This is an optimization exercise on Yosys and OpenROAD, whose aim is small area, a short achievable clock period and few clock cycles per item, not a production implementation. RTL that was checked went through simulation tests only; none was proved equivalent to the original. Some runs may be left out. An edit can pass the tests and still lose a function that they never use. Function not checked in runs 2 to 4 and 8 to 10: the RTL went through the layout flow alone.

`config.mk`:
```
export PLATFORM = sky130hd
export DESIGN_NAME = mips_div64
export DESIGN_NICKNAME = mips_div64
export VERILOG_FILES = /design/flow/design.v
export SDC_FILE = /design/flow/constraint.sdc
export NUM_CORES = 4
export LEC_CHECK = 0
export CAP_MARGIN = 20
export CORE_MARGIN = 2
export CORE_UTILIZATION = 40
export SLEW_MARGIN = 20
```
`constraint.sdc`:
```
create_clock -name core_clock -period 4.0 [get_ports {clk}]
set_input_delay 0.8000 -clock core_clock [delete_from_list [all_inputs] [get_ports {clk}]]
set_output_delay 0.8000 -clock core_clock [all_outputs]
set_load 0.01 [all_outputs]
```
`design.v`:
```
module dffen(q,d,clk,reset,en);
   parameter N = 1;
   input logic [N-1:0] d;
   input logic 	       clk;
   input logic 	       reset;
   input logic 	       en;
   output logic [N-1:0] q;
   always_ff@(posedge clk)
     begin
	if(reset)
	  begin
	     q <= 1'b0;
	  end
	else
	  begin
	     q <= en ? d : q;
	  end
     end  
endmodule  
module shiftregbit(clk,reset,b,valid,out);
   input logic clk;
   input logic reset;
   input logic b;
   input logic valid;
   parameter W = 32;
   output logic [W-1:0] out;
   for(genvar i = 0; i < W; i = i + 1)
     begin : sr
	if(i==0)
	  begin
	     dffen #(.N(1)) ff (.clk(clk), .reset(reset), .en(valid), .d(b), .q(out[0]));
	  end
	else
	  begin
	     dffen #(.N(1)) ff (.clk(clk), .reset(reset), .en(valid), .d(out[i-1]), .q(out[i]));	     
	  end
     end
endmodule
module divider(clk,
	       reset,
	       srcA,
	       srcB,
	       rob_ptr_in,
	       hilo_prf_ptr_in,	     
	       is_signed_div,
	       start_div,
	       y,
	       rob_ptr_out,
	       hilo_prf_ptr_out,
	       ready,
	       complete
	       );
   parameter LG_W = 5;
   localparam W = 1<<LG_W;
   localparam W2 = 2*W;
   input logic clk;
   input logic reset;
   input logic [W-1:0] srcA;
   input logic [W-1:0] srcB;
   input logic [5-1:0] rob_ptr_in;
   input logic [2-1:0] hilo_prf_ptr_in;
   input logic 	      is_signed_div;
   input logic 	      start_div;
   output logic [W2-1:0] y;
   output logic [5-1:0] rob_ptr_out;
   output logic [2-1:0] hilo_prf_ptr_out;
   output logic        ready;
   output logic        complete;
   typedef enum logic [2:0] {IDLE = 'd0,
			     INPUT_SIGN = 'd1,
			     DIVIDE = 'd2,
			     PACK_OUTPUT = 'd3,
			     OUTPUT_SIGN = 'd4,
			     WAIT_FOR_WB = 'd5} state_t;
   state_t r_state, n_state;
   logic 	r_is_signed, n_is_signed;
   logic 	r_sign, n_sign;
   logic 	r_rem_sign, n_rem_sign;
   logic [5-1:0] r_rob_ptr, n_rob_ptr;
   logic [2-1:0] r_hilo_prf_ptr, n_hilo_prf_ptr;
   logic [W-1:0] 		    r_A, n_A, r_B, n_B;
   logic [W2-1:0] 		    r_Y, n_Y;
   logic [W2-1:0] 		    r_D, n_D, r_R, n_R;
   logic [W-1:0] 		    t_ss;
   logic [LG_W-1:0] 		    r_idx, n_idx;
   logic 			    t_bit,t_valid;
   always_ff@(posedge clk)
     begin
	if(reset)
	  begin
	     r_state <= IDLE;
	     r_rob_ptr <= 'd0;
	     r_hilo_prf_ptr <= 'd0;
	     r_is_signed <= 1'b0;
	     r_sign <= 1'b0;
	     r_rem_sign <= 1'b0;
	     r_A <= 'd0;
	     r_B <= 'd0;
	     r_Y <= 'd0;
	     r_D <= 'd0;
	     r_R <= 'd0;
	     r_idx <= 'd0;
	  end
	else
	  begin
	     r_state <= n_state;
	     r_rob_ptr <= n_rob_ptr;
	     r_hilo_prf_ptr <= n_hilo_prf_ptr;
	     r_is_signed <= n_is_signed;
	     r_sign <= n_sign;
	     r_rem_sign <= n_rem_sign;
	     r_A <= n_A;
	     r_B <= n_B;
	     r_Y <= n_Y;
	     r_D <= n_D;
	     r_R <= n_R;
	     r_idx <= n_idx;
	  end
     end
   shiftregbit #(.W(W)) ss
     (.clk(clk), .reset(reset), .b(t_bit), .valid(t_valid), .out(t_ss));
   always_comb
     begin
	n_rob_ptr = r_rob_ptr;
	n_hilo_prf_ptr = r_hilo_prf_ptr;
	n_state = r_state;
	n_is_signed = r_is_signed;
	n_sign = r_sign;
	n_rem_sign = r_rem_sign;
	n_A = r_A;
	n_B = r_B;
	n_Y = r_Y;
	n_D = r_D;
	n_R = r_R;
	n_idx = r_idx;
	t_bit = 1'b0;
	t_valid = 1'b0;
	ready = (r_state == IDLE) & !start_div;
	rob_ptr_out = r_rob_ptr;
	hilo_prf_ptr_out = r_hilo_prf_ptr;
	y = r_Y;
	complete = 1'b0;
	unique case (r_state)
	  IDLE:
	    begin
	       if(start_div)
		 begin
		    n_rob_ptr = rob_ptr_in;
		    n_hilo_prf_ptr = hilo_prf_ptr_in;
		    n_is_signed = is_signed_div;
		    n_state = INPUT_SIGN;
		    n_A = srcA;
		    n_B = srcB;
		 end
	    end
	  INPUT_SIGN:
	    begin
	       if(r_is_signed)
		 begin
		    n_sign = r_A[W-1] ^ r_B[W-1];
		    n_rem_sign = r_A[W-1];
		    n_A = r_A[W-1] ? ((~r_A) + 'd1) : r_A;
		    n_B = r_B[W-1] ? ((~r_B) + 'd1) : r_B;
		 end
	       else
		 begin
		    n_sign = 1'b0;
		    n_rem_sign = 1'b0;
		 end
	       n_D = {n_B, {W{1'b0}}};
	       n_R = {{W{1'b0}}, n_A};
	       n_idx = W-1;
	       n_state = DIVIDE;
	    end
	  DIVIDE:
	    begin
	       if({r_R[W2-2:0], 1'b0} >= r_D)
		 begin
		    n_R = {r_R[W2-2:0], 1'b0} - r_D;
		    t_bit = 1'b1;
		    t_valid = 1'b1;		    
		 end
	       else
		 begin
		    n_R = {r_R[W2-2:0], 1'b0};
		    t_bit = 1'b0;
		    t_valid = 1'b1;
		 end
	       n_state = (r_idx == 'd0) ? PACK_OUTPUT : DIVIDE;
	       n_idx = r_idx - 'd1;
	    end  
	  PACK_OUTPUT:
	    begin
	       n_state = OUTPUT_SIGN;
	       n_Y[W-1:0] = t_ss;
	       n_Y[W2-1:W] = n_R[W2-1:W];
	    end
	  OUTPUT_SIGN:
	    begin
	       if(r_is_signed && r_sign)
		 begin
		    n_Y[W-1:0] = ((~r_Y[W-1:0]) +'d1);
		 end
	       if(r_is_signed && r_rem_sign)
		 begin
		    n_Y[W2-1:W] = ((~r_Y[W2-1:W]) + 'd1);
		 end
	       n_state = WAIT_FOR_WB;
	    end
	  WAIT_FOR_WB:
	    begin
	       complete =1'b1;
	       n_state = IDLE;
	    end
	  default:
	    begin
	    end
	endcase  
     end  
endmodule  
module mips_div64(
  input  logic         clk,
  input  logic         reset,
  input  logic [63:0]  srcA,
  input  logic [63:0]  srcB,
  input  logic [4:0]   rob_ptr_in,
  input  logic [1:0]   hilo_prf_ptr_in,
  input  logic         is_signed_div,
  input  logic         start_div,
  output logic [127:0] y,
  output logic [4:0]   rob_ptr_out,
  output logic [1:0]   hilo_prf_ptr_out,
  output logic         ready,
  output logic         complete
);
   divider #(.LG_W(6)) d64 (
     .clk(clk),
     .reset(reset),
     .srcA(srcA),
     .srcB(srcB),
     .rob_ptr_in(rob_ptr_in),
     .hilo_prf_ptr_in(hilo_prf_ptr_in),
     .is_signed_div(is_signed_div),
     .start_div(start_div),
     .y(y),
     .rob_ptr_out(rob_ptr_out),
     .hilo_prf_ptr_out(hilo_prf_ptr_out),
     .ready(ready),
     .complete(complete)
   );
endmodule
```
`run.sh`:
```
#!/bin/bash
# synth_recipe.tcl (not shown) runs the flow's synth.tcl, then flattens the netlist and writes it again
# the make line also repeats each setting of config.mk as NAME=value (left out here)
make -C /OpenROAD-flow-scripts/flow DESIGN_CONFIG=/design/flow/config.mk WORK_HOME=/design/flow/orfs CLKGATE_MAP_FILE= SYNTH_SCRIPT=/design/flow/synth_recipe.tcl finish
```
run_1/met4.png
The bar under the picture is 100 um long. Supply wires on this layer in gray.
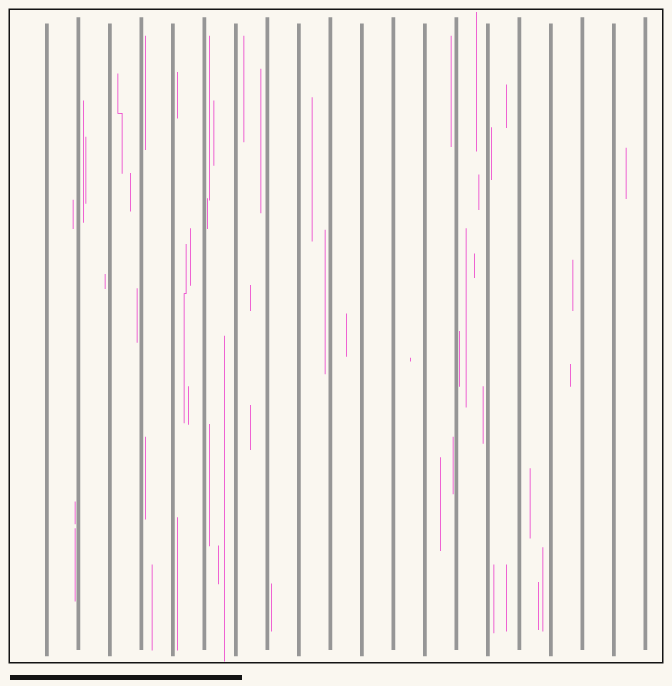
main direction	vertical
wire length on this layer	1720 um
longest straight run	140 um
share of all routed wire	1.6%
nets with wire on the layer	28

run_1/final_clocks.png
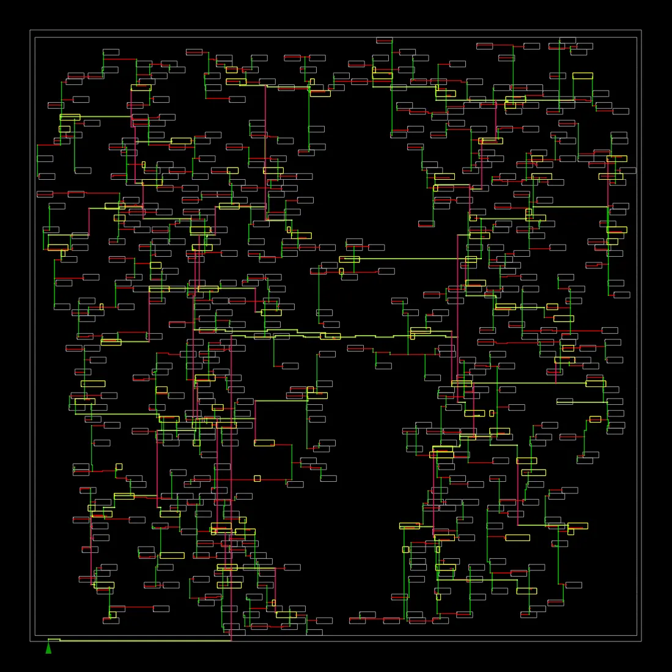
Clock Latency Late Sink: 0.65 ns
clock sinks: 531
total CTS buffers: 61

run_1/wire_density.png
The bar under the picture is 100 um long. 28 x 28 tiles, from black (low) to pale yellow (high), scaled to the fullest tile. Values are wire area over tile area, all layers added.
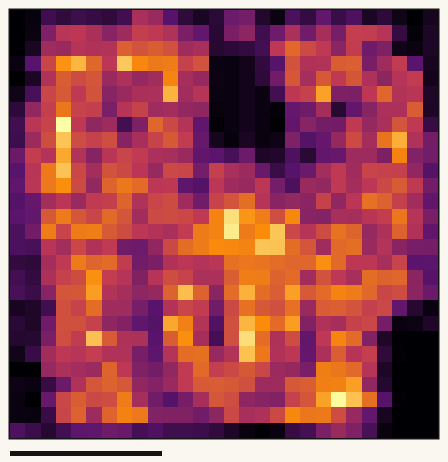
densest ninth of the die	center
mean over tiles	0.21
fullest tile	0.51
nearly empty tiles	4.6%
tiles over half the peak	39%
emptiest ninth of the die	top center

==> qor.yml, run 1 <==
drt_pre_antenna_iters: 8
grt_max_degree: 184
path_class: "reg -> reg"
final_max_slew_viol_count: 0
ys_warn_count: 2
post_route_cells_drive_above_1_share: 0.0551
drv_cap: 0
cts_tree: "yes"
timing.final.ws_setup_ns: 0.247
avgSynthCellArea_um2: 7.21
final-hold-violation-count: 0
place_ws_ns: -0.0443
required_ns: 4.51
drt-total-wl_um: 105000
outcome: "finished clean"
synth_edf_count: 0
die-area_um2: 78900
cp_num_buf_inv: 1
async_reset_ff_frac: 0
avgViaCountPerCell: 5.79
num_io_pins: 276
hold_depth: 2
slew_headroom: 0.373
drcViolationCount: 0
end_kind: "flop"
die_height_um: 281
vias: 31500
r2r_start: "d64.r_R[72]$_SDFFE_PP0P_"
ys_seq_elements: 531
final_core_util: 0.481
critPathArrivalTime_ns: 4.27
syn_nets: 4463
r2r_setup_slack_ns: 0.25
antenna_found_initial: 1
hold_class: "reg -> reg"
cp_max_fo: 5
Testbench counts for the RTL of run 1, summed over its fixed seeds: cycles 165,600, items 2,400.
-- run 1: registers in the layout, summed over array words and instances, names as in the netlist --
| name | cells |
|---|---|
| d64.r_state | 3 |
| d64.r_rob_ptr | 5 |
| d64.r_D | 64 |
| d64.r_R | 128 |
| d64.r_Y | 128 |
| d64.ss.sr.genblk1.ff.q | 64 |
| d64.r_rem_sign | 1 |
| d64.r_idx | 6 |
| d64.r_A | 64 |
| d64.r_B | 64 |
| d64.r_hilo_prf_ptr | 2 |
| d64.r_sign | 1 |
| d64.r_is_signed | 1 |
-- run 1: area by class of cell --
| class | instances | share of cell area |
|---|---|---|
| Inverter | 94 | 0.00965 |
| Clock inverter | 28 | 0.00996 |
| Timing Repair Buffer | 362 | 0.0977 |
| Clock buffer | 82 | 0.0477 |
| Sequential cell | 531 | 0.291 |
| Multi-Input combinational cell | 3317 | 0.509 |
| Tap cell | 1030 | 0.0352 |
-- run 1: tightest hold or removal path: cells and delay by family (launching register included) --
family,cells,cell delay (ns)
AO/OA/AOI/OAI,1,0.05
flip-flops,1,0.31
AND/OR/NAND/NOR,1,0.05
-- run 1: per-stage QoR --
stage	hold slack, ns	cell area [um^2]	cells
final	0.450	36600	5444
after CTS	0.452	36500	5444
after global placement	0.441	34400	5334
after detailed placement	0.446	34400	5334
after global routing	0.467	36600	5444
after floorplan	0.432	30700	4254
-- run 1: layer usage --
layer / routed length, um / up-vias / GRT usage
met1: 51700 / 14900 / 0.390
met2: 45100 / 1038 / 0.387
met5: 8 / - / 0
met4: 1720 / 2 / 0.0522
li1: - / 15500 / -
met3: 6590 / 116 / 0.0304
-- run 1: cell families after synthesis --
logic type	Yosys count	share of synthesized area
compound gates	1290	0.262
fa+ha+maj	70	0.0288
simple gates	1747	0.252
mux	31	0.0102
flops	531	0.347
xor+xnor	179	0.0511
buf+inv	406	0.0500
-- run 1: cells in the mapped netlist (70+ instances only) --
master,instances
a21oi_1,500
xnor2_1,109
clkbuf_1,288
a211oi_1,99
xor2_1,70
dfxtp_1,531
nor2_1,645
a22oi_1,145
inv_1,94
o21ai_0,236
nor3_1,149
nand2_1,617
-- run 1: worst max-delay path by stage --
stage	from	endpoint	slack (ns)
final	d64.r_R[72]$_SDFFE_PP0P_	d64.r_R[119]$_SDFFE_PP0P_	0.25
after global routing	d64.r_R[63]$_SDFFE_PP0P_	d64.r_R[126]$_SDFFE_PP0P_	0.03
after CTS	d64.r_Y[64]$_SDFFE_PP0P_	d64.r_Y[112]$_SDFFE_PP0P_	0.13
after detailed placement	d64.r_Y[64]$_SDFFE_PP0P_	d64.r_Y[112]$_SDFFE_PP0P_	-0.04
after global placement	d64.r_Y[64]$_SDFFE_PP0P_	d64.r_Y[96]$_SDFFE_PP0P_	-0.11
after floorplan	d64.r_R[63]$_SDFFE_PP0P_	d64.r_R[79]$_SDFFE_PP0P_	0.41
-- run 1: timing repair --
action | CTS | global route
cloned | 0 | 0
resized for setup | 2 | 10
endpoints found under the setup margin | 2 | 39
run_1/registers.png
The bar under the picture is 100 um long.
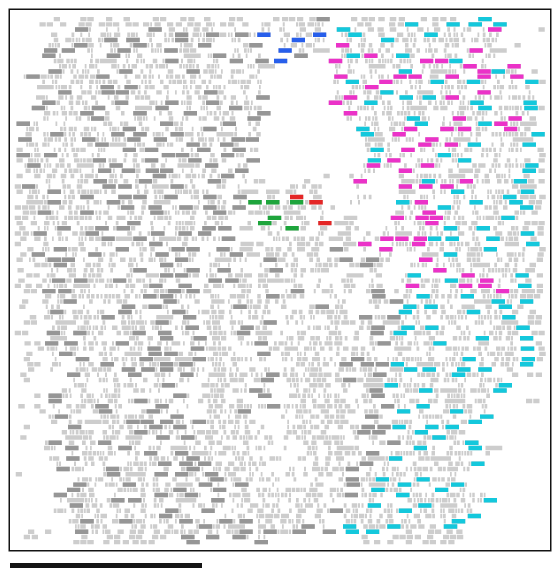

## Run 2: files that changed since run 1, shown whole
==> design.v <==
module mips_div64(
  input  logic         clk,
  input  logic         reset,
  input  logic [63:0]  srcA,
  input  logic [63:0]  srcB,
  input  logic [4:0]   rob_ptr_in,
  input  logic [1:0]   hilo_prf_ptr_in,
  input  logic         is_signed_div,
  input  logic         start_div,
  output logic [127:0] y,
  output logic [4:0]   rob_ptr_out,
  output logic [1:0]   hilo_prf_ptr_out,
  output logic         ready,
  output logic         complete
);
   localparam integer LG_G = 2;
   localparam integer G = 1 << LG_G;
   localparam integer DW = 66 + G - 1;
   localparam logic [1:0] IDLE = 2'd0, SETUP = 2'd1, ITER = 2'd2, DONE = 2'd3;
   logic [1:0]    r_state;
   logic [64:0]   r_R;        
   logic [DW-1:0] r_D;        
   logic [63:0]   r_Q;        
   logic [7:0]    r_k;        
   logic [5:0]    r_cnt;
   logic          r_negA, r_qneg, r_zf, r_bz;
   logic [4:0]    r_rob;
   logic [1:0]    r_hilo;
   function automatic logic [6:0] clz64(input logic [63:0] x);
      logic [31:0] z1, c1;
      logic [15:0] z2; logic [31:0] c2;
      logic [7:0]  z3; logic [23:0] c3;
      logic [3:0]  z4; logic [15:0] c4;
      logic [1:0]  z5; logic [9:0]  c5;
      logic        z6; logic [5:0]  c6;
      for (int i = 0; i < 32; i++) begin
         z1[i] = ~(x[2*i+1] | x[2*i]);
         c1[i] = ~x[2*i+1];
      end
      for (int i = 0; i < 16; i++) begin
         z2[i] = z1[2*i+1] & z1[2*i];
         c2[2*i +: 2] = z1[2*i+1] ? {1'b1, c1[2*i]} : {1'b0, c1[2*i+1]};
      end
      for (int i = 0; i < 8; i++) begin
         z3[i] = z2[2*i+1] & z2[2*i];
         c3[3*i +: 3] = z2[2*i+1] ? {1'b1, c2[4*i +: 2]} : {1'b0, c2[4*i+2 +: 2]};
      end
      for (int i = 0; i < 4; i++) begin
         z4[i] = z3[2*i+1] & z3[2*i];
         c4[4*i +: 4] = z3[2*i+1] ? {1'b1, c3[6*i +: 3]} : {1'b0, c3[6*i+3 +: 3]};
      end
      for (int i = 0; i < 2; i++) begin
         z5[i] = z4[2*i+1] & z4[2*i];
         c5[5*i +: 5] = z4[2*i+1] ? {1'b1, c4[8*i +: 4]} : {1'b0, c4[8*i+4 +: 4]};
      end
      z6 = z5[1] & z5[0];
      c6 = z5[1] ? {1'b1, c5[4:0]} : {1'b0, c5[9:5]};
      clz64 = z6 ? 7'd64 : {1'b0, c6};
   endfunction
   logic       sA, sB, qn, bz;
   logic [6:0] lsA, lsB, lsB63;
   assign sA  = is_signed_div & srcA[63];
   assign sB  = is_signed_div & srcB[63];
   assign qn  = sA ^ sB;
   assign bz  = ~|srcB;
   assign lsA = clz64(srcA ^ {64{sA}});
   assign lsB = clz64(srcB ^ {64{sB}});
   assign lsB63 = lsB[6] ? 7'd63 : lsB;
   logic [DW-1:0] d_lv [LG_G:6];
   logic          fill;
   assign fill = ~r_qneg;
   assign d_lv[LG_G] = r_D;
   for (genvar l = LG_G; l < 6; l++) begin : g_sh
      assign d_lv[l+1] = r_k[l] ? {d_lv[l][DW-1-(1<<l):0], {(1<<l){fill}}} : d_lv[l];
   end
   logic [DW-1:0] sum;
   logic          acc;
   assign sum = {{(DW-65){r_R[64]}}, r_R} + r_D + {{(DW-1){1'b0}}, ~r_qneg};
   assign acc = sum[DW-1] ^ ~r_negA;
   logic exit_now;
   assign exit_now = r_bz | r_k[7];
   always_ff @(posedge clk) begin
      if (reset) begin
         r_state <= IDLE;
      end else begin
         case (r_state)
           IDLE:  if (start_div) r_state <= SETUP;
           SETUP: r_state <= exit_now ? IDLE : ITER;
           ITER:  if (r_cnt == 6'd0) r_state <= DONE;
           DONE:  r_state <= IDLE;
         endcase
      end
   end
   always_ff @(posedge clk) begin
      case (r_state)
        IDLE: begin
           if (start_div) begin
              r_R    <= {sA, srcA};
              r_D    <= {{(DW-64-G+1){sB}}, srcB, {(G-1){1'b0}}} ^ {DW{~qn}};
              r_Q    <= {64{qn ^ bz}};
              r_k    <= {1'b0, lsB63} - {1'b0, lsA} + {7'd0, sA};
              r_negA <= sA;
              r_qneg <= qn;
              r_zf   <= 1'b0;
              r_bz   <= bz;
              r_rob  <= rob_ptr_in;
              r_hilo <= hilo_prf_ptr_in;
           end
        end
        SETUP: begin
           r_D   <= d_lv[6];
           r_cnt <= r_k[5:0] | (G - 1);
        end
        ITER: begin
           if (acc) r_R <= sum[64:0];
           r_Q   <= {r_Q[62:0], acc ^ r_qneg};
           r_D   <= {r_D[DW-1], r_D[DW-1:1]};
           r_cnt <= r_cnt - 6'd1;
           if (r_negA && (sum == '0)) r_zf <= 1'b1;
        end
        default: ;
      endcase
   end
   assign complete         = (r_state == DONE) | ((r_state == SETUP) & exit_now);
   assign ready            = (r_state == IDLE) & ~start_div;
   assign y[127:64]        = r_R[63:0] & {64{~r_zf}};
   assign y[63:0]          = r_Q + {63'd0, r_qneg ^ r_zf};
   assign rob_ptr_out      = r_rob;
   assign hilo_prf_ptr_out = r_hilo;
endmodule
run_2/registers.png
The bar under the picture is 50 um long.
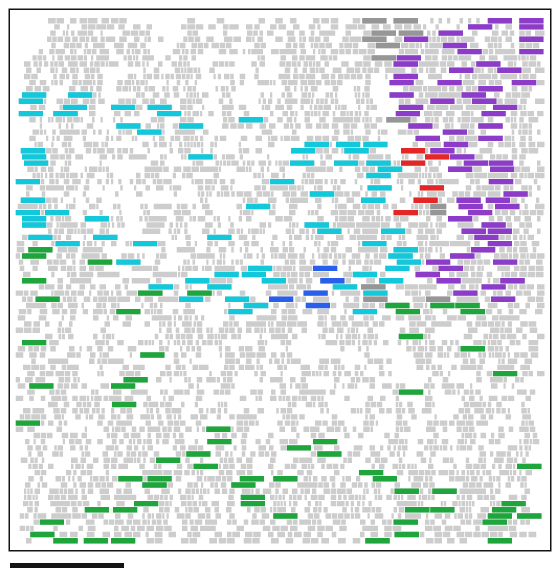
netlist name	color	placed flops
r_Q	purple	64
r_R	green	65
r_k	blue	5
r_D	cyan	69
r_cnt	red	6
not colored	13
Seq area share: 0.206
area taken by flip-flops and latches: 6650 um^2
fin util: 0.599

run_2/final_clocks.png
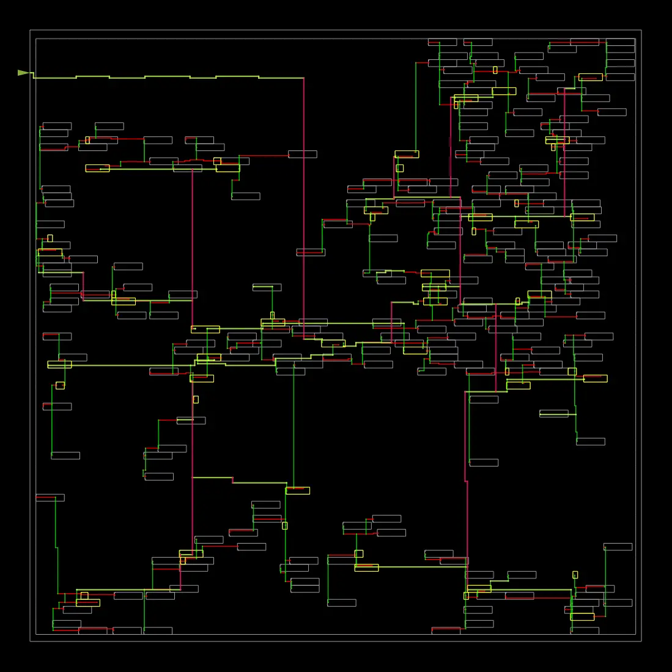
Seq cells: 222
Final Skew: 0.0184 ns
Clock Latency Late Sink: 0.62 ns
count of clock buffers in the final design: 34

==> qor.yml, run 2 <==
outcome: "finished with violations"
final_common_cell: "buf_4"
avgViaCountPerCell: 5.87  # +1.5%
period_needed_ns: 4.59
num_io_pins: 276  # unchanged
worst_pin_slew_ns: 1.14
ys_warn_count: 2  # unchanged
hold_class: "reg -> reg"
timing.final.ws_setup_ns: -0.586  # -0.832 ns
critPathArrivalTime_ns: 4.89  # +0.62 ns
final-hold-violation-count: 0  # unchanged
top_register: "r_D"
post_route_cells_drive_above_1_share: 0.303  # +0.248
synth_top_cell_by_area: "edfxtp_1"
hold_depth: 1  # -1
grt_max_degree: 88  # -52%
synth_edf_count: 220  # +220
place_hpwl_um: 76400
final_max_slew_viol_count: 0  # unchanged
nNetsFinal: 3716
required_ns: 4.31  # -0.20 ns
synth_most_common_cell: "nand2_1"
violations: "setup timing"
synth_cell_types: 89
slew_headroom: 0.234  # -0.139
cp_max_fo: 3  # -2
largest_register_ffs: 69
avgSynthCellArea_um2: 8.27  # +15%
clkSinkCount: 222  # -58%
setup_viol: 93
drv_cap: 0  # unchanged
async_reset_ff_frac: 0  # unchanged
drcViolationCount: 0  # unchanged
place_ws_ns: -1.49  # -1.45 ns
drt_pre_antenna_iters: 7  # -1
cts_root_buffer: "clkbuf_16"
hold_start: "r_Q[0]$_DFFE_PP_"
dp.cells: 4109  # -23%
path_class: "reg -> reg"
die-area_um2: 56300  # -29%
crit_start: "r_qneg$_DFFE_PP_"
top_regs: "r_D x69, r_R x65, r_Q x64"
antenna_found_initial: 1  # unchanged
end_kind: "flop"
finalNonFillerCells: 4206  # -23%
die_height_um: 237  # -16%
r2r_start: "r_qneg$_DFFE_PP_"
numCtsBuffers: 30  # -51%
io_buffers: 275
ys_seq_elements: 222  # -58%
path_cells: "buf_6 -> fa_2 -> inv_2 -> fa_2 -> a21o_1 -> a221oi_4 -> or3b_4 -> and3_4 -> xnor2_1 -> a211o_1 -> or4_4 -> nor4_2 -> buf_4 -> nand4_1 -> nor4_2 -> buf_4 -> nand4b_1 -> o31ai_2"
syn_nets: 2862  # -36%
synthTopCellsByCount: "301 x nand2_1, 228 x a21oi_1, 220 x edfxtp_1, 218 x nor2_1, 180 x o21ai_0"
cts_tree: "yes"
run_2/met4.png
The bar under the picture is 50 um long. Supply wires on this layer in gray.
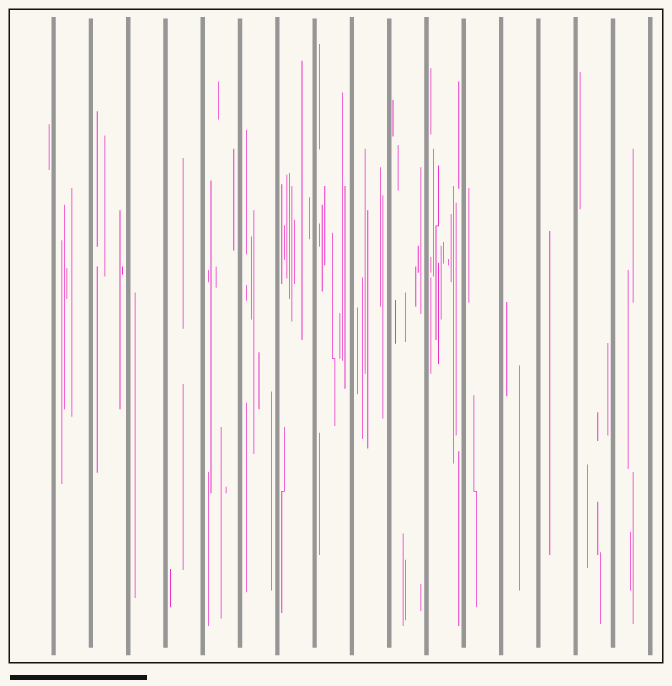
Vias: 24.7k
Routed WL: 96600 um

run_2/wire_density.png
The bar under the picture is 50 um long. 24 x 24 tiles, from black (low) to pale yellow (high), scaled to the fullest tile. Values are wire area over tile area, all layers added.
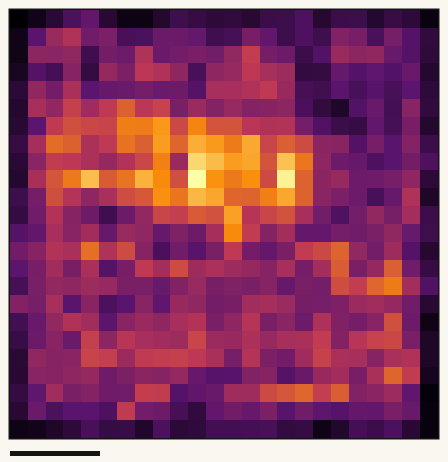
fullest tile	0.78
emptiest ninth of the die	upper right
mean over tiles	0.28
densest ninth of the die	center
DR WL/cell: 23.0 um
GRT Util Overall: 0.328

run 2: cell count changes after synthesis, moves of 83 or more:
cell,delta
dfxtp_1,-529
nor2_1,-427
nand2_1,-316
a21oi_1,-272
edfxtp_1,+220
clkbuf_1,-149
a22oi_1,-136
nor3_1,-85
nor2b_1,+83
run 2: area by class of cell:
type | instances | area, um^2 | area share
multi-input cells | 2180 | 15200 | 0.472
well taps | 696 | 871 | 0.0270
clock buffers | 34 | 766 | 0.0238
clock inverters | 21 | 166 | 0.00516
flip-flops and latches | 222 | 6650 | 0.206
inverters | 58 | 220 | 0.00683
repair buffers | 995 | 8350 | 0.259
run 2: worst max-delay path: cells and delay by family, from the launching register on:
family / cells / cell delay (ns)
and+or+nand+nor: 7 / 1.78
adders and majority gates: 2 / 0.56
buffers and inverters: 4 / 0.56
AOI/OAI and AO/OA: 4 / 0.80
xor gates and xnor gates: 1 / 0.16
DFF: 1 / 0.41
run 2: stage by stage:
| stage | area, um^2 | hold slack, ns | util |
|---|---|---|---|
| after global routing | 32200 | 0.595 | 0.599 |
| after detailed placement | 30100 | 0.557 | 0.559 |
| after global placement | 30100 | 0.550 | 0.559 |
| final | 32200 | 0.571 | 0.599 |
| after CTS | 31700 | 0.576 | 0.589 |
| after floorplan | 21900 | 0.459 | - |
run 2: logic make-up after synthesis:
| family | count (synthesis) | share of synthesized area |
|---|---|---|
| simple gates | 984 | 0.220 |
| compound gates | 788 | 0.233 |
| buf+inv | 231 | 0.0408 |
| flops | 222 | 0.305 |
| xor+xnor | 193 | 0.0786 |
| mux | 125 | 0.0694 |
| fa+ha+maj | 90 | 0.0524 |
run 2: repair_timing:
item / CTS / global route
gates cloned: 3 / 1
pin swaps: 49 / 54
buffers inserted: 29 / 13
setup endpoints to repair: 117 / 119
resized for setup: 252 / 142
run 2: final timing paths:
check	end	slack, ns
max	r_zf$_DFFE_PP_	-0.59
min	r_Q[1]$_DFFE_PP_	0.57
max reg2reg	r_zf$_DFFE_PP_	-0.59
min reg2reg	r_Q[1]$_DFFE_PP_	0.57
run 2: per-layer routing:
metal  share of wire  GRT usage
met2            0.45      0.532
met1            0.43      0.448
met5               0          0
met3           0.077     0.0447
met4           0.042      0.117
run_2/clock_map.png
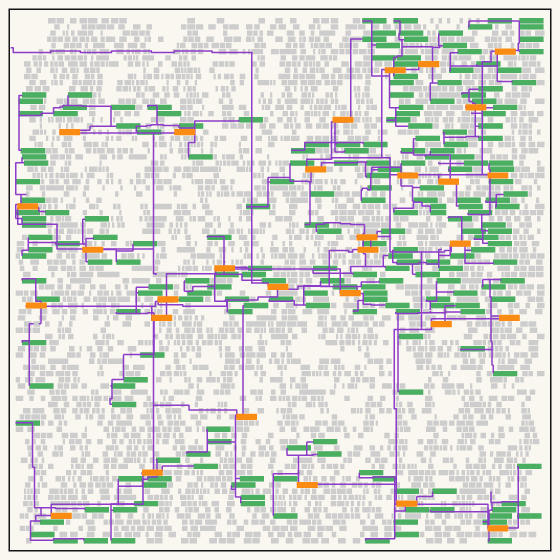

## Run 3: files that changed since run 2, shown whole
==> design.v <==
module mips_div64(
  input  logic         clk,
  input  logic         reset,
  input  logic [63:0]  srcA,
  input  logic [63:0]  srcB,
  input  logic [4:0]   rob_ptr_in,
  input  logic [1:0]   hilo_prf_ptr_in,
  input  logic         is_signed_div,
  input  logic         start_div,
  output logic [127:0] y,
  output logic [4:0]   rob_ptr_out,
  output logic [1:0]   hilo_prf_ptr_out,
  output logic         ready,
  output logic         complete
);
   localparam integer LG_G = 2;
   localparam integer G = 1 << LG_G;
   localparam integer DW = 66 + G - 1;
   localparam logic [1:0] IDLE = 2'd0, SETUP = 2'd1, ITER = 2'd2, DONE = 2'd3;
   logic [1:0]    r_state;
   logic [64:0]   r_R;        
   logic [DW-1:0] r_D;        
   logic [63:0]   r_Q;        
   logic [6:0]    r_lsA, r_lsB;
   logic [5:0]    r_cnt;
   logic          r_negA, r_qneg, r_inv, r_bz;
   logic [4:0]    r_rob;
   logic [1:0]    r_hilo;
   function automatic logic [6:0] clz64(input logic [63:0] x);
      logic [31:0] z1, c1;
      logic [15:0] z2; logic [31:0] c2;
      logic [7:0]  z3; logic [23:0] c3;
      logic [3:0]  z4; logic [15:0] c4;
      logic [1:0]  z5; logic [9:0]  c5;
      logic        z6; logic [5:0]  c6;
      for (int i = 0; i < 32; i++) begin
         z1[i] = ~(x[2*i+1] | x[2*i]);
         c1[i] = ~x[2*i+1];
      end
      for (int i = 0; i < 16; i++) begin
         z2[i] = z1[2*i+1] & z1[2*i];
         c2[2*i +: 2] = z1[2*i+1] ? {1'b1, c1[2*i]} : {1'b0, c1[2*i+1]};
      end
      for (int i = 0; i < 8; i++) begin
         z3[i] = z2[2*i+1] & z2[2*i];
         c3[3*i +: 3] = z2[2*i+1] ? {1'b1, c2[4*i +: 2]} : {1'b0, c2[4*i+2 +: 2]};
      end
      for (int i = 0; i < 4; i++) begin
         z4[i] = z3[2*i+1] & z3[2*i];
         c4[4*i +: 4] = z3[2*i+1] ? {1'b1, c3[6*i +: 3]} : {1'b0, c3[6*i+3 +: 3]};
      end
      for (int i = 0; i < 2; i++) begin
         z5[i] = z4[2*i+1] & z4[2*i];
         c5[5*i +: 5] = z4[2*i+1] ? {1'b1, c4[8*i +: 4]} : {1'b0, c4[8*i+4 +: 4]};
      end
      z6 = z5[1] & z5[0];
      c6 = z5[1] ? {1'b1, c5[4:0]} : {1'b0, c5[9:5]};
      clz64 = z6 ? 7'd64 : {1'b0, c6};
   endfunction
   logic       sA, sB, qn, bz;
   logic [6:0] lsB;
   assign sA  = is_signed_div & srcA[63];
   assign sB  = is_signed_div & srcB[63];
   assign qn  = sA ^ sB;
   assign bz  = ~|srcB;
   assign lsB = clz64(srcB ^ {64{sB}});
   logic [7:0]    k;
   logic          exit_now;
   logic [DW-1:0] d_lv [LG_G:6];
   logic          fill;
   assign k        = {1'b0, r_lsB} - {1'b0, r_lsA} + {7'd0, r_negA};
   assign exit_now = r_bz | k[7];
   assign fill     = ~r_qneg;
   assign d_lv[LG_G] = {r_D[DW-G:0], {(G-1){fill}}};
   for (genvar l = LG_G; l < 6; l++) begin : g_sh
      assign d_lv[l+1] = k[l] ? {d_lv[l][DW-1-(1<<l):0], {(1<<l){fill}}} : d_lv[l];
   end
   logic [DW-1:0] xs, sum;
   logic          cin, zero, acc;
   assign xs  = {{(DW-65){r_R[64]}}, r_R};
   assign cin = ~r_qneg;
   assign sum = xs + r_D + {{(DW-1){1'b0}}, cin};
   logic [DW-1:0] zt;
   assign zt   = (xs ^ r_D) ^ {(xs[DW-2:0] | r_D[DW-2:0]), cin};
   assign zero = ~|zt;
   assign acc  = r_negA ? (sum[DW-1] | zero) : ~sum[DW-1];
   logic start, inv_n;
   assign start = (r_state == IDLE) & start_div;
   assign inv_n = r_qneg & acc;
   always_ff @(posedge clk) begin
      if (reset) begin
         r_state <= IDLE;
      end else begin
         case (r_state)
           IDLE:  if (start_div) r_state <= SETUP;
           SETUP: r_state <= exit_now ? IDLE : ITER;
           ITER:  if (r_cnt == 6'd0) r_state <= DONE;
           DONE:  r_state <= IDLE;
         endcase
      end
   end
   always_ff @(posedge clk) begin
      if (start) begin
         r_lsA  <= clz64(srcA ^ {64{sA}});
         r_lsB  <= lsB[6] ? 7'd63 : lsB;
         r_negA <= sA;
         r_qneg <= qn;
         r_bz   <= bz;
         r_rob  <= rob_ptr_in;
         r_hilo <= hilo_prf_ptr_in;
      end
      if (start)
        r_R <= {sA, srcA};
      else if (((r_state == SETUP) & r_qneg | (r_state == ITER)) & acc)
        r_R <= sum[64:0];
      if (r_state == SETUP) begin
         r_inv <= inv_n;
         r_cnt <= k[5:0] | (G - 1);
      end else begin
         r_cnt <= r_cnt - 6'd1;
      end
   end
   always_ff @(posedge clk) begin
      if (start)
        r_D <= {{(DW-64){sB}}, srcB} ^ {DW{~qn}};
      else if (r_state == SETUP)
        r_D <= d_lv[6];
      else
        r_D <= {r_D[DW-1], r_D[DW-1:1]};
      if (start)
        r_Q <= bz ? (qn ? 64'd1 : '1) : '0;
      else if (r_state == SETUP)
        r_Q <= {64{inv_n}};
      else
        r_Q <= {r_Q[62:0], acc ^ r_inv};
   end
   assign complete         = (r_state == DONE) | ((r_state == SETUP) & exit_now);
   assign ready            = (r_state == IDLE) & ~start_div;
   assign y                = {r_R[63:0], r_Q};
   assign rob_ptr_out      = r_rob;
   assign hilo_prf_ptr_out = r_hilo;
endmodule
run_3/clock_map.png
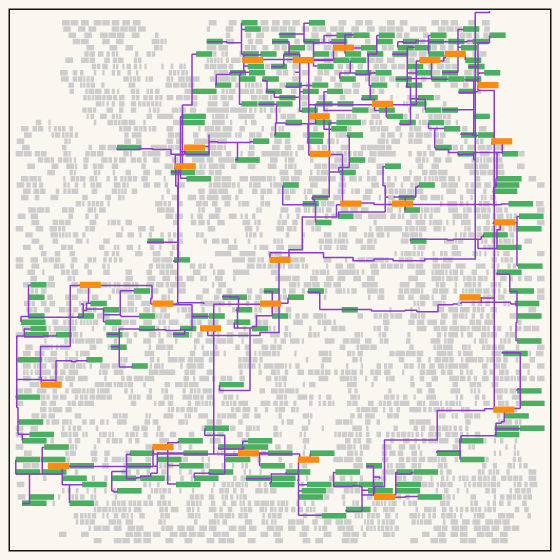
[flip-flops] green | count: 230
[clock wires] purple | length: 3740 um
[cells driving clock nets] orange | count: 28
flops lie	widely spread
routed clock nets	29

run_3/final_clocks.png
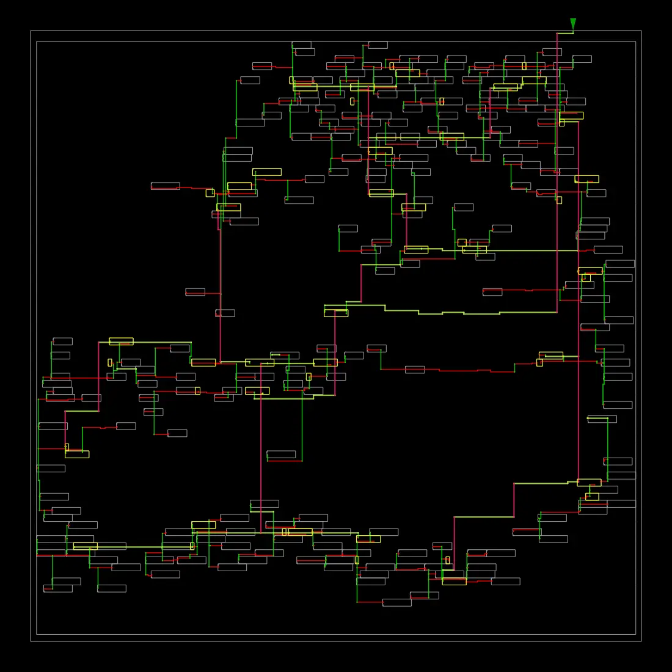
clock sinks: 230
total CTS buffers: 28
Clock Latency Late Sink: 0.60 ns

==> qor.yml, run 3 <==
hold_start: "r_cnt[0]$_SDFF_PP1_"
drv_cap: 0  # unchanged
place_hpwl_um: 76300  # -0.16%
path_cells: "inv_1 -> ha_1 -> ha_1 -> and3b_1 -> o21a_1 -> buf_4 -> buf_4 -> or2_4 -> buf_6 -> mux2i_1 -> mux2_2 -> nor2_1 -> a211oi_1 -> a21oi_1 -> nand3_1 -> o21ai_1"
async_reset_ff_frac: 0  # unchanged
timing.final.ws_setup_ns: -0.00904  # +0.577 ns
outcome: "finished with violations"
antenna_found_initial: 0  # -1
synth_edf_count: 90  # -59%
setup_viol: 1  # -99%
worst_pin_slew_ns: 0.840  # -0.301 ns
final_common_cell: "clkdlybuf4s50_1"
nNetsFinal: 3334  # -10%
post_route_cells_drive_above_1_share: 0.123  # -0.181
avgSynthCellArea_um2: 7.87  # -4.9%
die_height_um: 235  # -0.79%
io_buffers: 275  # unchanged
syn_nets: 3018  # +5.5%
r2r_start: "r_lsA[1]$_SDFFCE_PP0P_"
violations: "setup timing"
drcViolationCount: 0  # unchanged
drt_pre_antenna_iters: 6  # -1
run_3/registers.png
The bar under the picture is 50 um long.
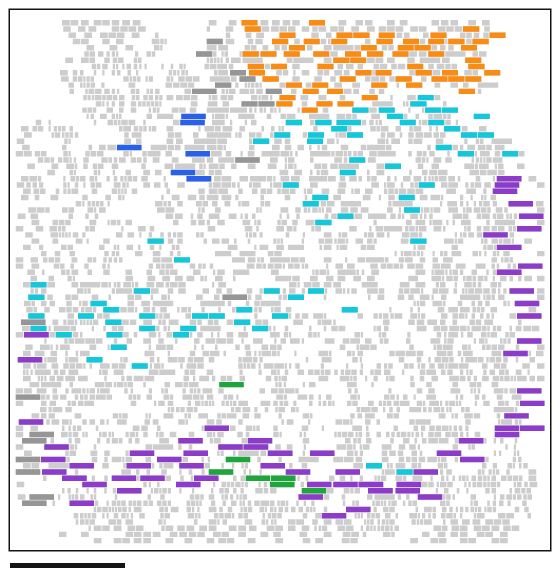
netlist name	color	placed flops
r_R	purple	65
r_D	cyan	69
r_lsB	blue	6
r_Q	orange	64
r_lsA	green	7
area taken by flip-flops and latches: 5510 um^2
fin util: 0.510
Seq area share: 0.205

run_3/wire_density.png
The bar under the picture is 50 um long. 24 x 24 tiles, from black (low) to pale yellow (high), scaled to the fullest tile. Values are wire area over tile area, all layers added.
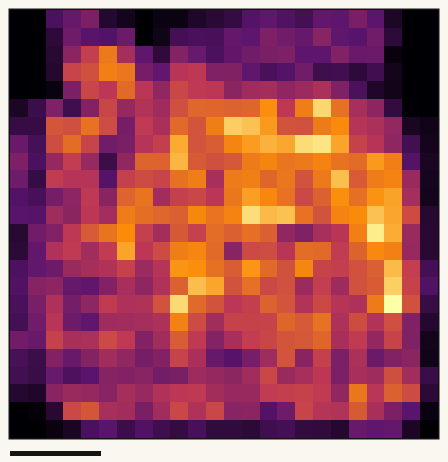
nearly empty tiles	5.0%
tiles over half the peak	39%
mean over tiles	0.27
DR WL/cell: 24.7 um
Vias: 22.0k
GRT Util Overall: 0.320

==> run 3: cell count changes in the layout (fill, tap and decap cells not counted), sizes merged, moves of 26 or more <==
cell / change
and3: -26
buf: -488
clkdlybuf4s50: +79
dfxtp: +138
edfxtp: -130
ha: +66
inv: +138
mux2: -47
mux2i: +94
nand2: -79
nor2b: -70
o221ai: -56
xnor2: -45
xor2: +36
==> run 3: kinds of logic (layout without fill, tap and decap cells) <==
family,count (synthesis),in the layout,synth area share
AND/OR/NAND/NOR,785,785,0.173
AO/OA/AOI/OAI,760,760,0.225
buffers and inverters,443,780,0.0949
flip-flops,230,230,0.257
XOR/XNOR,183,183,0.0748
multiplexers,166,166,0.0834
adder cells (fa/ha/maj),156,156,0.0918
==> run 3: how the worst max path moves through the flow <==
stage	startpoint	to	slack (ns)	cells after the start
detailed placement	is_signed_div	r_lsB[1]$_SDFFCE_PP1P_	-0.21	12
CTS	r_lsA[1]$_SDFFCE_PP0P_	complete	-0.06	13
global placement	is_signed_div	r_lsB[1]$_SDFFCE_PP1P_	-0.23	12
finish	r_lsA[1]$_SDFFCE_PP0P_	r_D[68]$_DFFE_PP_	-0.009	16
floorplan	r_R[0]$_DFFE_PP_	r_R[0]$_DFFE_PP_	0.009	13
global route	r_lsA[1]$_SDFFCE_PP0P_	complete	-0.06	13
==> run 3: per-stage QoR <==
step / cells / hold slack (ns)
finish: 3748 / 0.423
global route: 3748 / 0.443
CTS: 3744 / 0.421
detailed placement: 3692 / 0.405
global placement: 3692 / 0.397
floorplan: 2723 / 0.383
==> run 3: cell type report <==
type / instances / area, um^2 / area share
sequential: 230 / 5510 / 0.205
multi-input combinational: 2050 / 14000 / 0.522
clock buffer: 38 / 769 / 0.0286
timing repair buffer: 537 / 4880 / 0.181
clock inverter: 13 / 124 / 0.00460
inverter: 192 / 723 / 0.0269
tap: 688 / 861 / 0.0320
==> run 3: metal layers <==
metal,track usage,vias up,part of all wire
met5,0,-,0
met4,0.121,0,0.042
met3,0.0365,148,0.066
met2,0.528,928,0.46
met1,0.428,10700,0.43
li1,-,10300,-
==> run 3: what timing repair did <==
item / CTS / global route
pin swaps: 2 / 6
resized for setup: 8 / 11
gates cloned: 0 / 0
setup endpoints to repair: 2 / 7
buffers inserted: 1 / 4
==> run 3: worst reg2reg max path: stages (launching register included) <==
cell	delay, ns
edfxtp_1	0.48
inv_1	0.11
ha_1	0.23
ha_1	0.28
and3b_1	0.19
o21a_1	0.21
buf_4	0.14
buf_4	0.14
or2_4	0.34
buf_6	0.23
mux2i_1	0.38
mux2_2	0.26
nor2_1	0.04
a211oi_1	0.25
a21oi_1	0.12
nand3_1	0.11
o21ai_1	0.20
run_3/met4.png
The bar under the picture is 50 um long. Supply wires on this layer in gray.
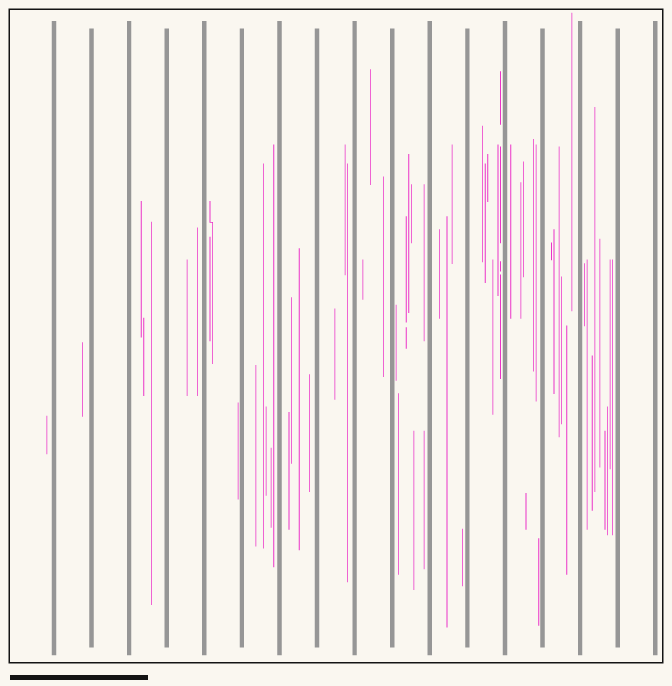

==> run 3 -> run 4 <==
--- a/design.v
+++ b/design.v
@@ -79,7 +79,7 @@
    logic          cin, zero, acc;
    assign xs  = {{(DW-65){r_R[64]}}, r_R};
    assign cin = ~r_qneg;
-   assign sum = xs + r_D + {{(DW-1){1'b0}}, cin};
+   sk_add #(.W(DW)) u_add (.a(xs), .b(r_D), .cin(cin), .s(sum));
    logic [DW-1:0] zt;
    assign zt   = (xs ^ r_D) ^ {(xs[DW-2:0] | r_D[DW-2:0]), cin};
    assign zero = ~|zt;
@@ -140,3 +140,26 @@
    assign rob_ptr_out      = r_rob;
    assign hilo_prf_ptr_out = r_hilo;
 endmodule
+module sk_add #(parameter integer W = 8)
+  (input logic [W-1:0] a, input logic [W-1:0] b, input logic cin,
+   output logic [W-1:0] s);
+   localparam integer N = W + 1;            
+   localparam integer L = $clog2(N);
+   logic [N-1:0] g [0:L];
+   logic [N-1:0] p [0:L];
+   assign g[0] = {a & b, cin};
+   assign p[0] = {a ^ b, 1'b0};
+   for (genvar l = 0; l < L; l++) begin : g_lv
+      for (genvar i = 0; i < N; i++) begin : g_b
+         if ((i >> l) & 1) begin : g_n
+            localparam integer J = ((i >> l) << l) - 1;
+            assign g[l+1][i] = g[l][i] | (p[l][i] & g[l][J]);
+            assign p[l+1][i] = p[l][i] & p[l][J];
+         end else begin : g_c
+            assign g[l+1][i] = g[l][i];
+            assign p[l+1][i] = p[l][i];
+         end
+      end
+   end
+   assign s = (a ^ b) ^ g[L][W-1:0];
+endmodule
run_4/met4.png
The bar under the picture is 50 um long. Supply wires on this layer in gray.
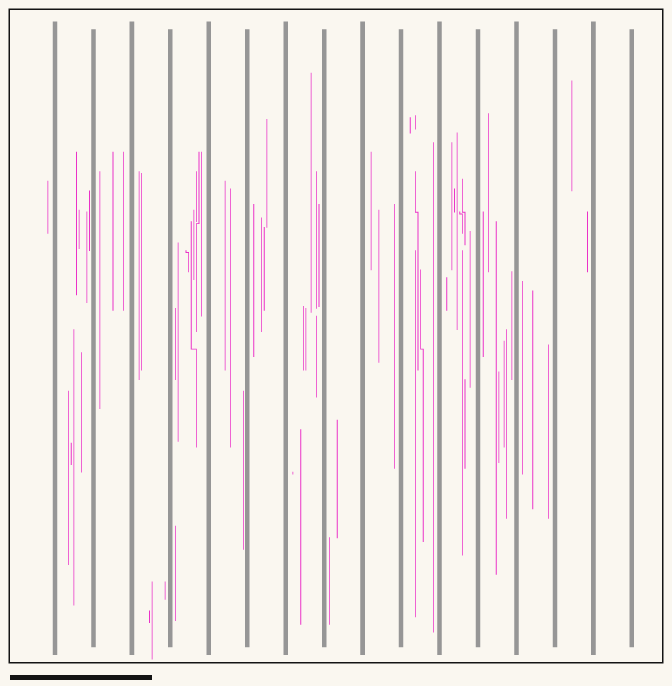
nets with wire on the layer	57
longest straight run	173 um

run_4/clock_map.png
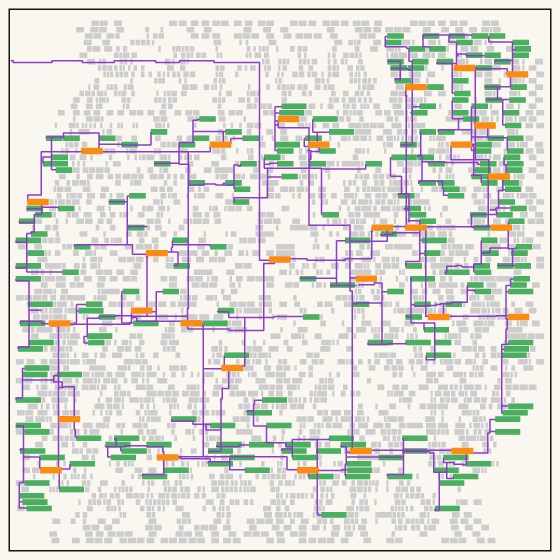
[flip-flops] green | count: 230
[cells driving clock nets] orange | count: 29
[clock wires] purple | length: 3790 um
flops lie	widely spread
routed clock nets	30
Final Skew: 0.0201 ns

==> qor.yml, run 4 <==
worstSetupPathDepth: 12  # -4
clk_latency_ns: 0.60  # about the same
worst_pin_slew_ns: 1.00  # +0.160 ns
async_reset_ff_frac: 0  # unchanged
synth_edf_count: 90  # unchanged
post_route_cells_drive_above_1_share: 0.112  # -0.0108
finalNonFillerCells: 3474  # -7.3%
setup_viol: 0  # -1
wire_per_inst_um: 24.6  # -0.62%
grt_max_degree: 112
antenna_found_initial: 2  # +2
grt_pass1_wl_um: 125000
largest_register_ffs: 69
grt_usage: 0.313  # -0.00651
clkSinkCount: 230  # unchanged
avgSynthCellArea_um2: 8.07  # +2.6%
io_buffers: 275  # unchanged
dp.cells: 3410  # -7.6%
final_common_cell: "nand2_1"
r2r_start: "r_lsA[0]$_SDFFCE_PP0P_"
vias: 20500  # -7.0%
drt_pre_antenna_iters: 7  # +1
die_height_um: 230  # -2.3%
timing.final.ws_setup_ns: 0.117  # +0.126 ns
crit_start: "r_lsA[0]$_SDFFCE_PP0P_"
place_hpwl_um: 68500  # -10%
drv_cap: 0  # unchanged
cp_max_fo: 3
hold_start: "r_cnt[0]$_SDFF_PP1_"
nNetsFinal: 3078  # -7.7%
drcViolationCount: 0  # unchanged
outcome: "finished clean"
path_cells: "ha_4 -> inv_1 -> ha_1 -> and3b_1 -> o21a_1 -> o21a_1 -> o21a_2 -> o21a_1 -> o21ai_2 -> a21oi_2 -> o21bai_1 -> buf_2"
numCtsBuffers: 29  # +3.6%
run_4/wire_density.png
The bar under the picture is 50 um long. 23 x 23 tiles, from black (low) to pale yellow (high), scaled to the fullest tile. Values are wire area over tile area, all layers added.
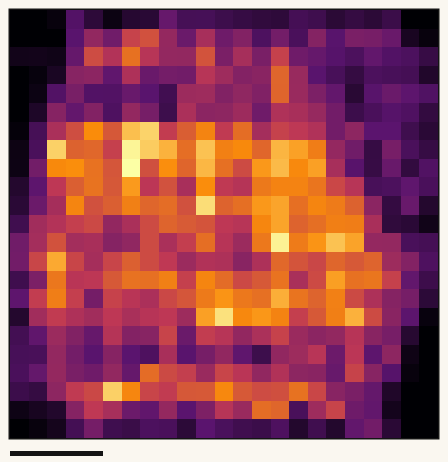
mean over tiles	0.27
nearly empty tiles	4.0%
emptiest ninth of the die	upper right
fullest tile	0.66
tiles over half the peak	35%
densest ninth of the die	center

run_4/registers.png
The bar under the picture is 50 um long.
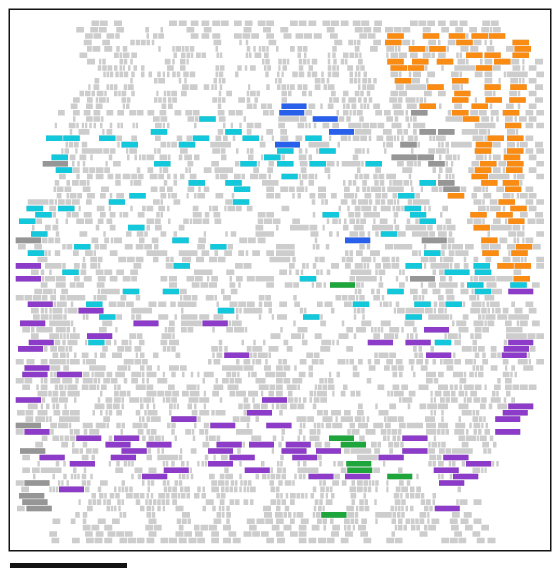
netlist name	color	placed flops
r_Q	orange	64
r_lsB	blue	6
r_R	purple	65
r_lsA	green	7
r_D	cyan	69
not colored	19

run 4: cell count changes after synthesis, sizes merged, moves of 21 or more:
cell,delta
xor2,-28
a21oi,-70
buf,-39
nand3,+46
o21ai,-53
a21o,-67
nand2,+64
mux2i,-23
nand4,-21
run 4: how the worst max path moves through the flow:
stage / end
3_5_place_dp: r_Q[10]$_DFF_P_
2_1_floorplan: r_R[0]$_DFFE_PP_
5_1_grt: complete
6_report: complete
4_1_cts: complete
3_3_place_gp: r_lsB[1]$_SDFFCE_PP1P_
run 4: cell families after synthesis:
| logic type | after synthesis | synth area share |
|---|---|---|
| xor+xnor | 146 | 0.0625 |
| mux | 134 | 0.0756 |
| compound gates | 603 | 0.194 |
| fa+ha+maj | 161 | 0.101 |
| flops | 230 | 0.269 |
| buf+inv | 404 | 0.0894 |
| simple gates | 855 | 0.208 |
run 4: timing repair:
item                                    4_1_cts  5_1_grt
cloned                                        0        0
resized for setup                             5        6
setup buffers                                 2        7
endpoints found under the setup margin        1        1
pin swaps                                     1        9
run 4: cell type report:
type | instances | area (um^2) | share of cell area
multi-input cells | 1899 | 13200 | 0.523
flip-flops and latches | 230 | 5510 | 0.218
repair buffers | 425 | 4020 | 0.159
clock buffers | 44 | 875 | 0.0346
well taps | 672 | 841 | 0.0333
inverters | 193 | 727 | 0.0288
clock inverters | 10 | 71.3 | 0.00282
diodes | 1 | 2.50 | 0.0000991
run 4: metal layers:
layer | vias up | GRT usage | part of all wire
met5 | - | 0 | 0.00014
met4 | 2 | 0.116 | 0.042
met3 | 154 | 0.0427 | 0.076
met2 | 901 | 0.517 | 0.47
met1 | 9917 | 0.417 | 0.42
li1 | 9489 | - | -
run 4: per-stage QoR:
step	instance area (um^2)	hold slack (ns)
floorplan	20500	0.379
global placement	24200	0.394
detailed placement	24200	0.414
CTS	25200	0.427
global route	25300	0.431
finish	25300	0.418
run 4: worst reg2reg max path, delay by kind of cell, from the launching register on:
| kind | cells | cell delay [ns] |
|---|---|---|
| and+or+nand+nor | 3 | 0.37 |
| DFF | 1 | 0.48 |
| buffers and inverters | 4 | 0.68 |
| muxes | 3 | 1.14 |
| adders and majority gates | 2 | 0.42 |
| AOI/OAI and AO/OA | 3 | 0.64 |
run_4/final_clocks.png
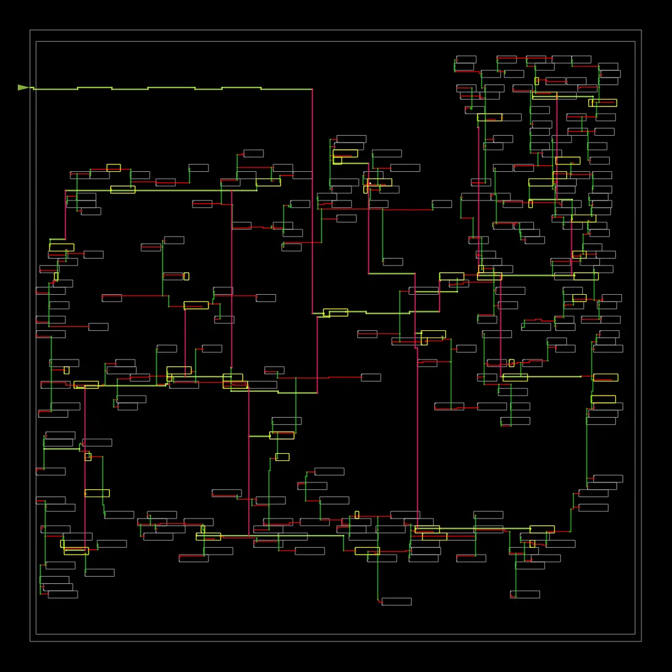

==> run 4 -> run 5 <==
--- a/design.v
+++ b/design.v
@@ -144,7 +144,8 @@
   (input logic [W-1:0] a, input logic [W-1:0] b, input logic cin,
    output logic [W-1:0] s);
    localparam integer N = W + 1;            
-   localparam integer L = $clog2(N);
+   localparam integer L = (N > 128) ? 8 : (N > 64) ? 7 : (N > 32) ? 6 : (N > 16) ? 5 :
+                          (N > 8) ? 4 : (N > 4) ? 3 : (N > 2) ? 2 : 1;
    logic [N-1:0] g [0:L];
    logic [N-1:0] p [0:L];
    assign g[0] = {a & b, cin};
--- a/config.mk
+++ b/config.mk
@@ -8,4 +8,5 @@
 export CAP_MARGIN = 20
 export CORE_MARGIN = 2
 export CORE_UTILIZATION = 40
+export SETUP_SLACK_MARGIN = 1.5
 export SLEW_MARGIN = 20
run_5/final_clocks.png
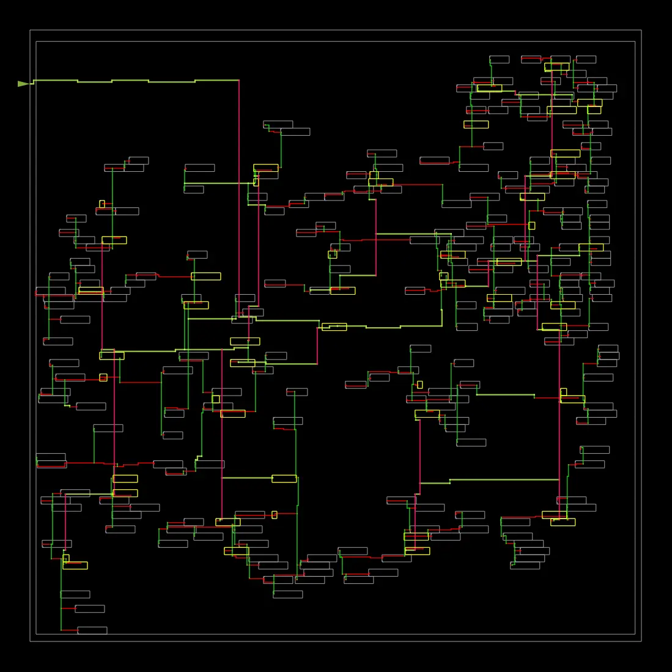
Final Skew: 0.0349 ns
count of clock buffers in the final design: 36

run_5/clock_map.png
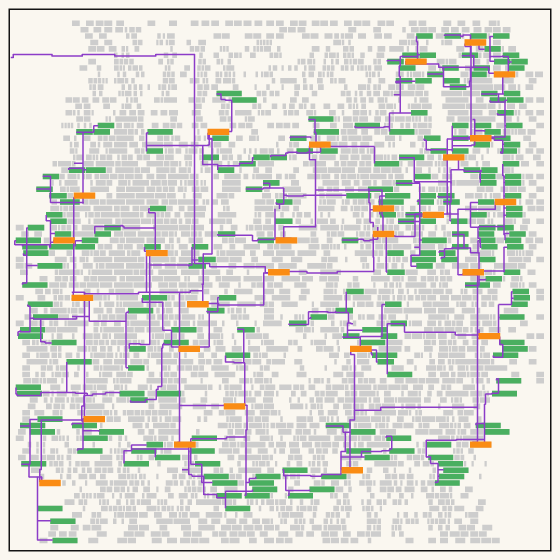
[clock wires] purple | length: 3750 um
[flip-flops] green | count: 230
[cells driving clock nets] orange | count: 28
flops lie	widely spread
routed clock nets	29

==> qor.yml, run 5 <==
synth_edf_count: 90  # unchanged
drv_cap: 0  # unchanged
grt_pass1_wl_um: 130000  # +3.3%
synth_compound_area_frac: 0.194  # unchanged
post_route_cells_drive_above_1_share: 0.289  # +0.177
avgSynthCellArea_um2: 8.07  # unchanged
synth_mux_area_frac: 0.0756  # unchanged
dpl_cell_area_um2: 24500  # +0.95%
wire_per_inst_um: 25.1  # +2.0%
numCtsBuffers: 28  # -3.4%
grt_max_degree: 89  # -21%
cts_tree: "yes"
final_common_cell: "nand2_1"
io_buffers: 275  # unchanged
clk_latency_ns: 0.60  # about the same
worst_pin_slew_ns: 1.08  # +0.0760 ns
postLayoutCellArea_um2: 30500  # +21%
grt_usage: 0.322  # +0.00846
synthXorXnorAreaFrac: 0.0625  # unchanged
drt_pre_antenna_iters: 6  # -1
cp_max_fo: 2  # -1
outcome: "finished clean"
synthSimpleGateAreaFrac: 0.208  # unchanged
async_reset_ff_frac: 0  # unchanged
setup_viol: 0  # unchanged
antenna_found_initial: 0  # -2
nNetsFinal: 3279  # +6.5%
place_hpwl_um: 66400  # -3.1%
drcViolationCount: 0  # unchanged
antenna_cells: 0  # -1
synth_top_family_by_area: "simple AND/OR/NAND/NOR gates"
Testbench counts for the RTL of run 5, summed over its fixed seeds: cycles 34,505, items 2,400.
run_5/registers.png
The bar under the picture is 50 um long.
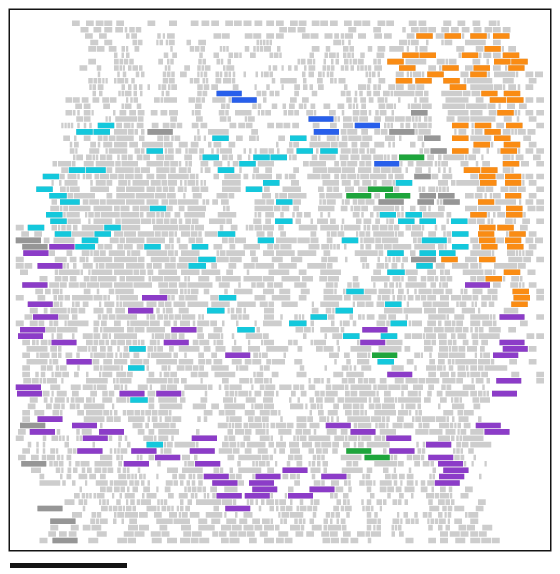
netlist name	color	placed flops
r_D	cyan	69
r_Q	orange	64
r_lsB	blue	6
r_R	purple	65
r_lsA	green	7

run_5/met4.png
The bar under the picture is 50 um long. Supply wires on this layer in gray.
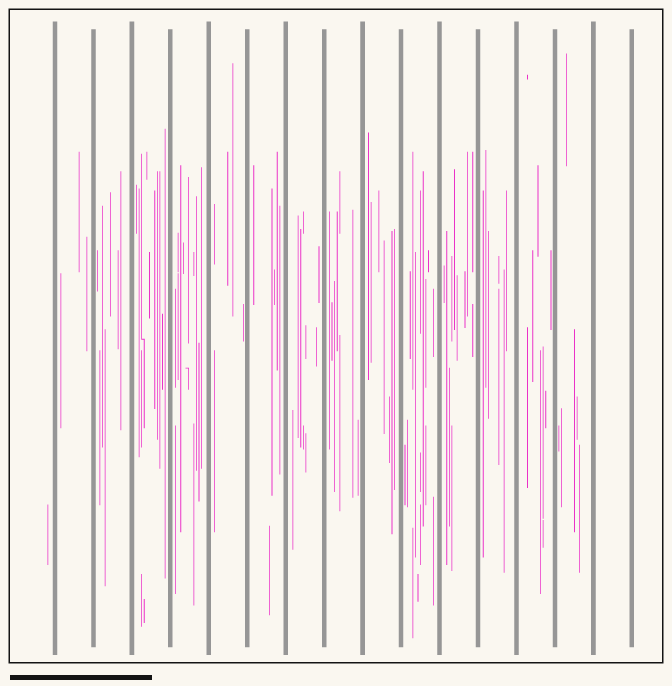
Vias: 22.0k
Routed WL: 92100 um

==> run 5: changes by cell type in the layout (fill, tap and decap cells not counted), sizes merged <==
cell,before,now
buf,151,343
dlymetal6s2s,0,40
inv,195,198
clkinvlp,0,2
clkdlybuf4s50,274,232
clkbuf,44,46
clkinv,8,7
diode,1,0
bufinv,0,3
or2,4,5
==> run 5: cell families (layout without fill, tap and decap cells) <==
| kind of cell | after synthesis | count (layout) |
|---|---|---|
| flops | 230 | 230 |
| buf+inv | 404 | 871 |
| fa+ha+maj | 161 | 161 |
| xor+xnor | 146 | 146 |
| mux | 134 | 134 |
| simple gates | 855 | 856 |
| compound gates | 603 | 603 |
==> run 5: area by class of cell <==
type / instances / area [um^2]
timing repair buffer: 625 / 6690
timing repair inverter: 1 / 11.3
inverter: 193 / 753
clock inverter: 16 / 200
clock buffer: 36 / 890
multi-input combinational: 1900 / 15600
fill: 4302 / 19700
tap: 672 / 841
sequential: 230 / 5530
==> run 5: critical path: stages, from the launching register on <==
cell      delay, ns
edfxtp_1       0.37
inv_1          0.07
ha_1           0.22
ha_1           0.26
and3b_1        0.19
o21a_1         0.18
o21a_1         0.20
o21a_2         0.22
o21a_1         0.21
o21ai_2        0.12
a21oi_1        0.09
o21bai_1       0.20
buf_2          0.17
==> run 5: per-layer routing <==
metal / routed length, um / up-vias / global-route usage
met3: 8040 / 266 / 0.0413
met2: 41800 / 1140 / 0.519
li1: - / 9887 / -
met1: 36200 / 10700 / 0.424
met4: 6020 / 0 / 0.160
met5: 0 / - / 0
==> run 5: path summary, 6_finish.rpt <==
kind	start	endpoint	slack (ns)	cells past startpoint
min reg2reg	r_cnt[0]$_SDFF_PP1_	r_cnt[0]$_SDFF_PP1_	0.41	1
max	r_lsA[1]$_SDFFCE_PP0P_	complete	0.09	12
min	r_cnt[0]$_SDFF_PP1_	r_cnt[0]$_SDFF_PP1_	0.41	1
max reg2reg	r_R[0]$_DFFE_PP_	r_R[35]$_DFFE_PP_	0.36	14
==> run 5: what timing repair did <==
item | CTS | global route
cloned | 18 | 11
gates resized for setup | 223 | 415
pin swaps | 57 | 162
buffers inserted | 88 | 101
setup endpoints to repair | 274 | 280
endpoints found under the hold margin | 0 | 0
==> run 5: through the flow <==
stage | util | worst slack [ns] | std cells | hold slack [ns]
after floorplan | - | -0.00656 | 2533 | 0.379
after global placement | 0.486 | 0.160 | 3403 | 0.394
after detailed placement | 0.486 | 0.152 | 3403 | 0.396
after CTS | 0.552 | 0.0859 | 3561 | 0.412
after global routing | 0.607 | 0.000407 | 3673 | 0.429
final | 0.607 | 0.0898 | 3673 | 0.412
run_5/wire_density.png
The bar under the picture is 50 um long. 23 x 23 tiles, from black (low) to pale yellow (high), scaled to the fullest tile. Values are wire area over tile area, all layers added.
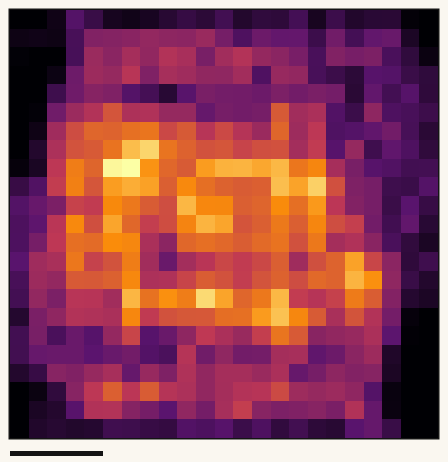

==> run 5 -> run 6 <==
--- a/config.mk
+++ b/config.mk
@@ -8,5 +8,5 @@
 export CAP_MARGIN = 20
 export CORE_MARGIN = 2
 export CORE_UTILIZATION = 40
-export SETUP_SLACK_MARGIN = 1.5
+export SETUP_SLACK_MARGIN = 1.0
 export SLEW_MARGIN = 20
run_6/wire_density.png
The bar under the picture is 50 um long. 23 x 23 tiles, from black (low) to pale yellow (high), scaled to the fullest tile. Values are wire area over tile area, all layers added.
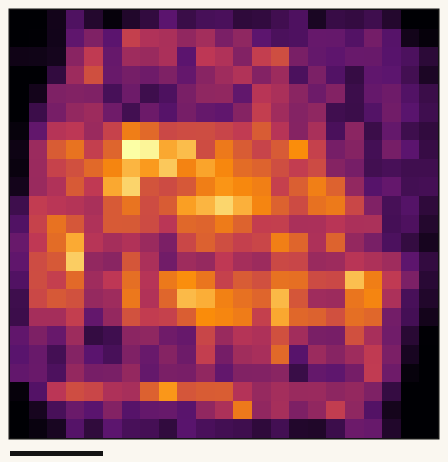
GRT Util Overall: 0.332
Routed WL: 92700 um

run_6/registers.png
The bar under the picture is 50 um long.
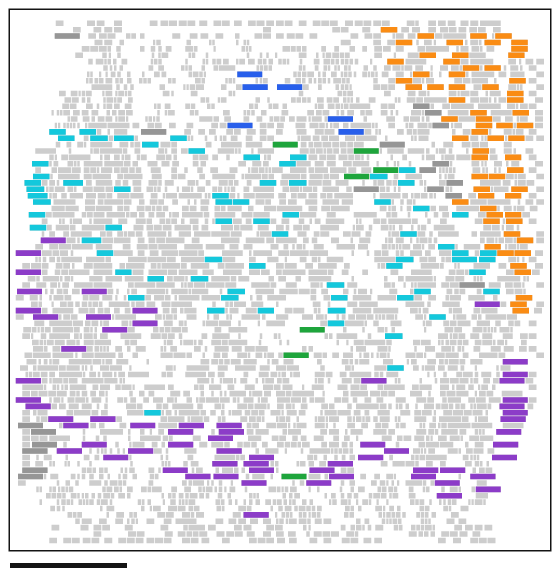
netlist name	color	placed flops
r_R	purple	65
r_lsA	green	7
r_lsB	blue	6
r_Q	orange	64
r_D	cyan	69

==> qor.yml, run 6 <==
outcome: "finished clean"
place_ws_ns: 0.0983  # -0.0534 ns
worst_pin_slew_ns: 1.06  # -0.0157 ns
dpl_cell_area_um2: 24300  # -0.50%
crit_slowest_cell: "edfxtp_1"
drcViolationCount: 0  # unchanged
path_cells: "inv_2 -> ha_4 -> ha_4 -> and3b_1 -> o21a_1 -> o21a_1 -> o21a_2 -> o21a_1 -> o21ai_2 -> a21oi_2 -> o21bai_1 -> buf_2"
dp.cells: 3406  # +0.088%
fillers: 4337  # +0.81%
postLayoutCellArea_um2: 30500  # about the same
timing.final.ws_setup_ns: 0.114  # +0.0241 ns
wire_per_inst_um: 25.2  # +0.58%
grt_max_degree: 103  # +16%
antenna_cells: 0  # unchanged
antenna_found_initial: 1  # +1
avgSynthCellArea_um2: 8.07  # unchanged
regToRegEndpoint: "r_R[7]$_DFFE_PP_"
hold_start: "r_cnt[0]$_SDFF_PP1_"
worstHoldEndpoint: "r_cnt[0]$_SDFF_PP1_"
setup_viol: 0  # unchanged
grt_pass1_wl_um: 133000  # +2.7%
r2r_start: "r_D[28]$_DFF_P_"
drv_cap: 0  # unchanged
vias: 21700  # -1.2%
async_reset_ff_frac: 0  # unchanged
drt_pre_antenna_iters: 6  # unchanged
cp_max_fo: 2  # unchanged
post_route_cells_drive_above_1_share: 0.286  # -0.00290
run_6/final_clocks.png
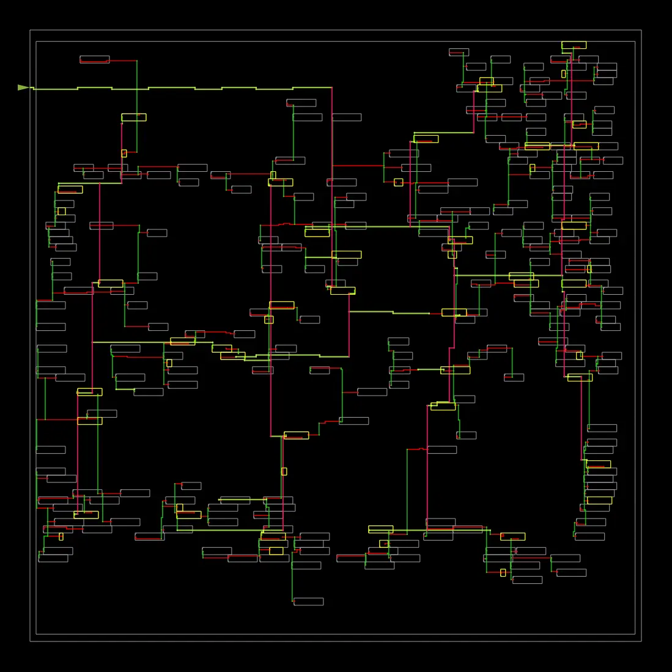
count of clock buffers in the final design: 38
total CTS buffers: 29
Final Skew: 0.0362 ns
Clock Latency Late Sink: 0.61 ns

run_6/clock_map.png
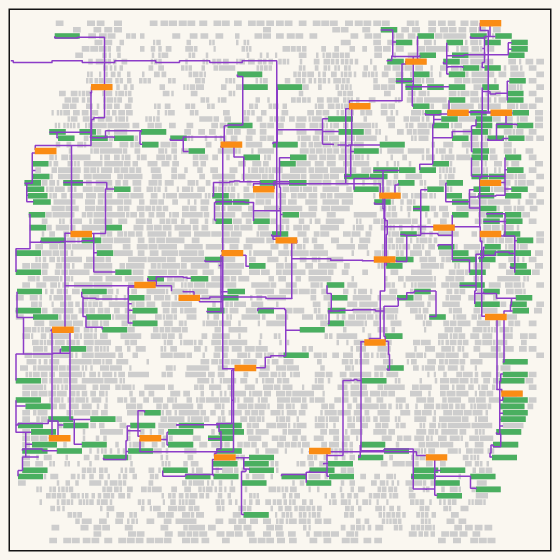

run 6: cell counts after synthesis:
No cell type changed its count.
run 6: routing by layer:
metal  track usage  part of all wire
met5             0           0.00014
met4         0.162             0.059
met3        0.0588             0.080
met2         0.536              0.46
met1         0.429              0.40
run 6: cell type report:
class	count	area, um^2	area share
Tap cell	672	841	0.0276
Timing Repair Buffer	631	6810	0.223
Inverter	193	731	0.0240
Multi-Input combinational cell	1899	15600	0.510
Clock inverter	16	165	0.00541
Clock buffer	38	853	0.0280
Sequential cell	230	5540	0.182
run 6: cell families (layout without fill, tap and decap cells):
group	after synthesis	count (layout)	share of synthesized area
xor gates and xnor gates	146	146	0.0625
muxes	134	134	0.0756
buffers and inverters	404	878	0.0894
AOI/OAI and AO/OA	603	603	0.194
DFF	230	230	0.269
and+or+nand+nor	855	855	0.208
adders and majority gates	161	161	0.101
run 6: timing repair:
item                                    in CTS  in global routing
setup buffers                              133                 62
resized for setup                          400                262
pin swaps                                  123                159
endpoints found under the setup margin     244                256
gates cloned                                20                  4
run 6: worst max-delay path by stage:
stage	start	end	cells after the start
floorplan	r_qneg$_DFFE_PP_	r_R[0]$_DFFE_PP_	12
global placement	r_negA$_DFFE_PP_	complete	13
detailed placement	r_lsA[1]$_SDFFCE_PP0P_	complete	12
CTS	r_lsA[1]$_SDFFCE_PP0P_	complete	12
global route	r_lsA[1]$_SDFFCE_PP0P_	complete	12
finish	r_lsA[1]$_SDFFCE_PP0P_	complete	12
==> run 6 -> run 7 <==
--- a/config.mk
+++ b/config.mk
@@ -8,5 +8,4 @@
 export CAP_MARGIN = 20
 export CORE_MARGIN = 2
 export CORE_UTILIZATION = 40
-export SETUP_SLACK_MARGIN = 1.0
 export SLEW_MARGIN = 20
==> qor.yml, run 7 <==
drt-total-wl_um: 85400  # -7.9%
setup_viol: 0  # unchanged
hold_start: "r_cnt[0]$_SDFF_PP1_"
r2r_setup_slack_ns: 0.13
ys_seq_elements: 230
worst_pin_slew_ns: 1.00  # -0.0603 ns
regToRegEndpoint: "r_D[65]$_DFF_P_"
grt_pass1_wl_um: 125000  # -5.7%
drcViolationCount: 0  # unchanged
clk_latency_ns: 0.60  # about the same
finClkSkew_ns: 0.0201  # -0.0161 ns
top_register: "r_D"
timing.final.ws_setup_ns: 0.117  # +0.00280 ns
avgSynthCellArea_um2: 8.07  # unchanged
clkSinkCount: 230
ys_warn_count: 5
ant_nets: 0
fillers: 4908  # +13%
wire_per_inst_um: 24.6  # -2.5%
critPathArrivalTime_ns: 3.08
cp_max_fo: 3  # +1
post_route_cells_drive_above_1_share: 0.112  # -0.174
worstHoldEndpoint: "r_cnt[0]$_SDFF_PP1_"
dp.cells: 3410  # +0.12%
slew_headroom: 0.333
cts_tree: "yes"
r2r_start: "r_lsA[0]$_SDFFCE_PP0P_"
num_io_pins: 276
antenna_found_initial: 2  # +1
syn_nets: 2833
htree_levels: 1
drt_pre_antenna_iters: 7  # +1
clkTransAtPathRegs_ns: 0.06
drtIter0Drc: 1803
place_ws_ns: 0.0480  # -0.0504 ns
drv_cap: 0  # unchanged
vias: 20500  # -5.7%
async_reset_ff_frac: 0  # unchanged
outcome: "finished clean"
numCtsBuffers: 29  # unchanged
grt_max_degree: 112  # +8.7%
post-route-period-util: 0.971
grt_usage: 0.313  # -0.0190
synthToLayoutAreaGrowth_pct: 23.6
synth_flop_cell: "dfxtp_1"
synthTopCellsByCount: "286 x nand2_1, 193 x nor2_1, 191 x inv_1, 156 x a21oi_1, 154 x ha_1"
run 7: cell counts after synthesis:
Identical to the previous run, type by type.
run 7: stage by stage:
stage / instance area, um^2 / hold WS [ns] / setup TNS [ns] / util
after floorplan: 20500 / 0.379 / -0.612 / -
after global placement: 24200 / 0.394 / 0 / 0.482
after detailed placement: 24200 / 0.414 / 0 / 0.482
after CTS: 25200 / 0.427 / 0 / 0.501
after global routing: 25300 / 0.431 / -0.0435 / 0.502
final: 25300 / 0.418 / 0 / 0.502
run 7: final cells by class:
type                       count  area [um^2]  area share
tap                          672          841      0.0333
multi-input combinational   1899        13200       0.523
clock buffer                  44          875      0.0346
inverter                     193          727      0.0288
clock inverter                10         71.3     0.00282
sequential                   230         5510       0.218
antenna                        1         2.50   0.0000991
timing repair buffer         425         4020       0.159
run 7: worst max-delay path, cell delays in order (launching register included):
cell      delay (ns)
edfxtp_1        0.48
ha_4            0.20
inv_1           0.04
ha_1            0.21
and3b_1         0.18
o21a_1          0.21
o21a_1          0.19
o21a_2          0.22
o21a_1          0.22
o21ai_2         0.15
a21oi_2         0.07
o21bai_1        0.13
buf_2           0.16
run 7: per-layer routing:
layer	routed length (um)	share of wire	track usage	up-vias
met3	6500	0.076	0.0427	154
met2	39800	0.47	0.517	901
met4	3560	0.042	0.116	2
met5	12	0.00014	0	-
li1	-	-	-	9489
met1	35500	0.42	0.417	9917
run 7: cell families after synthesis:
kind of cell | count (synthesis) | synth area share
and+or+nand+nor | 855 | 0.208
AOI/OAI and AO/OA | 603 | 0.194
buffers and inverters | 404 | 0.0894
DFF | 230 | 0.269
adders and majority gates | 161 | 0.101
xor gates and xnor gates | 146 | 0.0625
muxes | 134 | 0.0756
run 7: worst max-delay path by stage:
stage,cells after the start,slack (ns),end,start
after CTS,12,0.03,complete,r_lsA[1]$_SDFFCE_PP0P_
final,12,0.12,complete,r_lsA[0]$_SDFFCE_PP0P_
after floorplan,12,-0.009,r_R[0]$_DFFE_PP_,r_qneg$_DFFE_PP_
after global placement,11,0.12,r_lsB[1]$_SDFFCE_PP1P_,is_signed_div
after global routing,11,-0.04,complete,r_lsB[1]$_SDFFCE_PP1P_
after detailed placement,6,0.05,r_Q[10]$_DFF_P_,is_signed_div
run 7: repair_timing:
item	4_1_cts	5_1_grt
setup buffers	2	7
setup endpoints to repair	1	1
resized for setup	5	6
endpoints found under the hold margin	0	0
pin swaps	1	9
==> run 7 -> run 8 <==
--- a/design.v
+++ b/design.v
@@ -23,7 +23,7 @@
    logic [63:0]   r_Q;        
    logic [6:0]    r_lsA, r_lsB;
    logic [5:0]    r_cnt;
-   logic          r_negA, r_qneg, r_inv, r_bz;
+   logic          r_negA, r_qneg, r_inv, r_exit;
    logic [4:0]    r_rob;
    logic [1:0]    r_hilo;
    function automatic logic [6:0] clz64(input logic [63:0] x);
@@ -58,18 +58,18 @@
       clz64 = z6 ? 7'd64 : {1'b0, c6};
    endfunction
    logic       sA, sB, qn, bz;
-   logic [6:0] lsB;
-   assign sA  = is_signed_div & srcA[63];
-   assign sB  = is_signed_div & srcB[63];
-   assign qn  = sA ^ sB;
-   assign bz  = ~|srcB;
-   assign lsB = clz64(srcB ^ {64{sB}});
+   logic [6:0] lsA, lsB, lsB63;
+   assign sA    = is_signed_div & srcA[63];
+   assign sB    = is_signed_div & srcB[63];
+   assign qn    = sA ^ sB;
+   assign bz    = ~|srcB;
+   assign lsA   = clz64(sA ? {~srcA[62:0], 1'b1} : srcA);
+   assign lsB   = clz64(srcB ^ {64{sB}});
+   assign lsB63 = {1'b0, lsB[5:0] | {6{lsB[6]}}};
    logic [7:0]    k;
-   logic          exit_now;
    logic [DW-1:0] d_lv [LG_G:6];
    logic          fill;
-   assign k        = {1'b0, r_lsB} - {1'b0, r_lsA} + {7'd0, r_negA};
-   assign exit_now = r_bz | k[7];
+   sk_add #(.W(8)) u_k (.a({1'b0, r_lsB}), .b(~{1'b0, r_lsA}), .cin(1'b1), .s(k));
    assign fill     = ~r_qneg;
    assign d_lv[LG_G] = {r_D[DW-G:0], {(G-1){fill}}};
    for (genvar l = LG_G; l < 6; l++) begin : g_sh
@@ -93,7 +93,7 @@
       end else begin
          case (r_state)
            IDLE:  if (start_div) r_state <= SETUP;
-           SETUP: r_state <= exit_now ? IDLE : ITER;
+           SETUP: r_state <= r_exit ? IDLE : ITER;
            ITER:  if (r_cnt == 6'd0) r_state <= DONE;
            DONE:  r_state <= IDLE;
          endcase
@@ -101,11 +101,11 @@
    end
    always_ff @(posedge clk) begin
       if (start) begin
-         r_lsA  <= clz64(srcA ^ {64{sA}});
-         r_lsB  <= lsB[6] ? 7'd63 : lsB;
+         r_lsA  <= lsA;
+         r_lsB  <= lsB63;
+         r_exit <= bz | (lsA > lsB63);
          r_negA <= sA;
          r_qneg <= qn;
-         r_bz   <= bz;
          r_rob  <= rob_ptr_in;
          r_hilo <= hilo_prf_ptr_in;
       end
@@ -134,7 +134,7 @@
       else
         r_Q <= {r_Q[62:0], acc ^ r_inv};
    end
-   assign complete         = (r_state == DONE) | ((r_state == SETUP) & exit_now);
+   assign complete         = (r_state == DONE) | ((r_state == SETUP) & r_exit);
    assign ready            = (r_state == IDLE) & ~start_div;
    assign y                = {r_R[63:0], r_Q};
    assign rob_ptr_out      = r_rob;
==> flow/run.sh (new file) <==
#!/bin/bash
# Standard ORFS layout (standard.sh) with one change to how it is
# made: the port buffers use the smallest buffer cell instead of the delay
# buffer buffer_ports picks by default.  All of make's output goes to
# standard_flow.log here.
set -euo pipefail
export BUFFER_PORTS_ARGS="-buffer_cell sky130_fd_sc_hd__buf_1"
bash standard.sh > standard_flow.log 2>&1
==> standard.sh (new file) <==
#!/bin/bash
# synth_recipe.tcl (not shown) runs the flow's synth.tcl, then flattens the netlist and writes it again
# the make line also repeats each setting of config.mk as NAME=value (left out here)
make -C /OpenROAD-flow-scripts/flow DESIGN_CONFIG=/design/flow/config.mk WORK_HOME=/design/flow/orfs CLKGATE_MAP_FILE= SYNTH_SCRIPT=/design/flow/synth_recipe.tcl "${@:-finish}"
removed: run.sh
run_8/met4.png
The bar under the picture is 50 um long. Supply wires on this layer in gray.
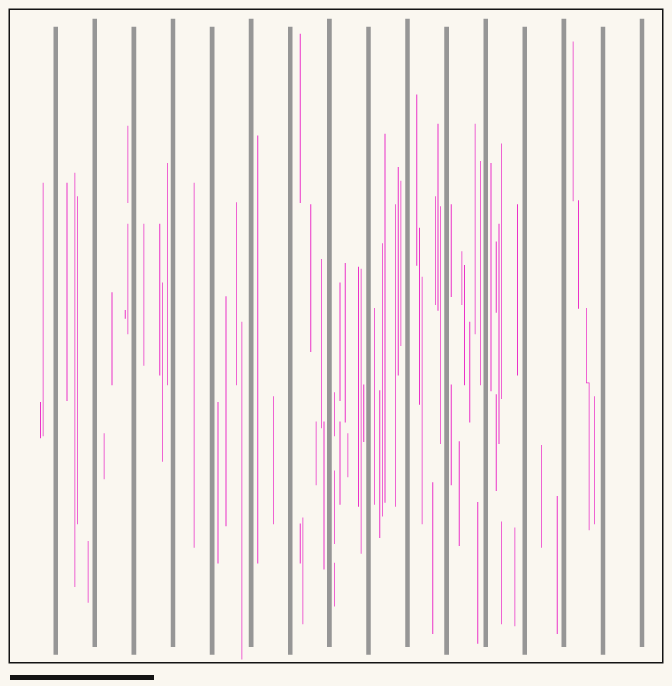
Vias: 20.4k
Routed WL: 83600 um

run_8/wire_density.png
The bar under the picture is 50 um long. 23 x 23 tiles, from black (low) to pale yellow (high), scaled to the fullest tile. Values are wire area over tile area, all layers added.
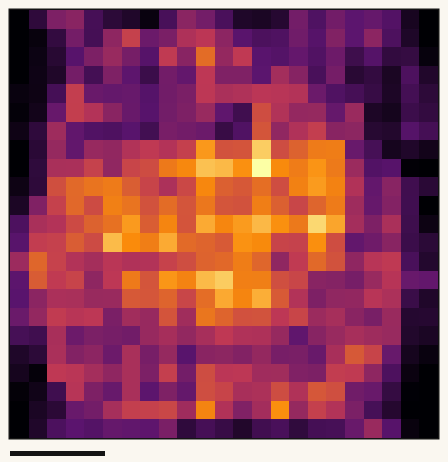
nearly empty tiles	4.2%
densest ninth of the die	center
mean over tiles	0.27
tiles over half the peak	29%
fullest tile	0.71
DR WL/cell: 23.0 um
GRT Util Overall: 0.320

run_8/final_clocks.png
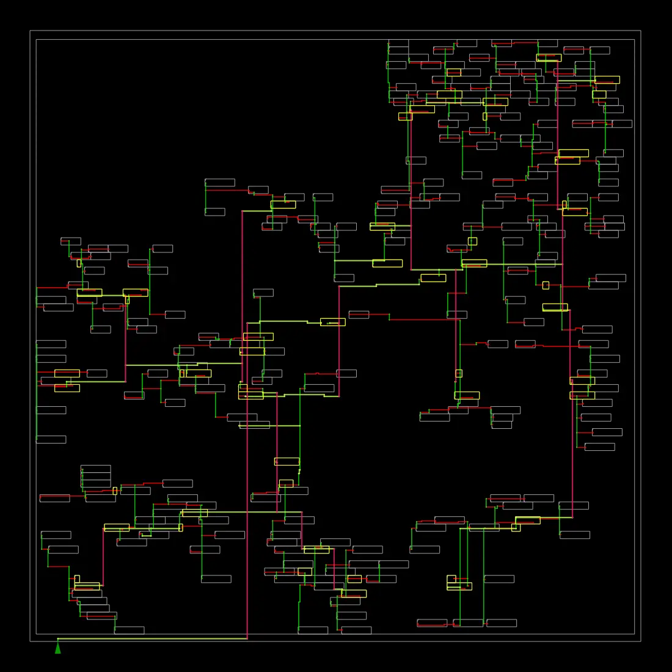
Final Skew: 0.0266 ns
clock sinks: 229

run_8/registers.png
The bar under the picture is 50 um long.
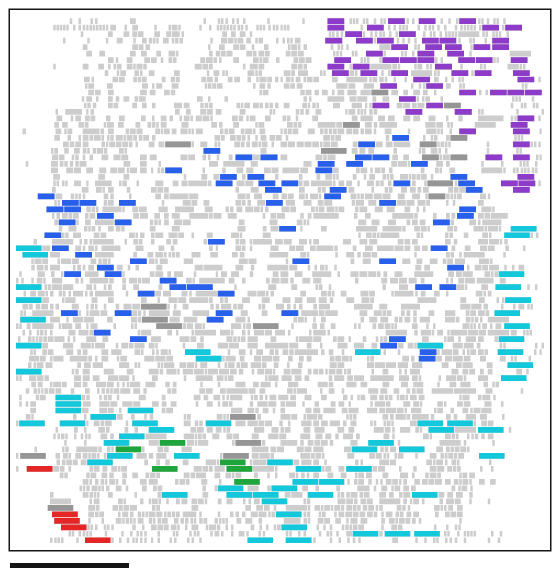
netlist name	color	placed flops
r_R	cyan	65
r_rob	red	5
r_lsA	green	6
r_D	blue	69
r_Q	purple	64

==> qor.yml, run 8 <==
outcome: "finished clean"
grt_use_met3: 0.0426  # about the same
syn_nets: 2747  # -3.0%
num_io_pins: 276  # unchanged
clk_latency_ns: 0.59  # about the same
drv_cap: 0  # unchanged
synth_top_family_by_area: "compound AO/OA/AOI/OAI gates"
synthToLayoutAreaGrowth_pct: 25.6
top_register: "r_D"
critPathArrivalTime_ns: 4.21  # +1.13 ns
synth_mux_area_frac: 0.0805  # +0.00490
fin_setup_tns_ns: 0  # unchanged
clkTransAtPathRegs_ns: 0.06  # about the same
synthSimpleGateAreaFrac: 0.178  # -0.0299
path_cells: "buf_2 -> nand2_1 -> inv_4 -> buf_4 -> and3_1 -> a32oi_1 -> nand4b_1 -> buf_4 -> nand2_1 -> a21boi_0 -> o21ai_0 -> a21oi_1 -> ha_1 -> and3_1 -> a221o_1 -> a21oi_1 -> o31ai_1"
fillers: 4855  # -1.1%
timing.final.ws_setup_ns: 0.108  # -0.00903 ns
met2_usage: 0.524  # +0.00719
dpl_cell_area_um2: 23800  # -1.9%
avgSynthCellArea_um2: 8.08  # about the same
antenna_found_initial: 1  # -1
place_ws_ns: -0.674  # -0.722 ns
cp_max_fo: 13  # +10
cts_tree: "yes"
drt_pre_antenna_iters: 6  # -1
crit_family: "compound AO/OA/AOI/OAI gates"
worst_pin_slew_ns: 0.897  # -0.103 ns
crit_slowest_cell: "a21boi_0"
slew_headroom: 0.402  # +0.0687
synthXorXnorAreaFrac: 0.0757  # +0.0132
top_usage_layer: "met2"
## run 8: cell count changes in the layout (fill, tap and decap cells not counted), moves of 18 or more
cell	delta
clkdlybuf4s50_1	-274
nand3_2	-60
mux2i_1	-26
or3_1	-18
o21ai_0	+28
a21oi_1	+51
xor2_1	+24
buf_1	+274
a31oi_1	-27
buf_4	+231
nor3_1	-20
o311ai_0	-18
## run 8: cell families after synthesis
family                     after synthesis
DFF                                    229
adders and majority gates              160
and+or+nand+nor                        770
xor gates and xnor gates               171
AOI/OAI and AO/OA                      615
buffers and inverters                  374
muxes                                  129
## run 8: per-layer routing
| layer | up-vias | part of all wire |
|---|---|---|
| met5 | - | 0 |
| met4 | 0 | 0.051 |
| met3 | 164 | 0.072 |
| met2 | 850 | 0.47 |
| met1 | 9832 | 0.41 |
| li1 | 9573 | - |
## run 8: through the flow
| step | hold slack [ns] | utilization | std cells |
|---|---|---|---|
| 6_report | 0.403 | 0.509 | 3633 |
| 5_1_grt | 0.394 | 0.509 | 3633 |
| 4_1_cts | 0.386 | 0.507 | 3632 |
| 3_5_place_dp | 0.407 | 0.486 | 3578 |
| 3_3_place_gp | 0.383 | 0.486 | 3578 |
| 2_1_floorplan | 0.371 | - | 2448 |
## run 8: worst reg2reg max path, stage by stage, from the launching register on
cell      delay [ns]
dfxtp_1         0.35
inv_1           0.09
ha_1            0.39
a21oi_1         0.17
o21ai_1         0.11
a221oi_1        0.45
o211ai_1        0.24
a211oi_2        0.37
a21oi_2         0.17
o211a_1         0.30
or2_4           0.30
o31ai_4         0.22
buf_12          0.19
buf_12          0.20
## run 8: final cells by class
cell class,count,area (um^2),share of cell area
clock buffer,44,885,0.0356
clock inverter,10,143,0.00574
inverter,184,696,0.0280
multi-input combinational,1845,12800,0.514
sequential,229,5480,0.220
tap,664,831,0.0334
timing repair buffer,657,4060,0.163
## run 8: timing repair
action / CTS / global route
hold buffers: 0 / 0
endpoints found under the setup margin: 1 / 90
pin swaps: 0 / 6
buffers inserted: 0 / 1
resized for setup: 1 / 12
## run 8: final timing paths
kind | to | startpoint | cells after the start
hold / removal | r_hilo[1]$_DFFE_PP_ | hilo_prf_ptr_in[1] | 1
setup / recovery | r_exit$_DFFE_PP_ | is_signed_div | 17
hold reg to reg | r_cnt[0]$_SDFF_PP1_ | r_cnt[0]$_SDFF_PP1_ | 1
setup reg to reg | r_R[49]$_DFFE_PP_ | r_D[50]$_DFF_P_ | 13
run_8/clock_map.png
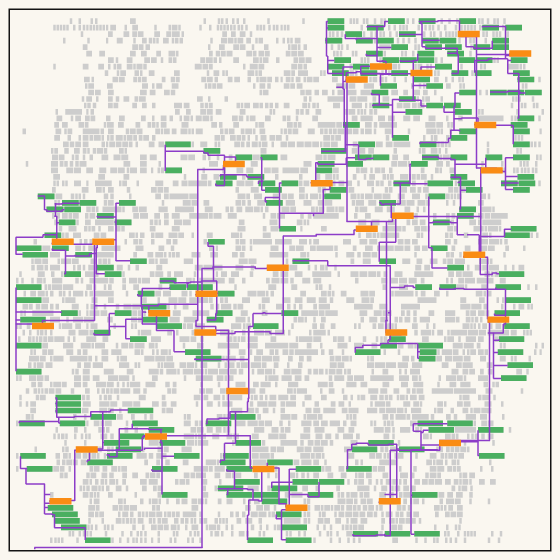

## Run 9: files that changed since run 8, shown whole
removed: flow/run.sh
removed: standard.sh
==> design.v <==
module mips_div64(
  input  logic         clk,
  input  logic         reset,
  input  logic [63:0]  srcA,
  input  logic [63:0]  srcB,
  input  logic [4:0]   rob_ptr_in,
  input  logic [1:0]   hilo_prf_ptr_in,
  input  logic         is_signed_div,
  input  logic         start_div,
  output logic [127:0] y,
  output logic [4:0]   rob_ptr_out,
  output logic [1:0]   hilo_prf_ptr_out,
  output logic         ready,
  output logic         complete
);
   localparam integer LG_G = 2;
   localparam integer G = 1 << LG_G;
   localparam integer DW = 66 + G - 1;
   localparam logic [1:0] IDLE = 2'd0, SETUP = 2'd1, ITER = 2'd2, DONE = 2'd3;
   logic [1:0]    r_state;
   logic [64:0]   r_R;        
   logic [DW-1:0] r_D;        
   logic [63:0]   r_Q;        
   logic [6:0]    r_lsA, r_lsB;
   logic [5:0]    r_cnt;
   logic          r_negA, r_qneg, r_inv, r_exit;
   logic          r_zf;       
   logic          r_zs;       
   logic [4:0]    r_rob;
   logic [1:0]    r_hilo;
   logic       sA, sB, qn, bz;
   logic [6:0] lsA, lsB, lsB63;
   assign sA    = is_signed_div & srcA[63];
   assign sB    = is_signed_div & srcB[63];
   assign qn    = sA ^ sB;
   assign bz    = ~|srcB;
   clz64 u_clzA (.x(sA ? {~srcA[62:0], 1'b1} : srcA), .n(lsA));
   clz64 u_clzB (.x(srcB ^ {64{sB}}), .n(lsB));
   assign lsB63 = {1'b0, lsB[5:0] | {6{lsB[6]}}};
   logic [7:0]    k;
   logic [DW-1:0] d_al;
   sk_add #(.W(8)) u_k (.a({1'b0, r_lsB}), .b(~{1'b0, r_lsA}), .cin(1'b1), .s(k));
   align_shl #(.W(DW), .LG_G(LG_G)) u_sh (.d(r_D), .k(k[5:0]), .fill(~r_qneg), .q(d_al));
   logic [DW-1:0] xs, sum;
   logic          cin, zero, acc;
   assign xs  = {{(DW-65){r_R[64]}}, r_R};
   assign cin = ~r_qneg;
   sk_add_z #(.W(DW)) u_add (.a(xs), .b(r_D), .cin(cin), .s(sum), .z(zero));
   logic fix;
   assign fix = r_zf | r_zs;
   assign acc = (sum[DW-1] ^ ~r_negA) & ~fix;
   logic start, inv_n, setup_sub;
   assign start     = (r_state == IDLE) & start_div;
   assign inv_n     = r_qneg & acc;
   assign setup_sub = (r_state == SETUP) & r_qneg & ~r_exit;
   always_ff @(posedge clk) begin
      if (reset) begin
         r_state <= IDLE;
      end else begin
         case (r_state)
           IDLE:  if (start_div) r_state <= SETUP;
           SETUP: r_state <= r_exit ? IDLE : ITER;
           ITER:  if (r_cnt == 6'd0) r_state <= DONE;
           DONE:  if (!r_zf) r_state <= IDLE;
         endcase
      end
   end
   always_ff @(posedge clk) begin
      if (start) begin
         r_lsA  <= lsA;
         r_lsB  <= lsB63;
         r_exit <= bz | (lsA > lsB63);
         r_negA <= sA;
         r_qneg <= qn;
         r_rob  <= rob_ptr_in;
         r_hilo <= hilo_prf_ptr_in;
      end
      if (start)
        r_R <= {sA, srcA};
      else if (fix)
        r_R <= '0;
      else if ((setup_sub | (r_state == ITER)) & acc)
        r_R <= sum[64:0];
      r_zs <= setup_sub & r_negA & zero;
      r_zf <= (r_state == ITER) & r_negA & zero;
      if (r_state == SETUP) begin
         r_inv <= inv_n;
         r_cnt <= k[5:0] | (G - 1);
      end else begin
         if (r_zs) r_inv <= 1'b1;
         r_cnt <= r_cnt - 6'd1;
      end
   end
   always_ff @(posedge clk) begin
      if (start)
        r_D <= {{(DW-64){sB}}, srcB} ^ {DW{~qn}};
      else if (r_state == SETUP)
        r_D <= d_al;
      else
        r_D <= {r_D[DW-1], r_D[DW-1:1]};
      if (start)
        r_Q <= bz ? (qn ? 64'd1 : '1) : '0;
      else if (r_state == SETUP)
        r_Q <= {64{inv_n}};
      else if (r_zs)
        r_Q <= '1;
      else if (r_zf & (r_state == DONE))
        r_Q <= {r_Q[63:1], ~r_inv};
      else if (r_zf)
        r_Q <= {r_Q[62:1], ~r_inv, r_inv};
      else
        r_Q <= {r_Q[62:0], acc ^ r_inv};
   end
   assign complete         = (r_state == DONE) & ~r_zf | ((r_state == SETUP) & r_exit);
   assign ready            = (r_state == IDLE) & ~start_div;
   assign y                = {r_R[63:0], r_Q};
   assign rob_ptr_out      = r_rob;
   assign hilo_prf_ptr_out = r_hilo;
endmodule
module clz64(input logic [63:0] x, output logic [6:0] n);
   logic [31:0] z1, c1;
   logic [15:0] z2; logic [31:0] c2;
   logic [7:0]  z3; logic [23:0] c3;
   logic [3:0]  z4; logic [15:0] c4;
   logic [1:0]  z5; logic [9:0]  c5;
   logic        z6; logic [5:0]  c6;
   always_comb begin
      for (int i = 0; i < 32; i++) begin
         z1[i] = ~(x[2*i+1] | x[2*i]);
         c1[i] = ~x[2*i+1];
      end
      for (int i = 0; i < 16; i++) begin
         z2[i] = z1[2*i+1] & z1[2*i];
         c2[2*i +: 2] = z1[2*i+1] ? {1'b1, c1[2*i]} : {1'b0, c1[2*i+1]};
      end
      for (int i = 0; i < 8; i++) begin
         z3[i] = z2[2*i+1] & z2[2*i];
         c3[3*i +: 3] = z2[2*i+1] ? {1'b1, c2[4*i +: 2]} : {1'b0, c2[4*i+2 +: 2]};
      end
      for (int i = 0; i < 4; i++) begin
         z4[i] = z3[2*i+1] & z3[2*i];
         c4[4*i +: 4] = z3[2*i+1] ? {1'b1, c3[6*i +: 3]} : {1'b0, c3[6*i+3 +: 3]};
      end
      for (int i = 0; i < 2; i++) begin
         z5[i] = z4[2*i+1] & z4[2*i];
         c5[5*i +: 5] = z4[2*i+1] ? {1'b1, c4[8*i +: 4]} : {1'b0, c4[8*i+4 +: 4]};
      end
      z6 = z5[1] & z5[0];
      c6 = z5[1] ? {1'b1, c5[4:0]} : {1'b0, c5[9:5]};
      n  = z6 ? 7'd64 : {1'b0, c6};
   end
endmodule
module align_shl #(parameter integer W = 8, parameter integer LG_G = 2)
  (input logic [W-1:0] d, input logic [5:0] k, input logic fill,
   output logic [W-1:0] q);
   localparam integer G = 1 << LG_G;
   logic [W-1:0] lv [LG_G:6];
   assign lv[LG_G] = {d[W-G:0], {(G-1){fill}}};
   for (genvar l = LG_G; l < 6; l++) begin : g_sh
      assign lv[l+1] = k[l] ? {lv[l][W-1-(1<<l):0], {(1<<l){fill}}} : lv[l];
   end
   assign q = lv[6];
endmodule
module sk_add #(parameter integer W = 8)
  (input logic [W-1:0] a, input logic [W-1:0] b, input logic cin,
   output logic [W-1:0] s);
   localparam integer N = W + 1;            
   localparam integer L = (N > 128) ? 8 : (N > 64) ? 7 : (N > 32) ? 6 : (N > 16) ? 5 :
                          (N > 8) ? 4 : (N > 4) ? 3 : (N > 2) ? 2 : 1;
   logic [N-1:0] g [0:L];
   logic [N-1:0] p [0:L];
   assign g[0] = {a & b, cin};
   assign p[0] = {a ^ b, 1'b0};
   for (genvar l = 0; l < L; l++) begin : g_lv
      for (genvar i = 0; i < N; i++) begin : g_b
         if ((i >> l) & 1) begin : g_n
            localparam integer J = ((i >> l) << l) - 1;
            assign g[l+1][i] = g[l][i] | (p[l][i] & g[l][J]);
            assign p[l+1][i] = p[l][i] & p[l][J];
         end else begin : g_c
            assign g[l+1][i] = g[l][i];
            assign p[l+1][i] = p[l][i];
         end
      end
   end
   assign s = (a ^ b) ^ g[L][W-1:0];
endmodule
module sk_add_z #(parameter integer W = 8)
  (input logic [W-1:0] a, input logic [W-1:0] b, input logic cin,
   output logic [W-1:0] s, output logic z);
   localparam integer N = W + 1;            
   localparam integer L = (N > 128) ? 8 : (N > 64) ? 7 : (N > 32) ? 6 : (N > 16) ? 5 :
                          (N > 8) ? 4 : (N > 4) ? 3 : (N > 2) ? 2 : 1;
   logic [N-1:0] g [0:L];
   logic [N-1:0] p [0:L];
   assign g[0] = {a & b, cin};
   assign p[0] = {a ^ b, 1'b0};
   for (genvar l = 0; l < L; l++) begin : g_lv
      for (genvar i = 0; i < N; i++) begin : g_b
         if ((i >> l) & 1) begin : g_n
            localparam integer J = ((i >> l) << l) - 1;
            assign g[l+1][i] = g[l][i] | (p[l][i] & g[l][J]);
            assign p[l+1][i] = p[l][i] & p[l][J];
         end else begin : g_c
            assign g[l+1][i] = g[l][i];
            assign p[l+1][i] = p[l][i];
         end
      end
   end
   assign s = (a ^ b) ^ g[L][W-1:0];
   assign z = ~|s;
endmodule
==> run.sh <==
#!/bin/bash
# synth_recipe.tcl (not shown) runs the flow's synth.tcl, then flattens the netlist and writes it again
# the make line also repeats each setting of config.mk as NAME=value (left out here)
make -C /OpenROAD-flow-scripts/flow DESIGN_CONFIG=/design/flow/config.mk WORK_HOME=/design/flow/orfs CLKGATE_MAP_FILE= SYNTH_SCRIPT=/design/flow/synth_recipe.tcl finish
==> config.mk <==
export PLATFORM = sky130hd
export DESIGN_NAME = mips_div64
export DESIGN_NICKNAME = mips_div64
export VERILOG_FILES = /design/flow/design.v
export SDC_FILE = /design/flow/constraint.sdc
export NUM_CORES = 4
export LEC_CHECK = 0
export CAP_MARGIN = 20
export CORE_MARGIN = 2
export CORE_UTILIZATION = 40
export SLEW_MARGIN = 20
export SYNTH_HIERARCHICAL = 1
run_9/clock_map.png
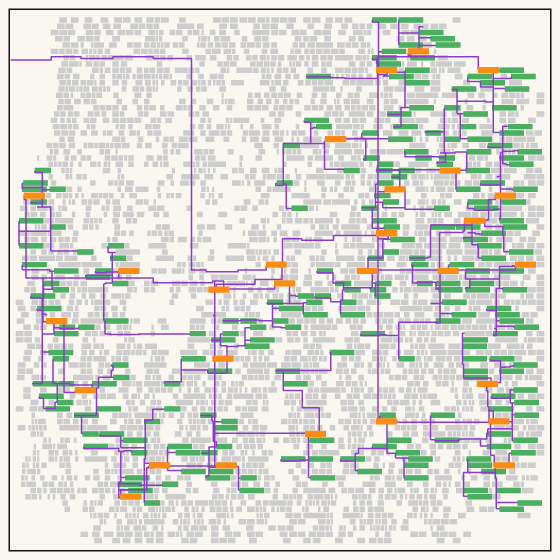
Final Skew: 0.0200 ns
Clock Latency Late Sink: 0.59 ns

run_9/wire_density.png
The bar under the picture is 50 um long. 23 x 23 tiles, from black (low) to pale yellow (high), scaled to the fullest tile. Values are wire area over tile area, all layers added.
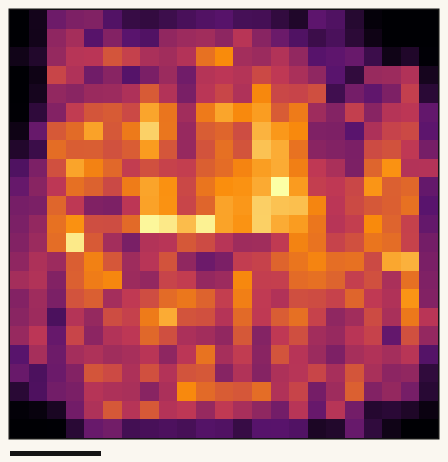
GRT Util Overall: 0.326
DR WL/cell: 23.4 um

run_9/final_clocks.png
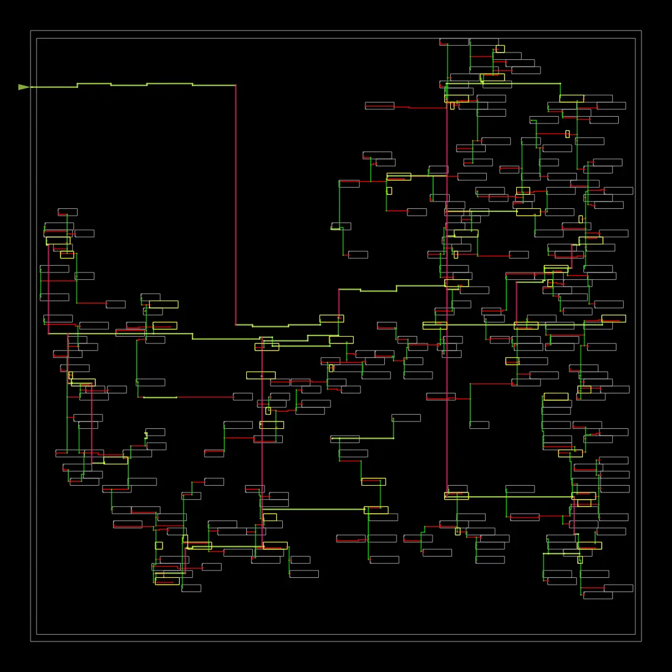
count of clock buffers in the final design: 41
Seq cells: 231
total CTS buffers: 28
clock sinks: 231

run_9/met4.png
The bar under the picture is 50 um long. Supply wires on this layer in gray.
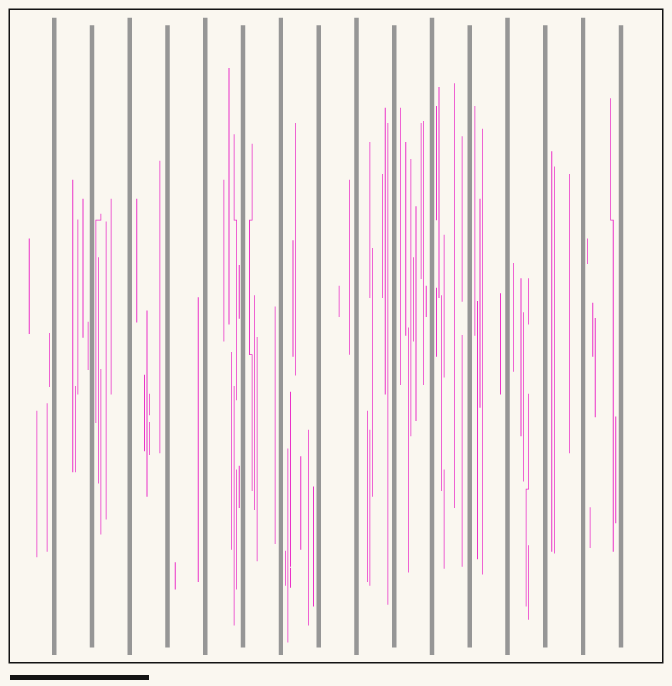
longest straight run	173 um
share of all routed wire	6.2%
nets with wire on the layer	76
main direction	vertical

==> qor.yml, run 9 <==
required_ns: 4.52
cp_max_fo: 4  # -9
top_regs: "r_D x69, r_R x65, r_Q x64"
synth_cells: 2388
final_common_cell: "buf_4"
setup_viol: 132
core-area_um2: 52400
start_util: 0.404
htree_levels: 1
dp.cells: 3823  # +6.8%
vias: 22800  # +12%
drcViolationCount: 0
cts_tree: "yes"
grt_remaining_overflow: 0
mostFrequentLayoutCells: "708 x buf_4, 271 x clkdlybuf4s50_1, 226 x a21oi_1, 152 x edfxtp_1, 150 x xnor2_1"
critPathArrivalTime_ns: 6.27  # +2.06 ns
cts-hold-fix-buffers: 0  # unchanged
rows: 84
period_needed_ns: 5.74
slew_headroom: 0.393  # -0.00894
drt_pre_antenna_iters: 6  # unchanged
top_register: "r_D"
avgSynthCellArea_um2: 8.87  # +9.9%
worst_pin_slew_ns: 0.911  # +0.0134 ns
r2r_setup_slack_ns: -1.74
violations: "setup timing"
dpl_cell_area_um2: 29300  # +23%
drv_cap: 0  # unchanged
io_buffers: 275
place_hpwl_um: 67900
holdWs_ns: 0.418  # +0.0145 ns
antenna_cells: 0
syn_nets: 2620  # -4.6%
hold_class: "reg -> reg"
antenna_found_initial: 0  # -1
synthToLayoutAreaGrowth_pct: 51.7
avgViaCountPerCell: 5.79
finalNonFillerCells: 3931  # +8.2%
chipWidth_um: 234
drtIter0Drc: 1926
timing.final.ws_setup_ns: -1.74  # -1.85 ns
num_io_pins: 276  # unchanged
outcome: "finished with violations"
final_max_slew_viol_count: 0
clkTransAtPathRegs_ns: 0.06  # about the same
fin_setup_tns_ns: -55.69  # -55.69 ns
final_core_util: 0.613  # +0.104
drt-total-wl_um: 92100  # +10%
place_ws_ns: -2.07  # -1.39 ns
final-hold-violation-count: 0
run 9: final timing paths:
kind / start / to / depth (start not counted)
setup / recovery: r_R[27]$_DFFE_PP_ / r_zs$_DFF_P_ / 22
hold / removal: r_cnt[0]$_SDFF_PP1_ / r_cnt[0]$_SDFF_PP1_ / 1
setup reg to reg: r_R[27]$_DFFE_PP_ / r_zs$_DFF_P_ / 22
hold reg to reg: r_cnt[0]$_SDFF_PP1_ / r_cnt[0]$_SDFF_PP1_ / 1
run 9: repair_timing:
item / in CTS / in global routing
gates resized for setup: 146 / 102
setup buffers: 32 / 11
gates cloned: 19 / 3
pin swaps: 32 / 28
endpoints found under the setup margin: 133 / 143
run 9: area by class of cell:
cell class,count,area [um^2]
sequential,231,6150
clock buffer,41,852
inverter,74,283
multi-input combinational,1848,14700
clock inverter,11,110
fill,4431,20300
timing repair buffer,1038,9230
tap,688,861
run 9: layer usage:
layer	vias to the layer above	share of wire	track usage
li1	10700	-	-
met1	11100	0.40	0.406
met2	832	0.48	0.552
met3	197	0.056	0.0355
met4	0	0.062	0.175
met5	-	0	0
run 9: worst max-delay path, stage by stage (launching register included):
cell       delay, ns
edfxtp_1        0.40
ha_1            0.34
and4_4          0.20
and2_1          0.17
a221o_1         0.35
o21ai_4         0.21
a21oi_2         0.08
o211ai_1        0.25
a21boi_2        0.09
or2_4           0.26
fa_2            0.48
or4_4           0.43
nor3_2          0.16
nand4_1         0.11
a2111oi_2       0.21
or4b_4          0.51
nor4_4          0.15
nand4b_1        0.18
nor4_2          0.24
buf_4           0.16
nand4_1         0.16
a2111oi_4       0.33
and3_1          0.20
run_9/registers.png
The bar under the picture is 50 um long.
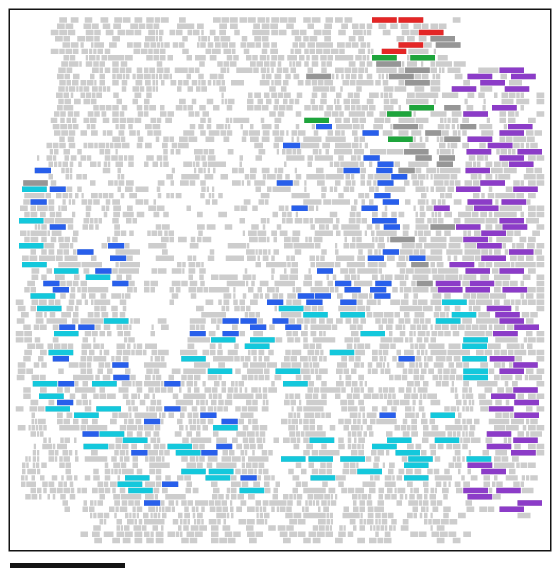

==> run 9 -> run 10 <==
--- a/config.mk
+++ b/config.mk
@@ -9,4 +9,3 @@
 export CORE_MARGIN = 2
 export CORE_UTILIZATION = 40
 export SLEW_MARGIN = 20
-export SYNTH_HIERARCHICAL = 1
run_10/registers.png
The bar under the picture is 50 um long.
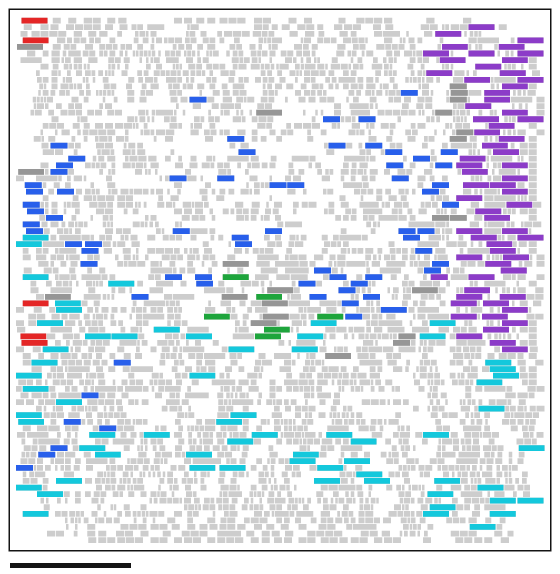
netlist name	color	placed flops
r_R	cyan	65
r_rob	red	5
r_lsA	green	6
r_D	blue	69
r_Q	purple	64
not colored	22

run_10/final_clocks.png
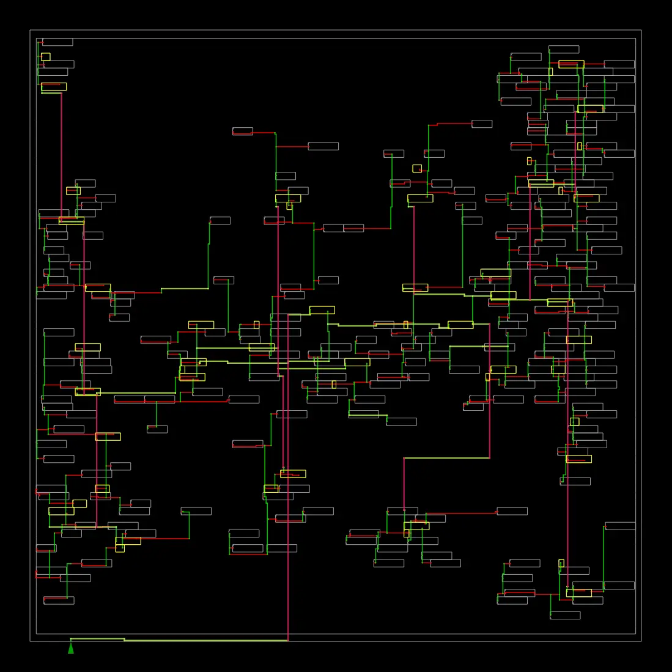
Final Skew: 0.0204 ns
count of clock buffers in the final design: 38
Clock Latency Late Sink: 0.57 ns

run_10/wire_density.png
The bar under the picture is 50 um long. 22 x 22 tiles, from black (low) to pale yellow (high), scaled to the fullest tile. Values are wire area over tile area, all layers added.
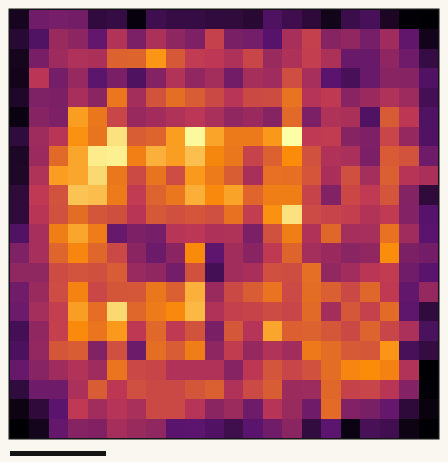
DR WL/cell: 23.1 um
Vias: 21.3k
GRT Util Overall: 0.325
Routed WL: 85500 um

run_10/clock_map.png
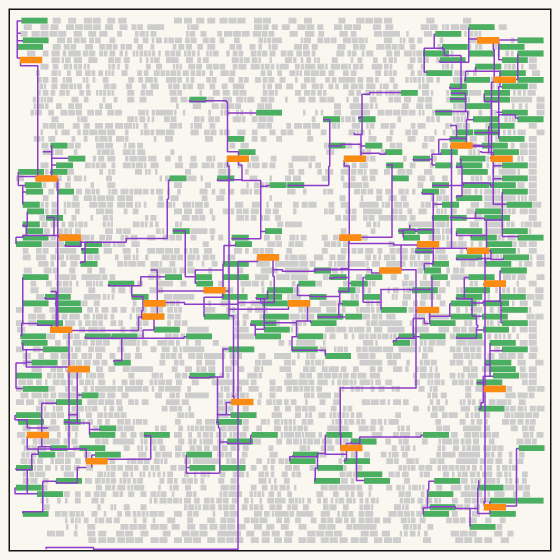
[flip-flops] green | count: 231
[clock wires] purple | length: 3730 um
[cells driving clock nets] orange | count: 28
routed clock nets	29

==> qor.yml, run 10 <==
period_needed_ns: 4.93  # -0.811 ns
violations: "setup timing"
drv_cap: 0  # unchanged
crit_start: "r_R[50]$_DFFE_PP_"
top_register: "r_D"
worstSetupPathDepth: 22  # unchanged
required_ns: 4.48  # -0.04 ns
timing.critical_path.to: "r_zs$_DFF_P_"
crit_slowest_cell: "fa_2"
hold_class: "reg -> reg"
ff2ff_path_depth: 22  # unchanged
clkSinkCount: 231  # unchanged
outcome: "finished with violations"
synthToLayoutAreaGrowth_pct: 50.0
crit_family: "compound AO/OA/AOI/OAI gates"
setup_viol: 77  # -42%
grt_remaining_overflow: 0  # unchanged
final_common_cell: "buf_4"
cp_max_fo: 5  # +1
cp_num_buf_inv: 3  # +2
critPathArrivalTime_ns: 5.41  # -0.86 ns
place_hpwl_um: 65600  # -3.4%
drt_pre_antenna_iters: 6  # unchanged
holdWs_ns: 0.417  # -0.000464 ns
synth_cells: 2297  # -3.8%
num_io_pins: 276  # unchanged
antenna_found_initial: 0  # unchanged
io_buffers: 275  # unchanged
multi_input_area_um2: 12500  # -15%
r2r_setup_slack_ns: -0.93  # +0.81 ns
mostFrequentLayoutCells: "629 x buf_4, 271 x clkdlybuf4s50_1, 249 x nand2_1, 226 x a21oi_1, 152 x edfxtp_1"
avgSynthCellArea_um2: 8.38  # -5.6%
htree_levels: 1  # unchanged
avgViaCountPerCell: 5.77  # -0.46%
core-area_um2: 47600  # -9.2%
worst_pin_slew_ns: 1.06  # +0.146 ns
antenna_cells: 0  # unchanged
fillers: 4200  # -5.2%
slew_headroom: 0.277  # -0.115
rows: 80  # -4.8%
syn_nets: 2528  # -3.5%
timing.final.ws_setup_ns: -0.930  # +0.811 ns
path_cells: "ha_4 -> a21oi_1 -> o22ai_1 -> a221oi_1 -> buf_4 -> o211ai_1 -> a21oi_2 -> nand2_1 -> inv_1 -> fa_2 -> nand4_1 -> a21oi_2 -> o2111ai_1 -> nor4_2 -> o2111ai_1 -> a211o_1 -> nand4bb_4 -> a2111oi_4 -> buf_4 -> nand4_1 -> or4_4 -> nor4_2"
start_util: 0.404  # about the same
top_regs: "r_D x69, r_R x65, r_Q x64"
seqCellArea_um2: 6150  # about the same
chipWidth_um: 223  # -4.6%
numCtsBuffers: 28  # unchanged
-- run 10: cell types whose count changed in the layout (fill, tap and decap cells not counted), moves of 43 or more --
cell	change
buf_4	-79
mux2i_1	+71
o2bb2ai_1	-44
nand2_1	+106
xnor2_1	-85
o21ai_2	-43
nor2b_1	-46
-- run 10: area by class of cell --
cell class | instances | area share
multi-input cells | 1784 | 0.433
repair buffers | 945 | 0.285
flip-flops and latches | 231 | 0.213
clock buffers | 38 | 0.0288
well taps | 615 | 0.0267
inverters | 72 | 0.00988
clock inverters | 14 | 0.00364
-- run 10: per-stage QoR --
step	cell area (um^2)	setup WS [ns]	utilization	std cells	TNS, ns
after global routing	28900	-1.17	0.606	3699	-23.98
after global placement	26800	-1.34	0.563	3607	-3.59
after floorplan	19300	-0.552	-	2297	-1.08
after CTS	28400	-0.918	0.596	3679	-28.02
after detailed placement	26800	-1.46	0.563	3607	-4.30
final	28900	-0.930	0.606	3699	-12.03
-- run 10: worst min path at each step --
stage | depth (start not counted) | end | start | slack, ns
after floorplan | 1 | r_cnt[0]$_SDFF_PP1_ | r_cnt[0]$_SDFF_PP1_ | 0.38
after global placement | 1 | r_cnt[0]$_SDFF_PP1_ | r_cnt[0]$_SDFF_PP1_ | 0.39
after detailed placement | 1 | r_cnt[0]$_SDFF_PP1_ | r_cnt[0]$_SDFF_PP1_ | 0.41
after CTS | 1 | r_cnt[0]$_SDFF_PP1_ | r_cnt[0]$_SDFF_PP1_ | 0.42
after global routing | 1 | r_cnt[0]$_SDFF_PP1_ | r_cnt[0]$_SDFF_PP1_ | 0.43
final | 1 | r_cnt[0]$_SDFF_PP1_ | r_cnt[0]$_SDFF_PP1_ | 0.42
-- run 10: cell families (layout without fill, tap and decap cells) --
group / count (synthesis) / in the layout / share of synthesized area
AO/OA/AOI/OAI: 750 / 750 / 0.252
AND/OR/NAND/NOR: 690 / 690 / 0.170
buffers and inverters: 282 / 1069 / 0.0681
flip-flops: 231 / 231 / 0.319
XOR/XNOR: 130 / 130 / 0.0592
multiplexers: 122 / 122 / 0.0688
adder cells (fa/ha/maj): 92 / 92 / 0.0629
-- run 10: routing by layer --
metal  global-route usage  wire length (um)
met1                0.445             37300
met2                0.537             40300
met3               0.0375              4830
met4                0.101              3020
met5                    0                 0
-- run 10: worst register-to-register path, delay by kind of cell (launching register included) --
family                   cells  cell delay (ns)
AO/OA/AOI/OAI               10             1.78
AND/OR/NAND/NOR              7             1.38
adder cells (fa/ha/maj)      2             0.85
flip-flops                   1             0.44
buffers and inverters        3             0.39
-- run 10: timing repair --
action                                  CTS  global route
buffers inserted                         20            12
cloned                                    1            10
hold buffers                              0             0
endpoints found under the setup margin    3           133
pin swaps                                51            11
resized for setup                       106            33

==> port drivers added, routing unchanged <==
Ports are ideal in the flow. The routed layouts listed here were re-timed in OpenROAD.
Step 1 assumes that a clkbuf_16 drives the clock port and a buf_2 every other input.
Step 2 moves the port delays by t, midway between the first and last clock arrival at a register: inputs arrive t later, outputs are due t later. That takes back most of the time a late clock gives input paths.
a / b / c = no drivers / after step 1 / after step 2; a / b = the first two.
run	t (ns)	setup slack, ns	worst hold slack (ns)	worst slew at a driven data input, ns	cell pins on the clock port's net
run 1	0.693	0.247 / 0.247 / 0.247	0.450 / 0.450 / 0.450	0.07	1
run 2	0.666	-0.586 / -0.586 / -0.717	0.571 / 0.571 / 0.571	0.06	1
run 3	0.644	-0.009 / -0.009 / -0.187	0.423 / 0.423 / 0.423	0.05	1
run 4	0.649	0.117 / 0.060 / 0.013	0.418 / 0.418 / 0.418	0.05	1
run 5	0.645	0.090 / 0.030 / 0.363	0.412 / 0.412 / 0.412	0.06	1
run 6	0.646	0.114 / 0.056 / 0.287	0.414 / 0.414 / 0.414	0.06	1
run 7	0.649	0.117 / 0.060 / 0.013	0.418 / 0.418 / 0.418	0.05	1
run 8	0.631	0.108 / 0.137 / -0.486	0.403 / 0.368 / 0.419	0.05	1
run 9	0.635	-1.741 / -1.741 / -1.741	0.418 / 0.418 / 0.418	0.08	1
run 10	0.613	-0.930 / -0.930 / -0.930	0.417 / 0.417 / 0.417	0.06	1
With both steps, setup timing fails in run 8, where it was met with ideal ports. The setup slack of run 8, which loses most, moves by +0.029 ns with the drivers and by -0.594 ns with both steps.
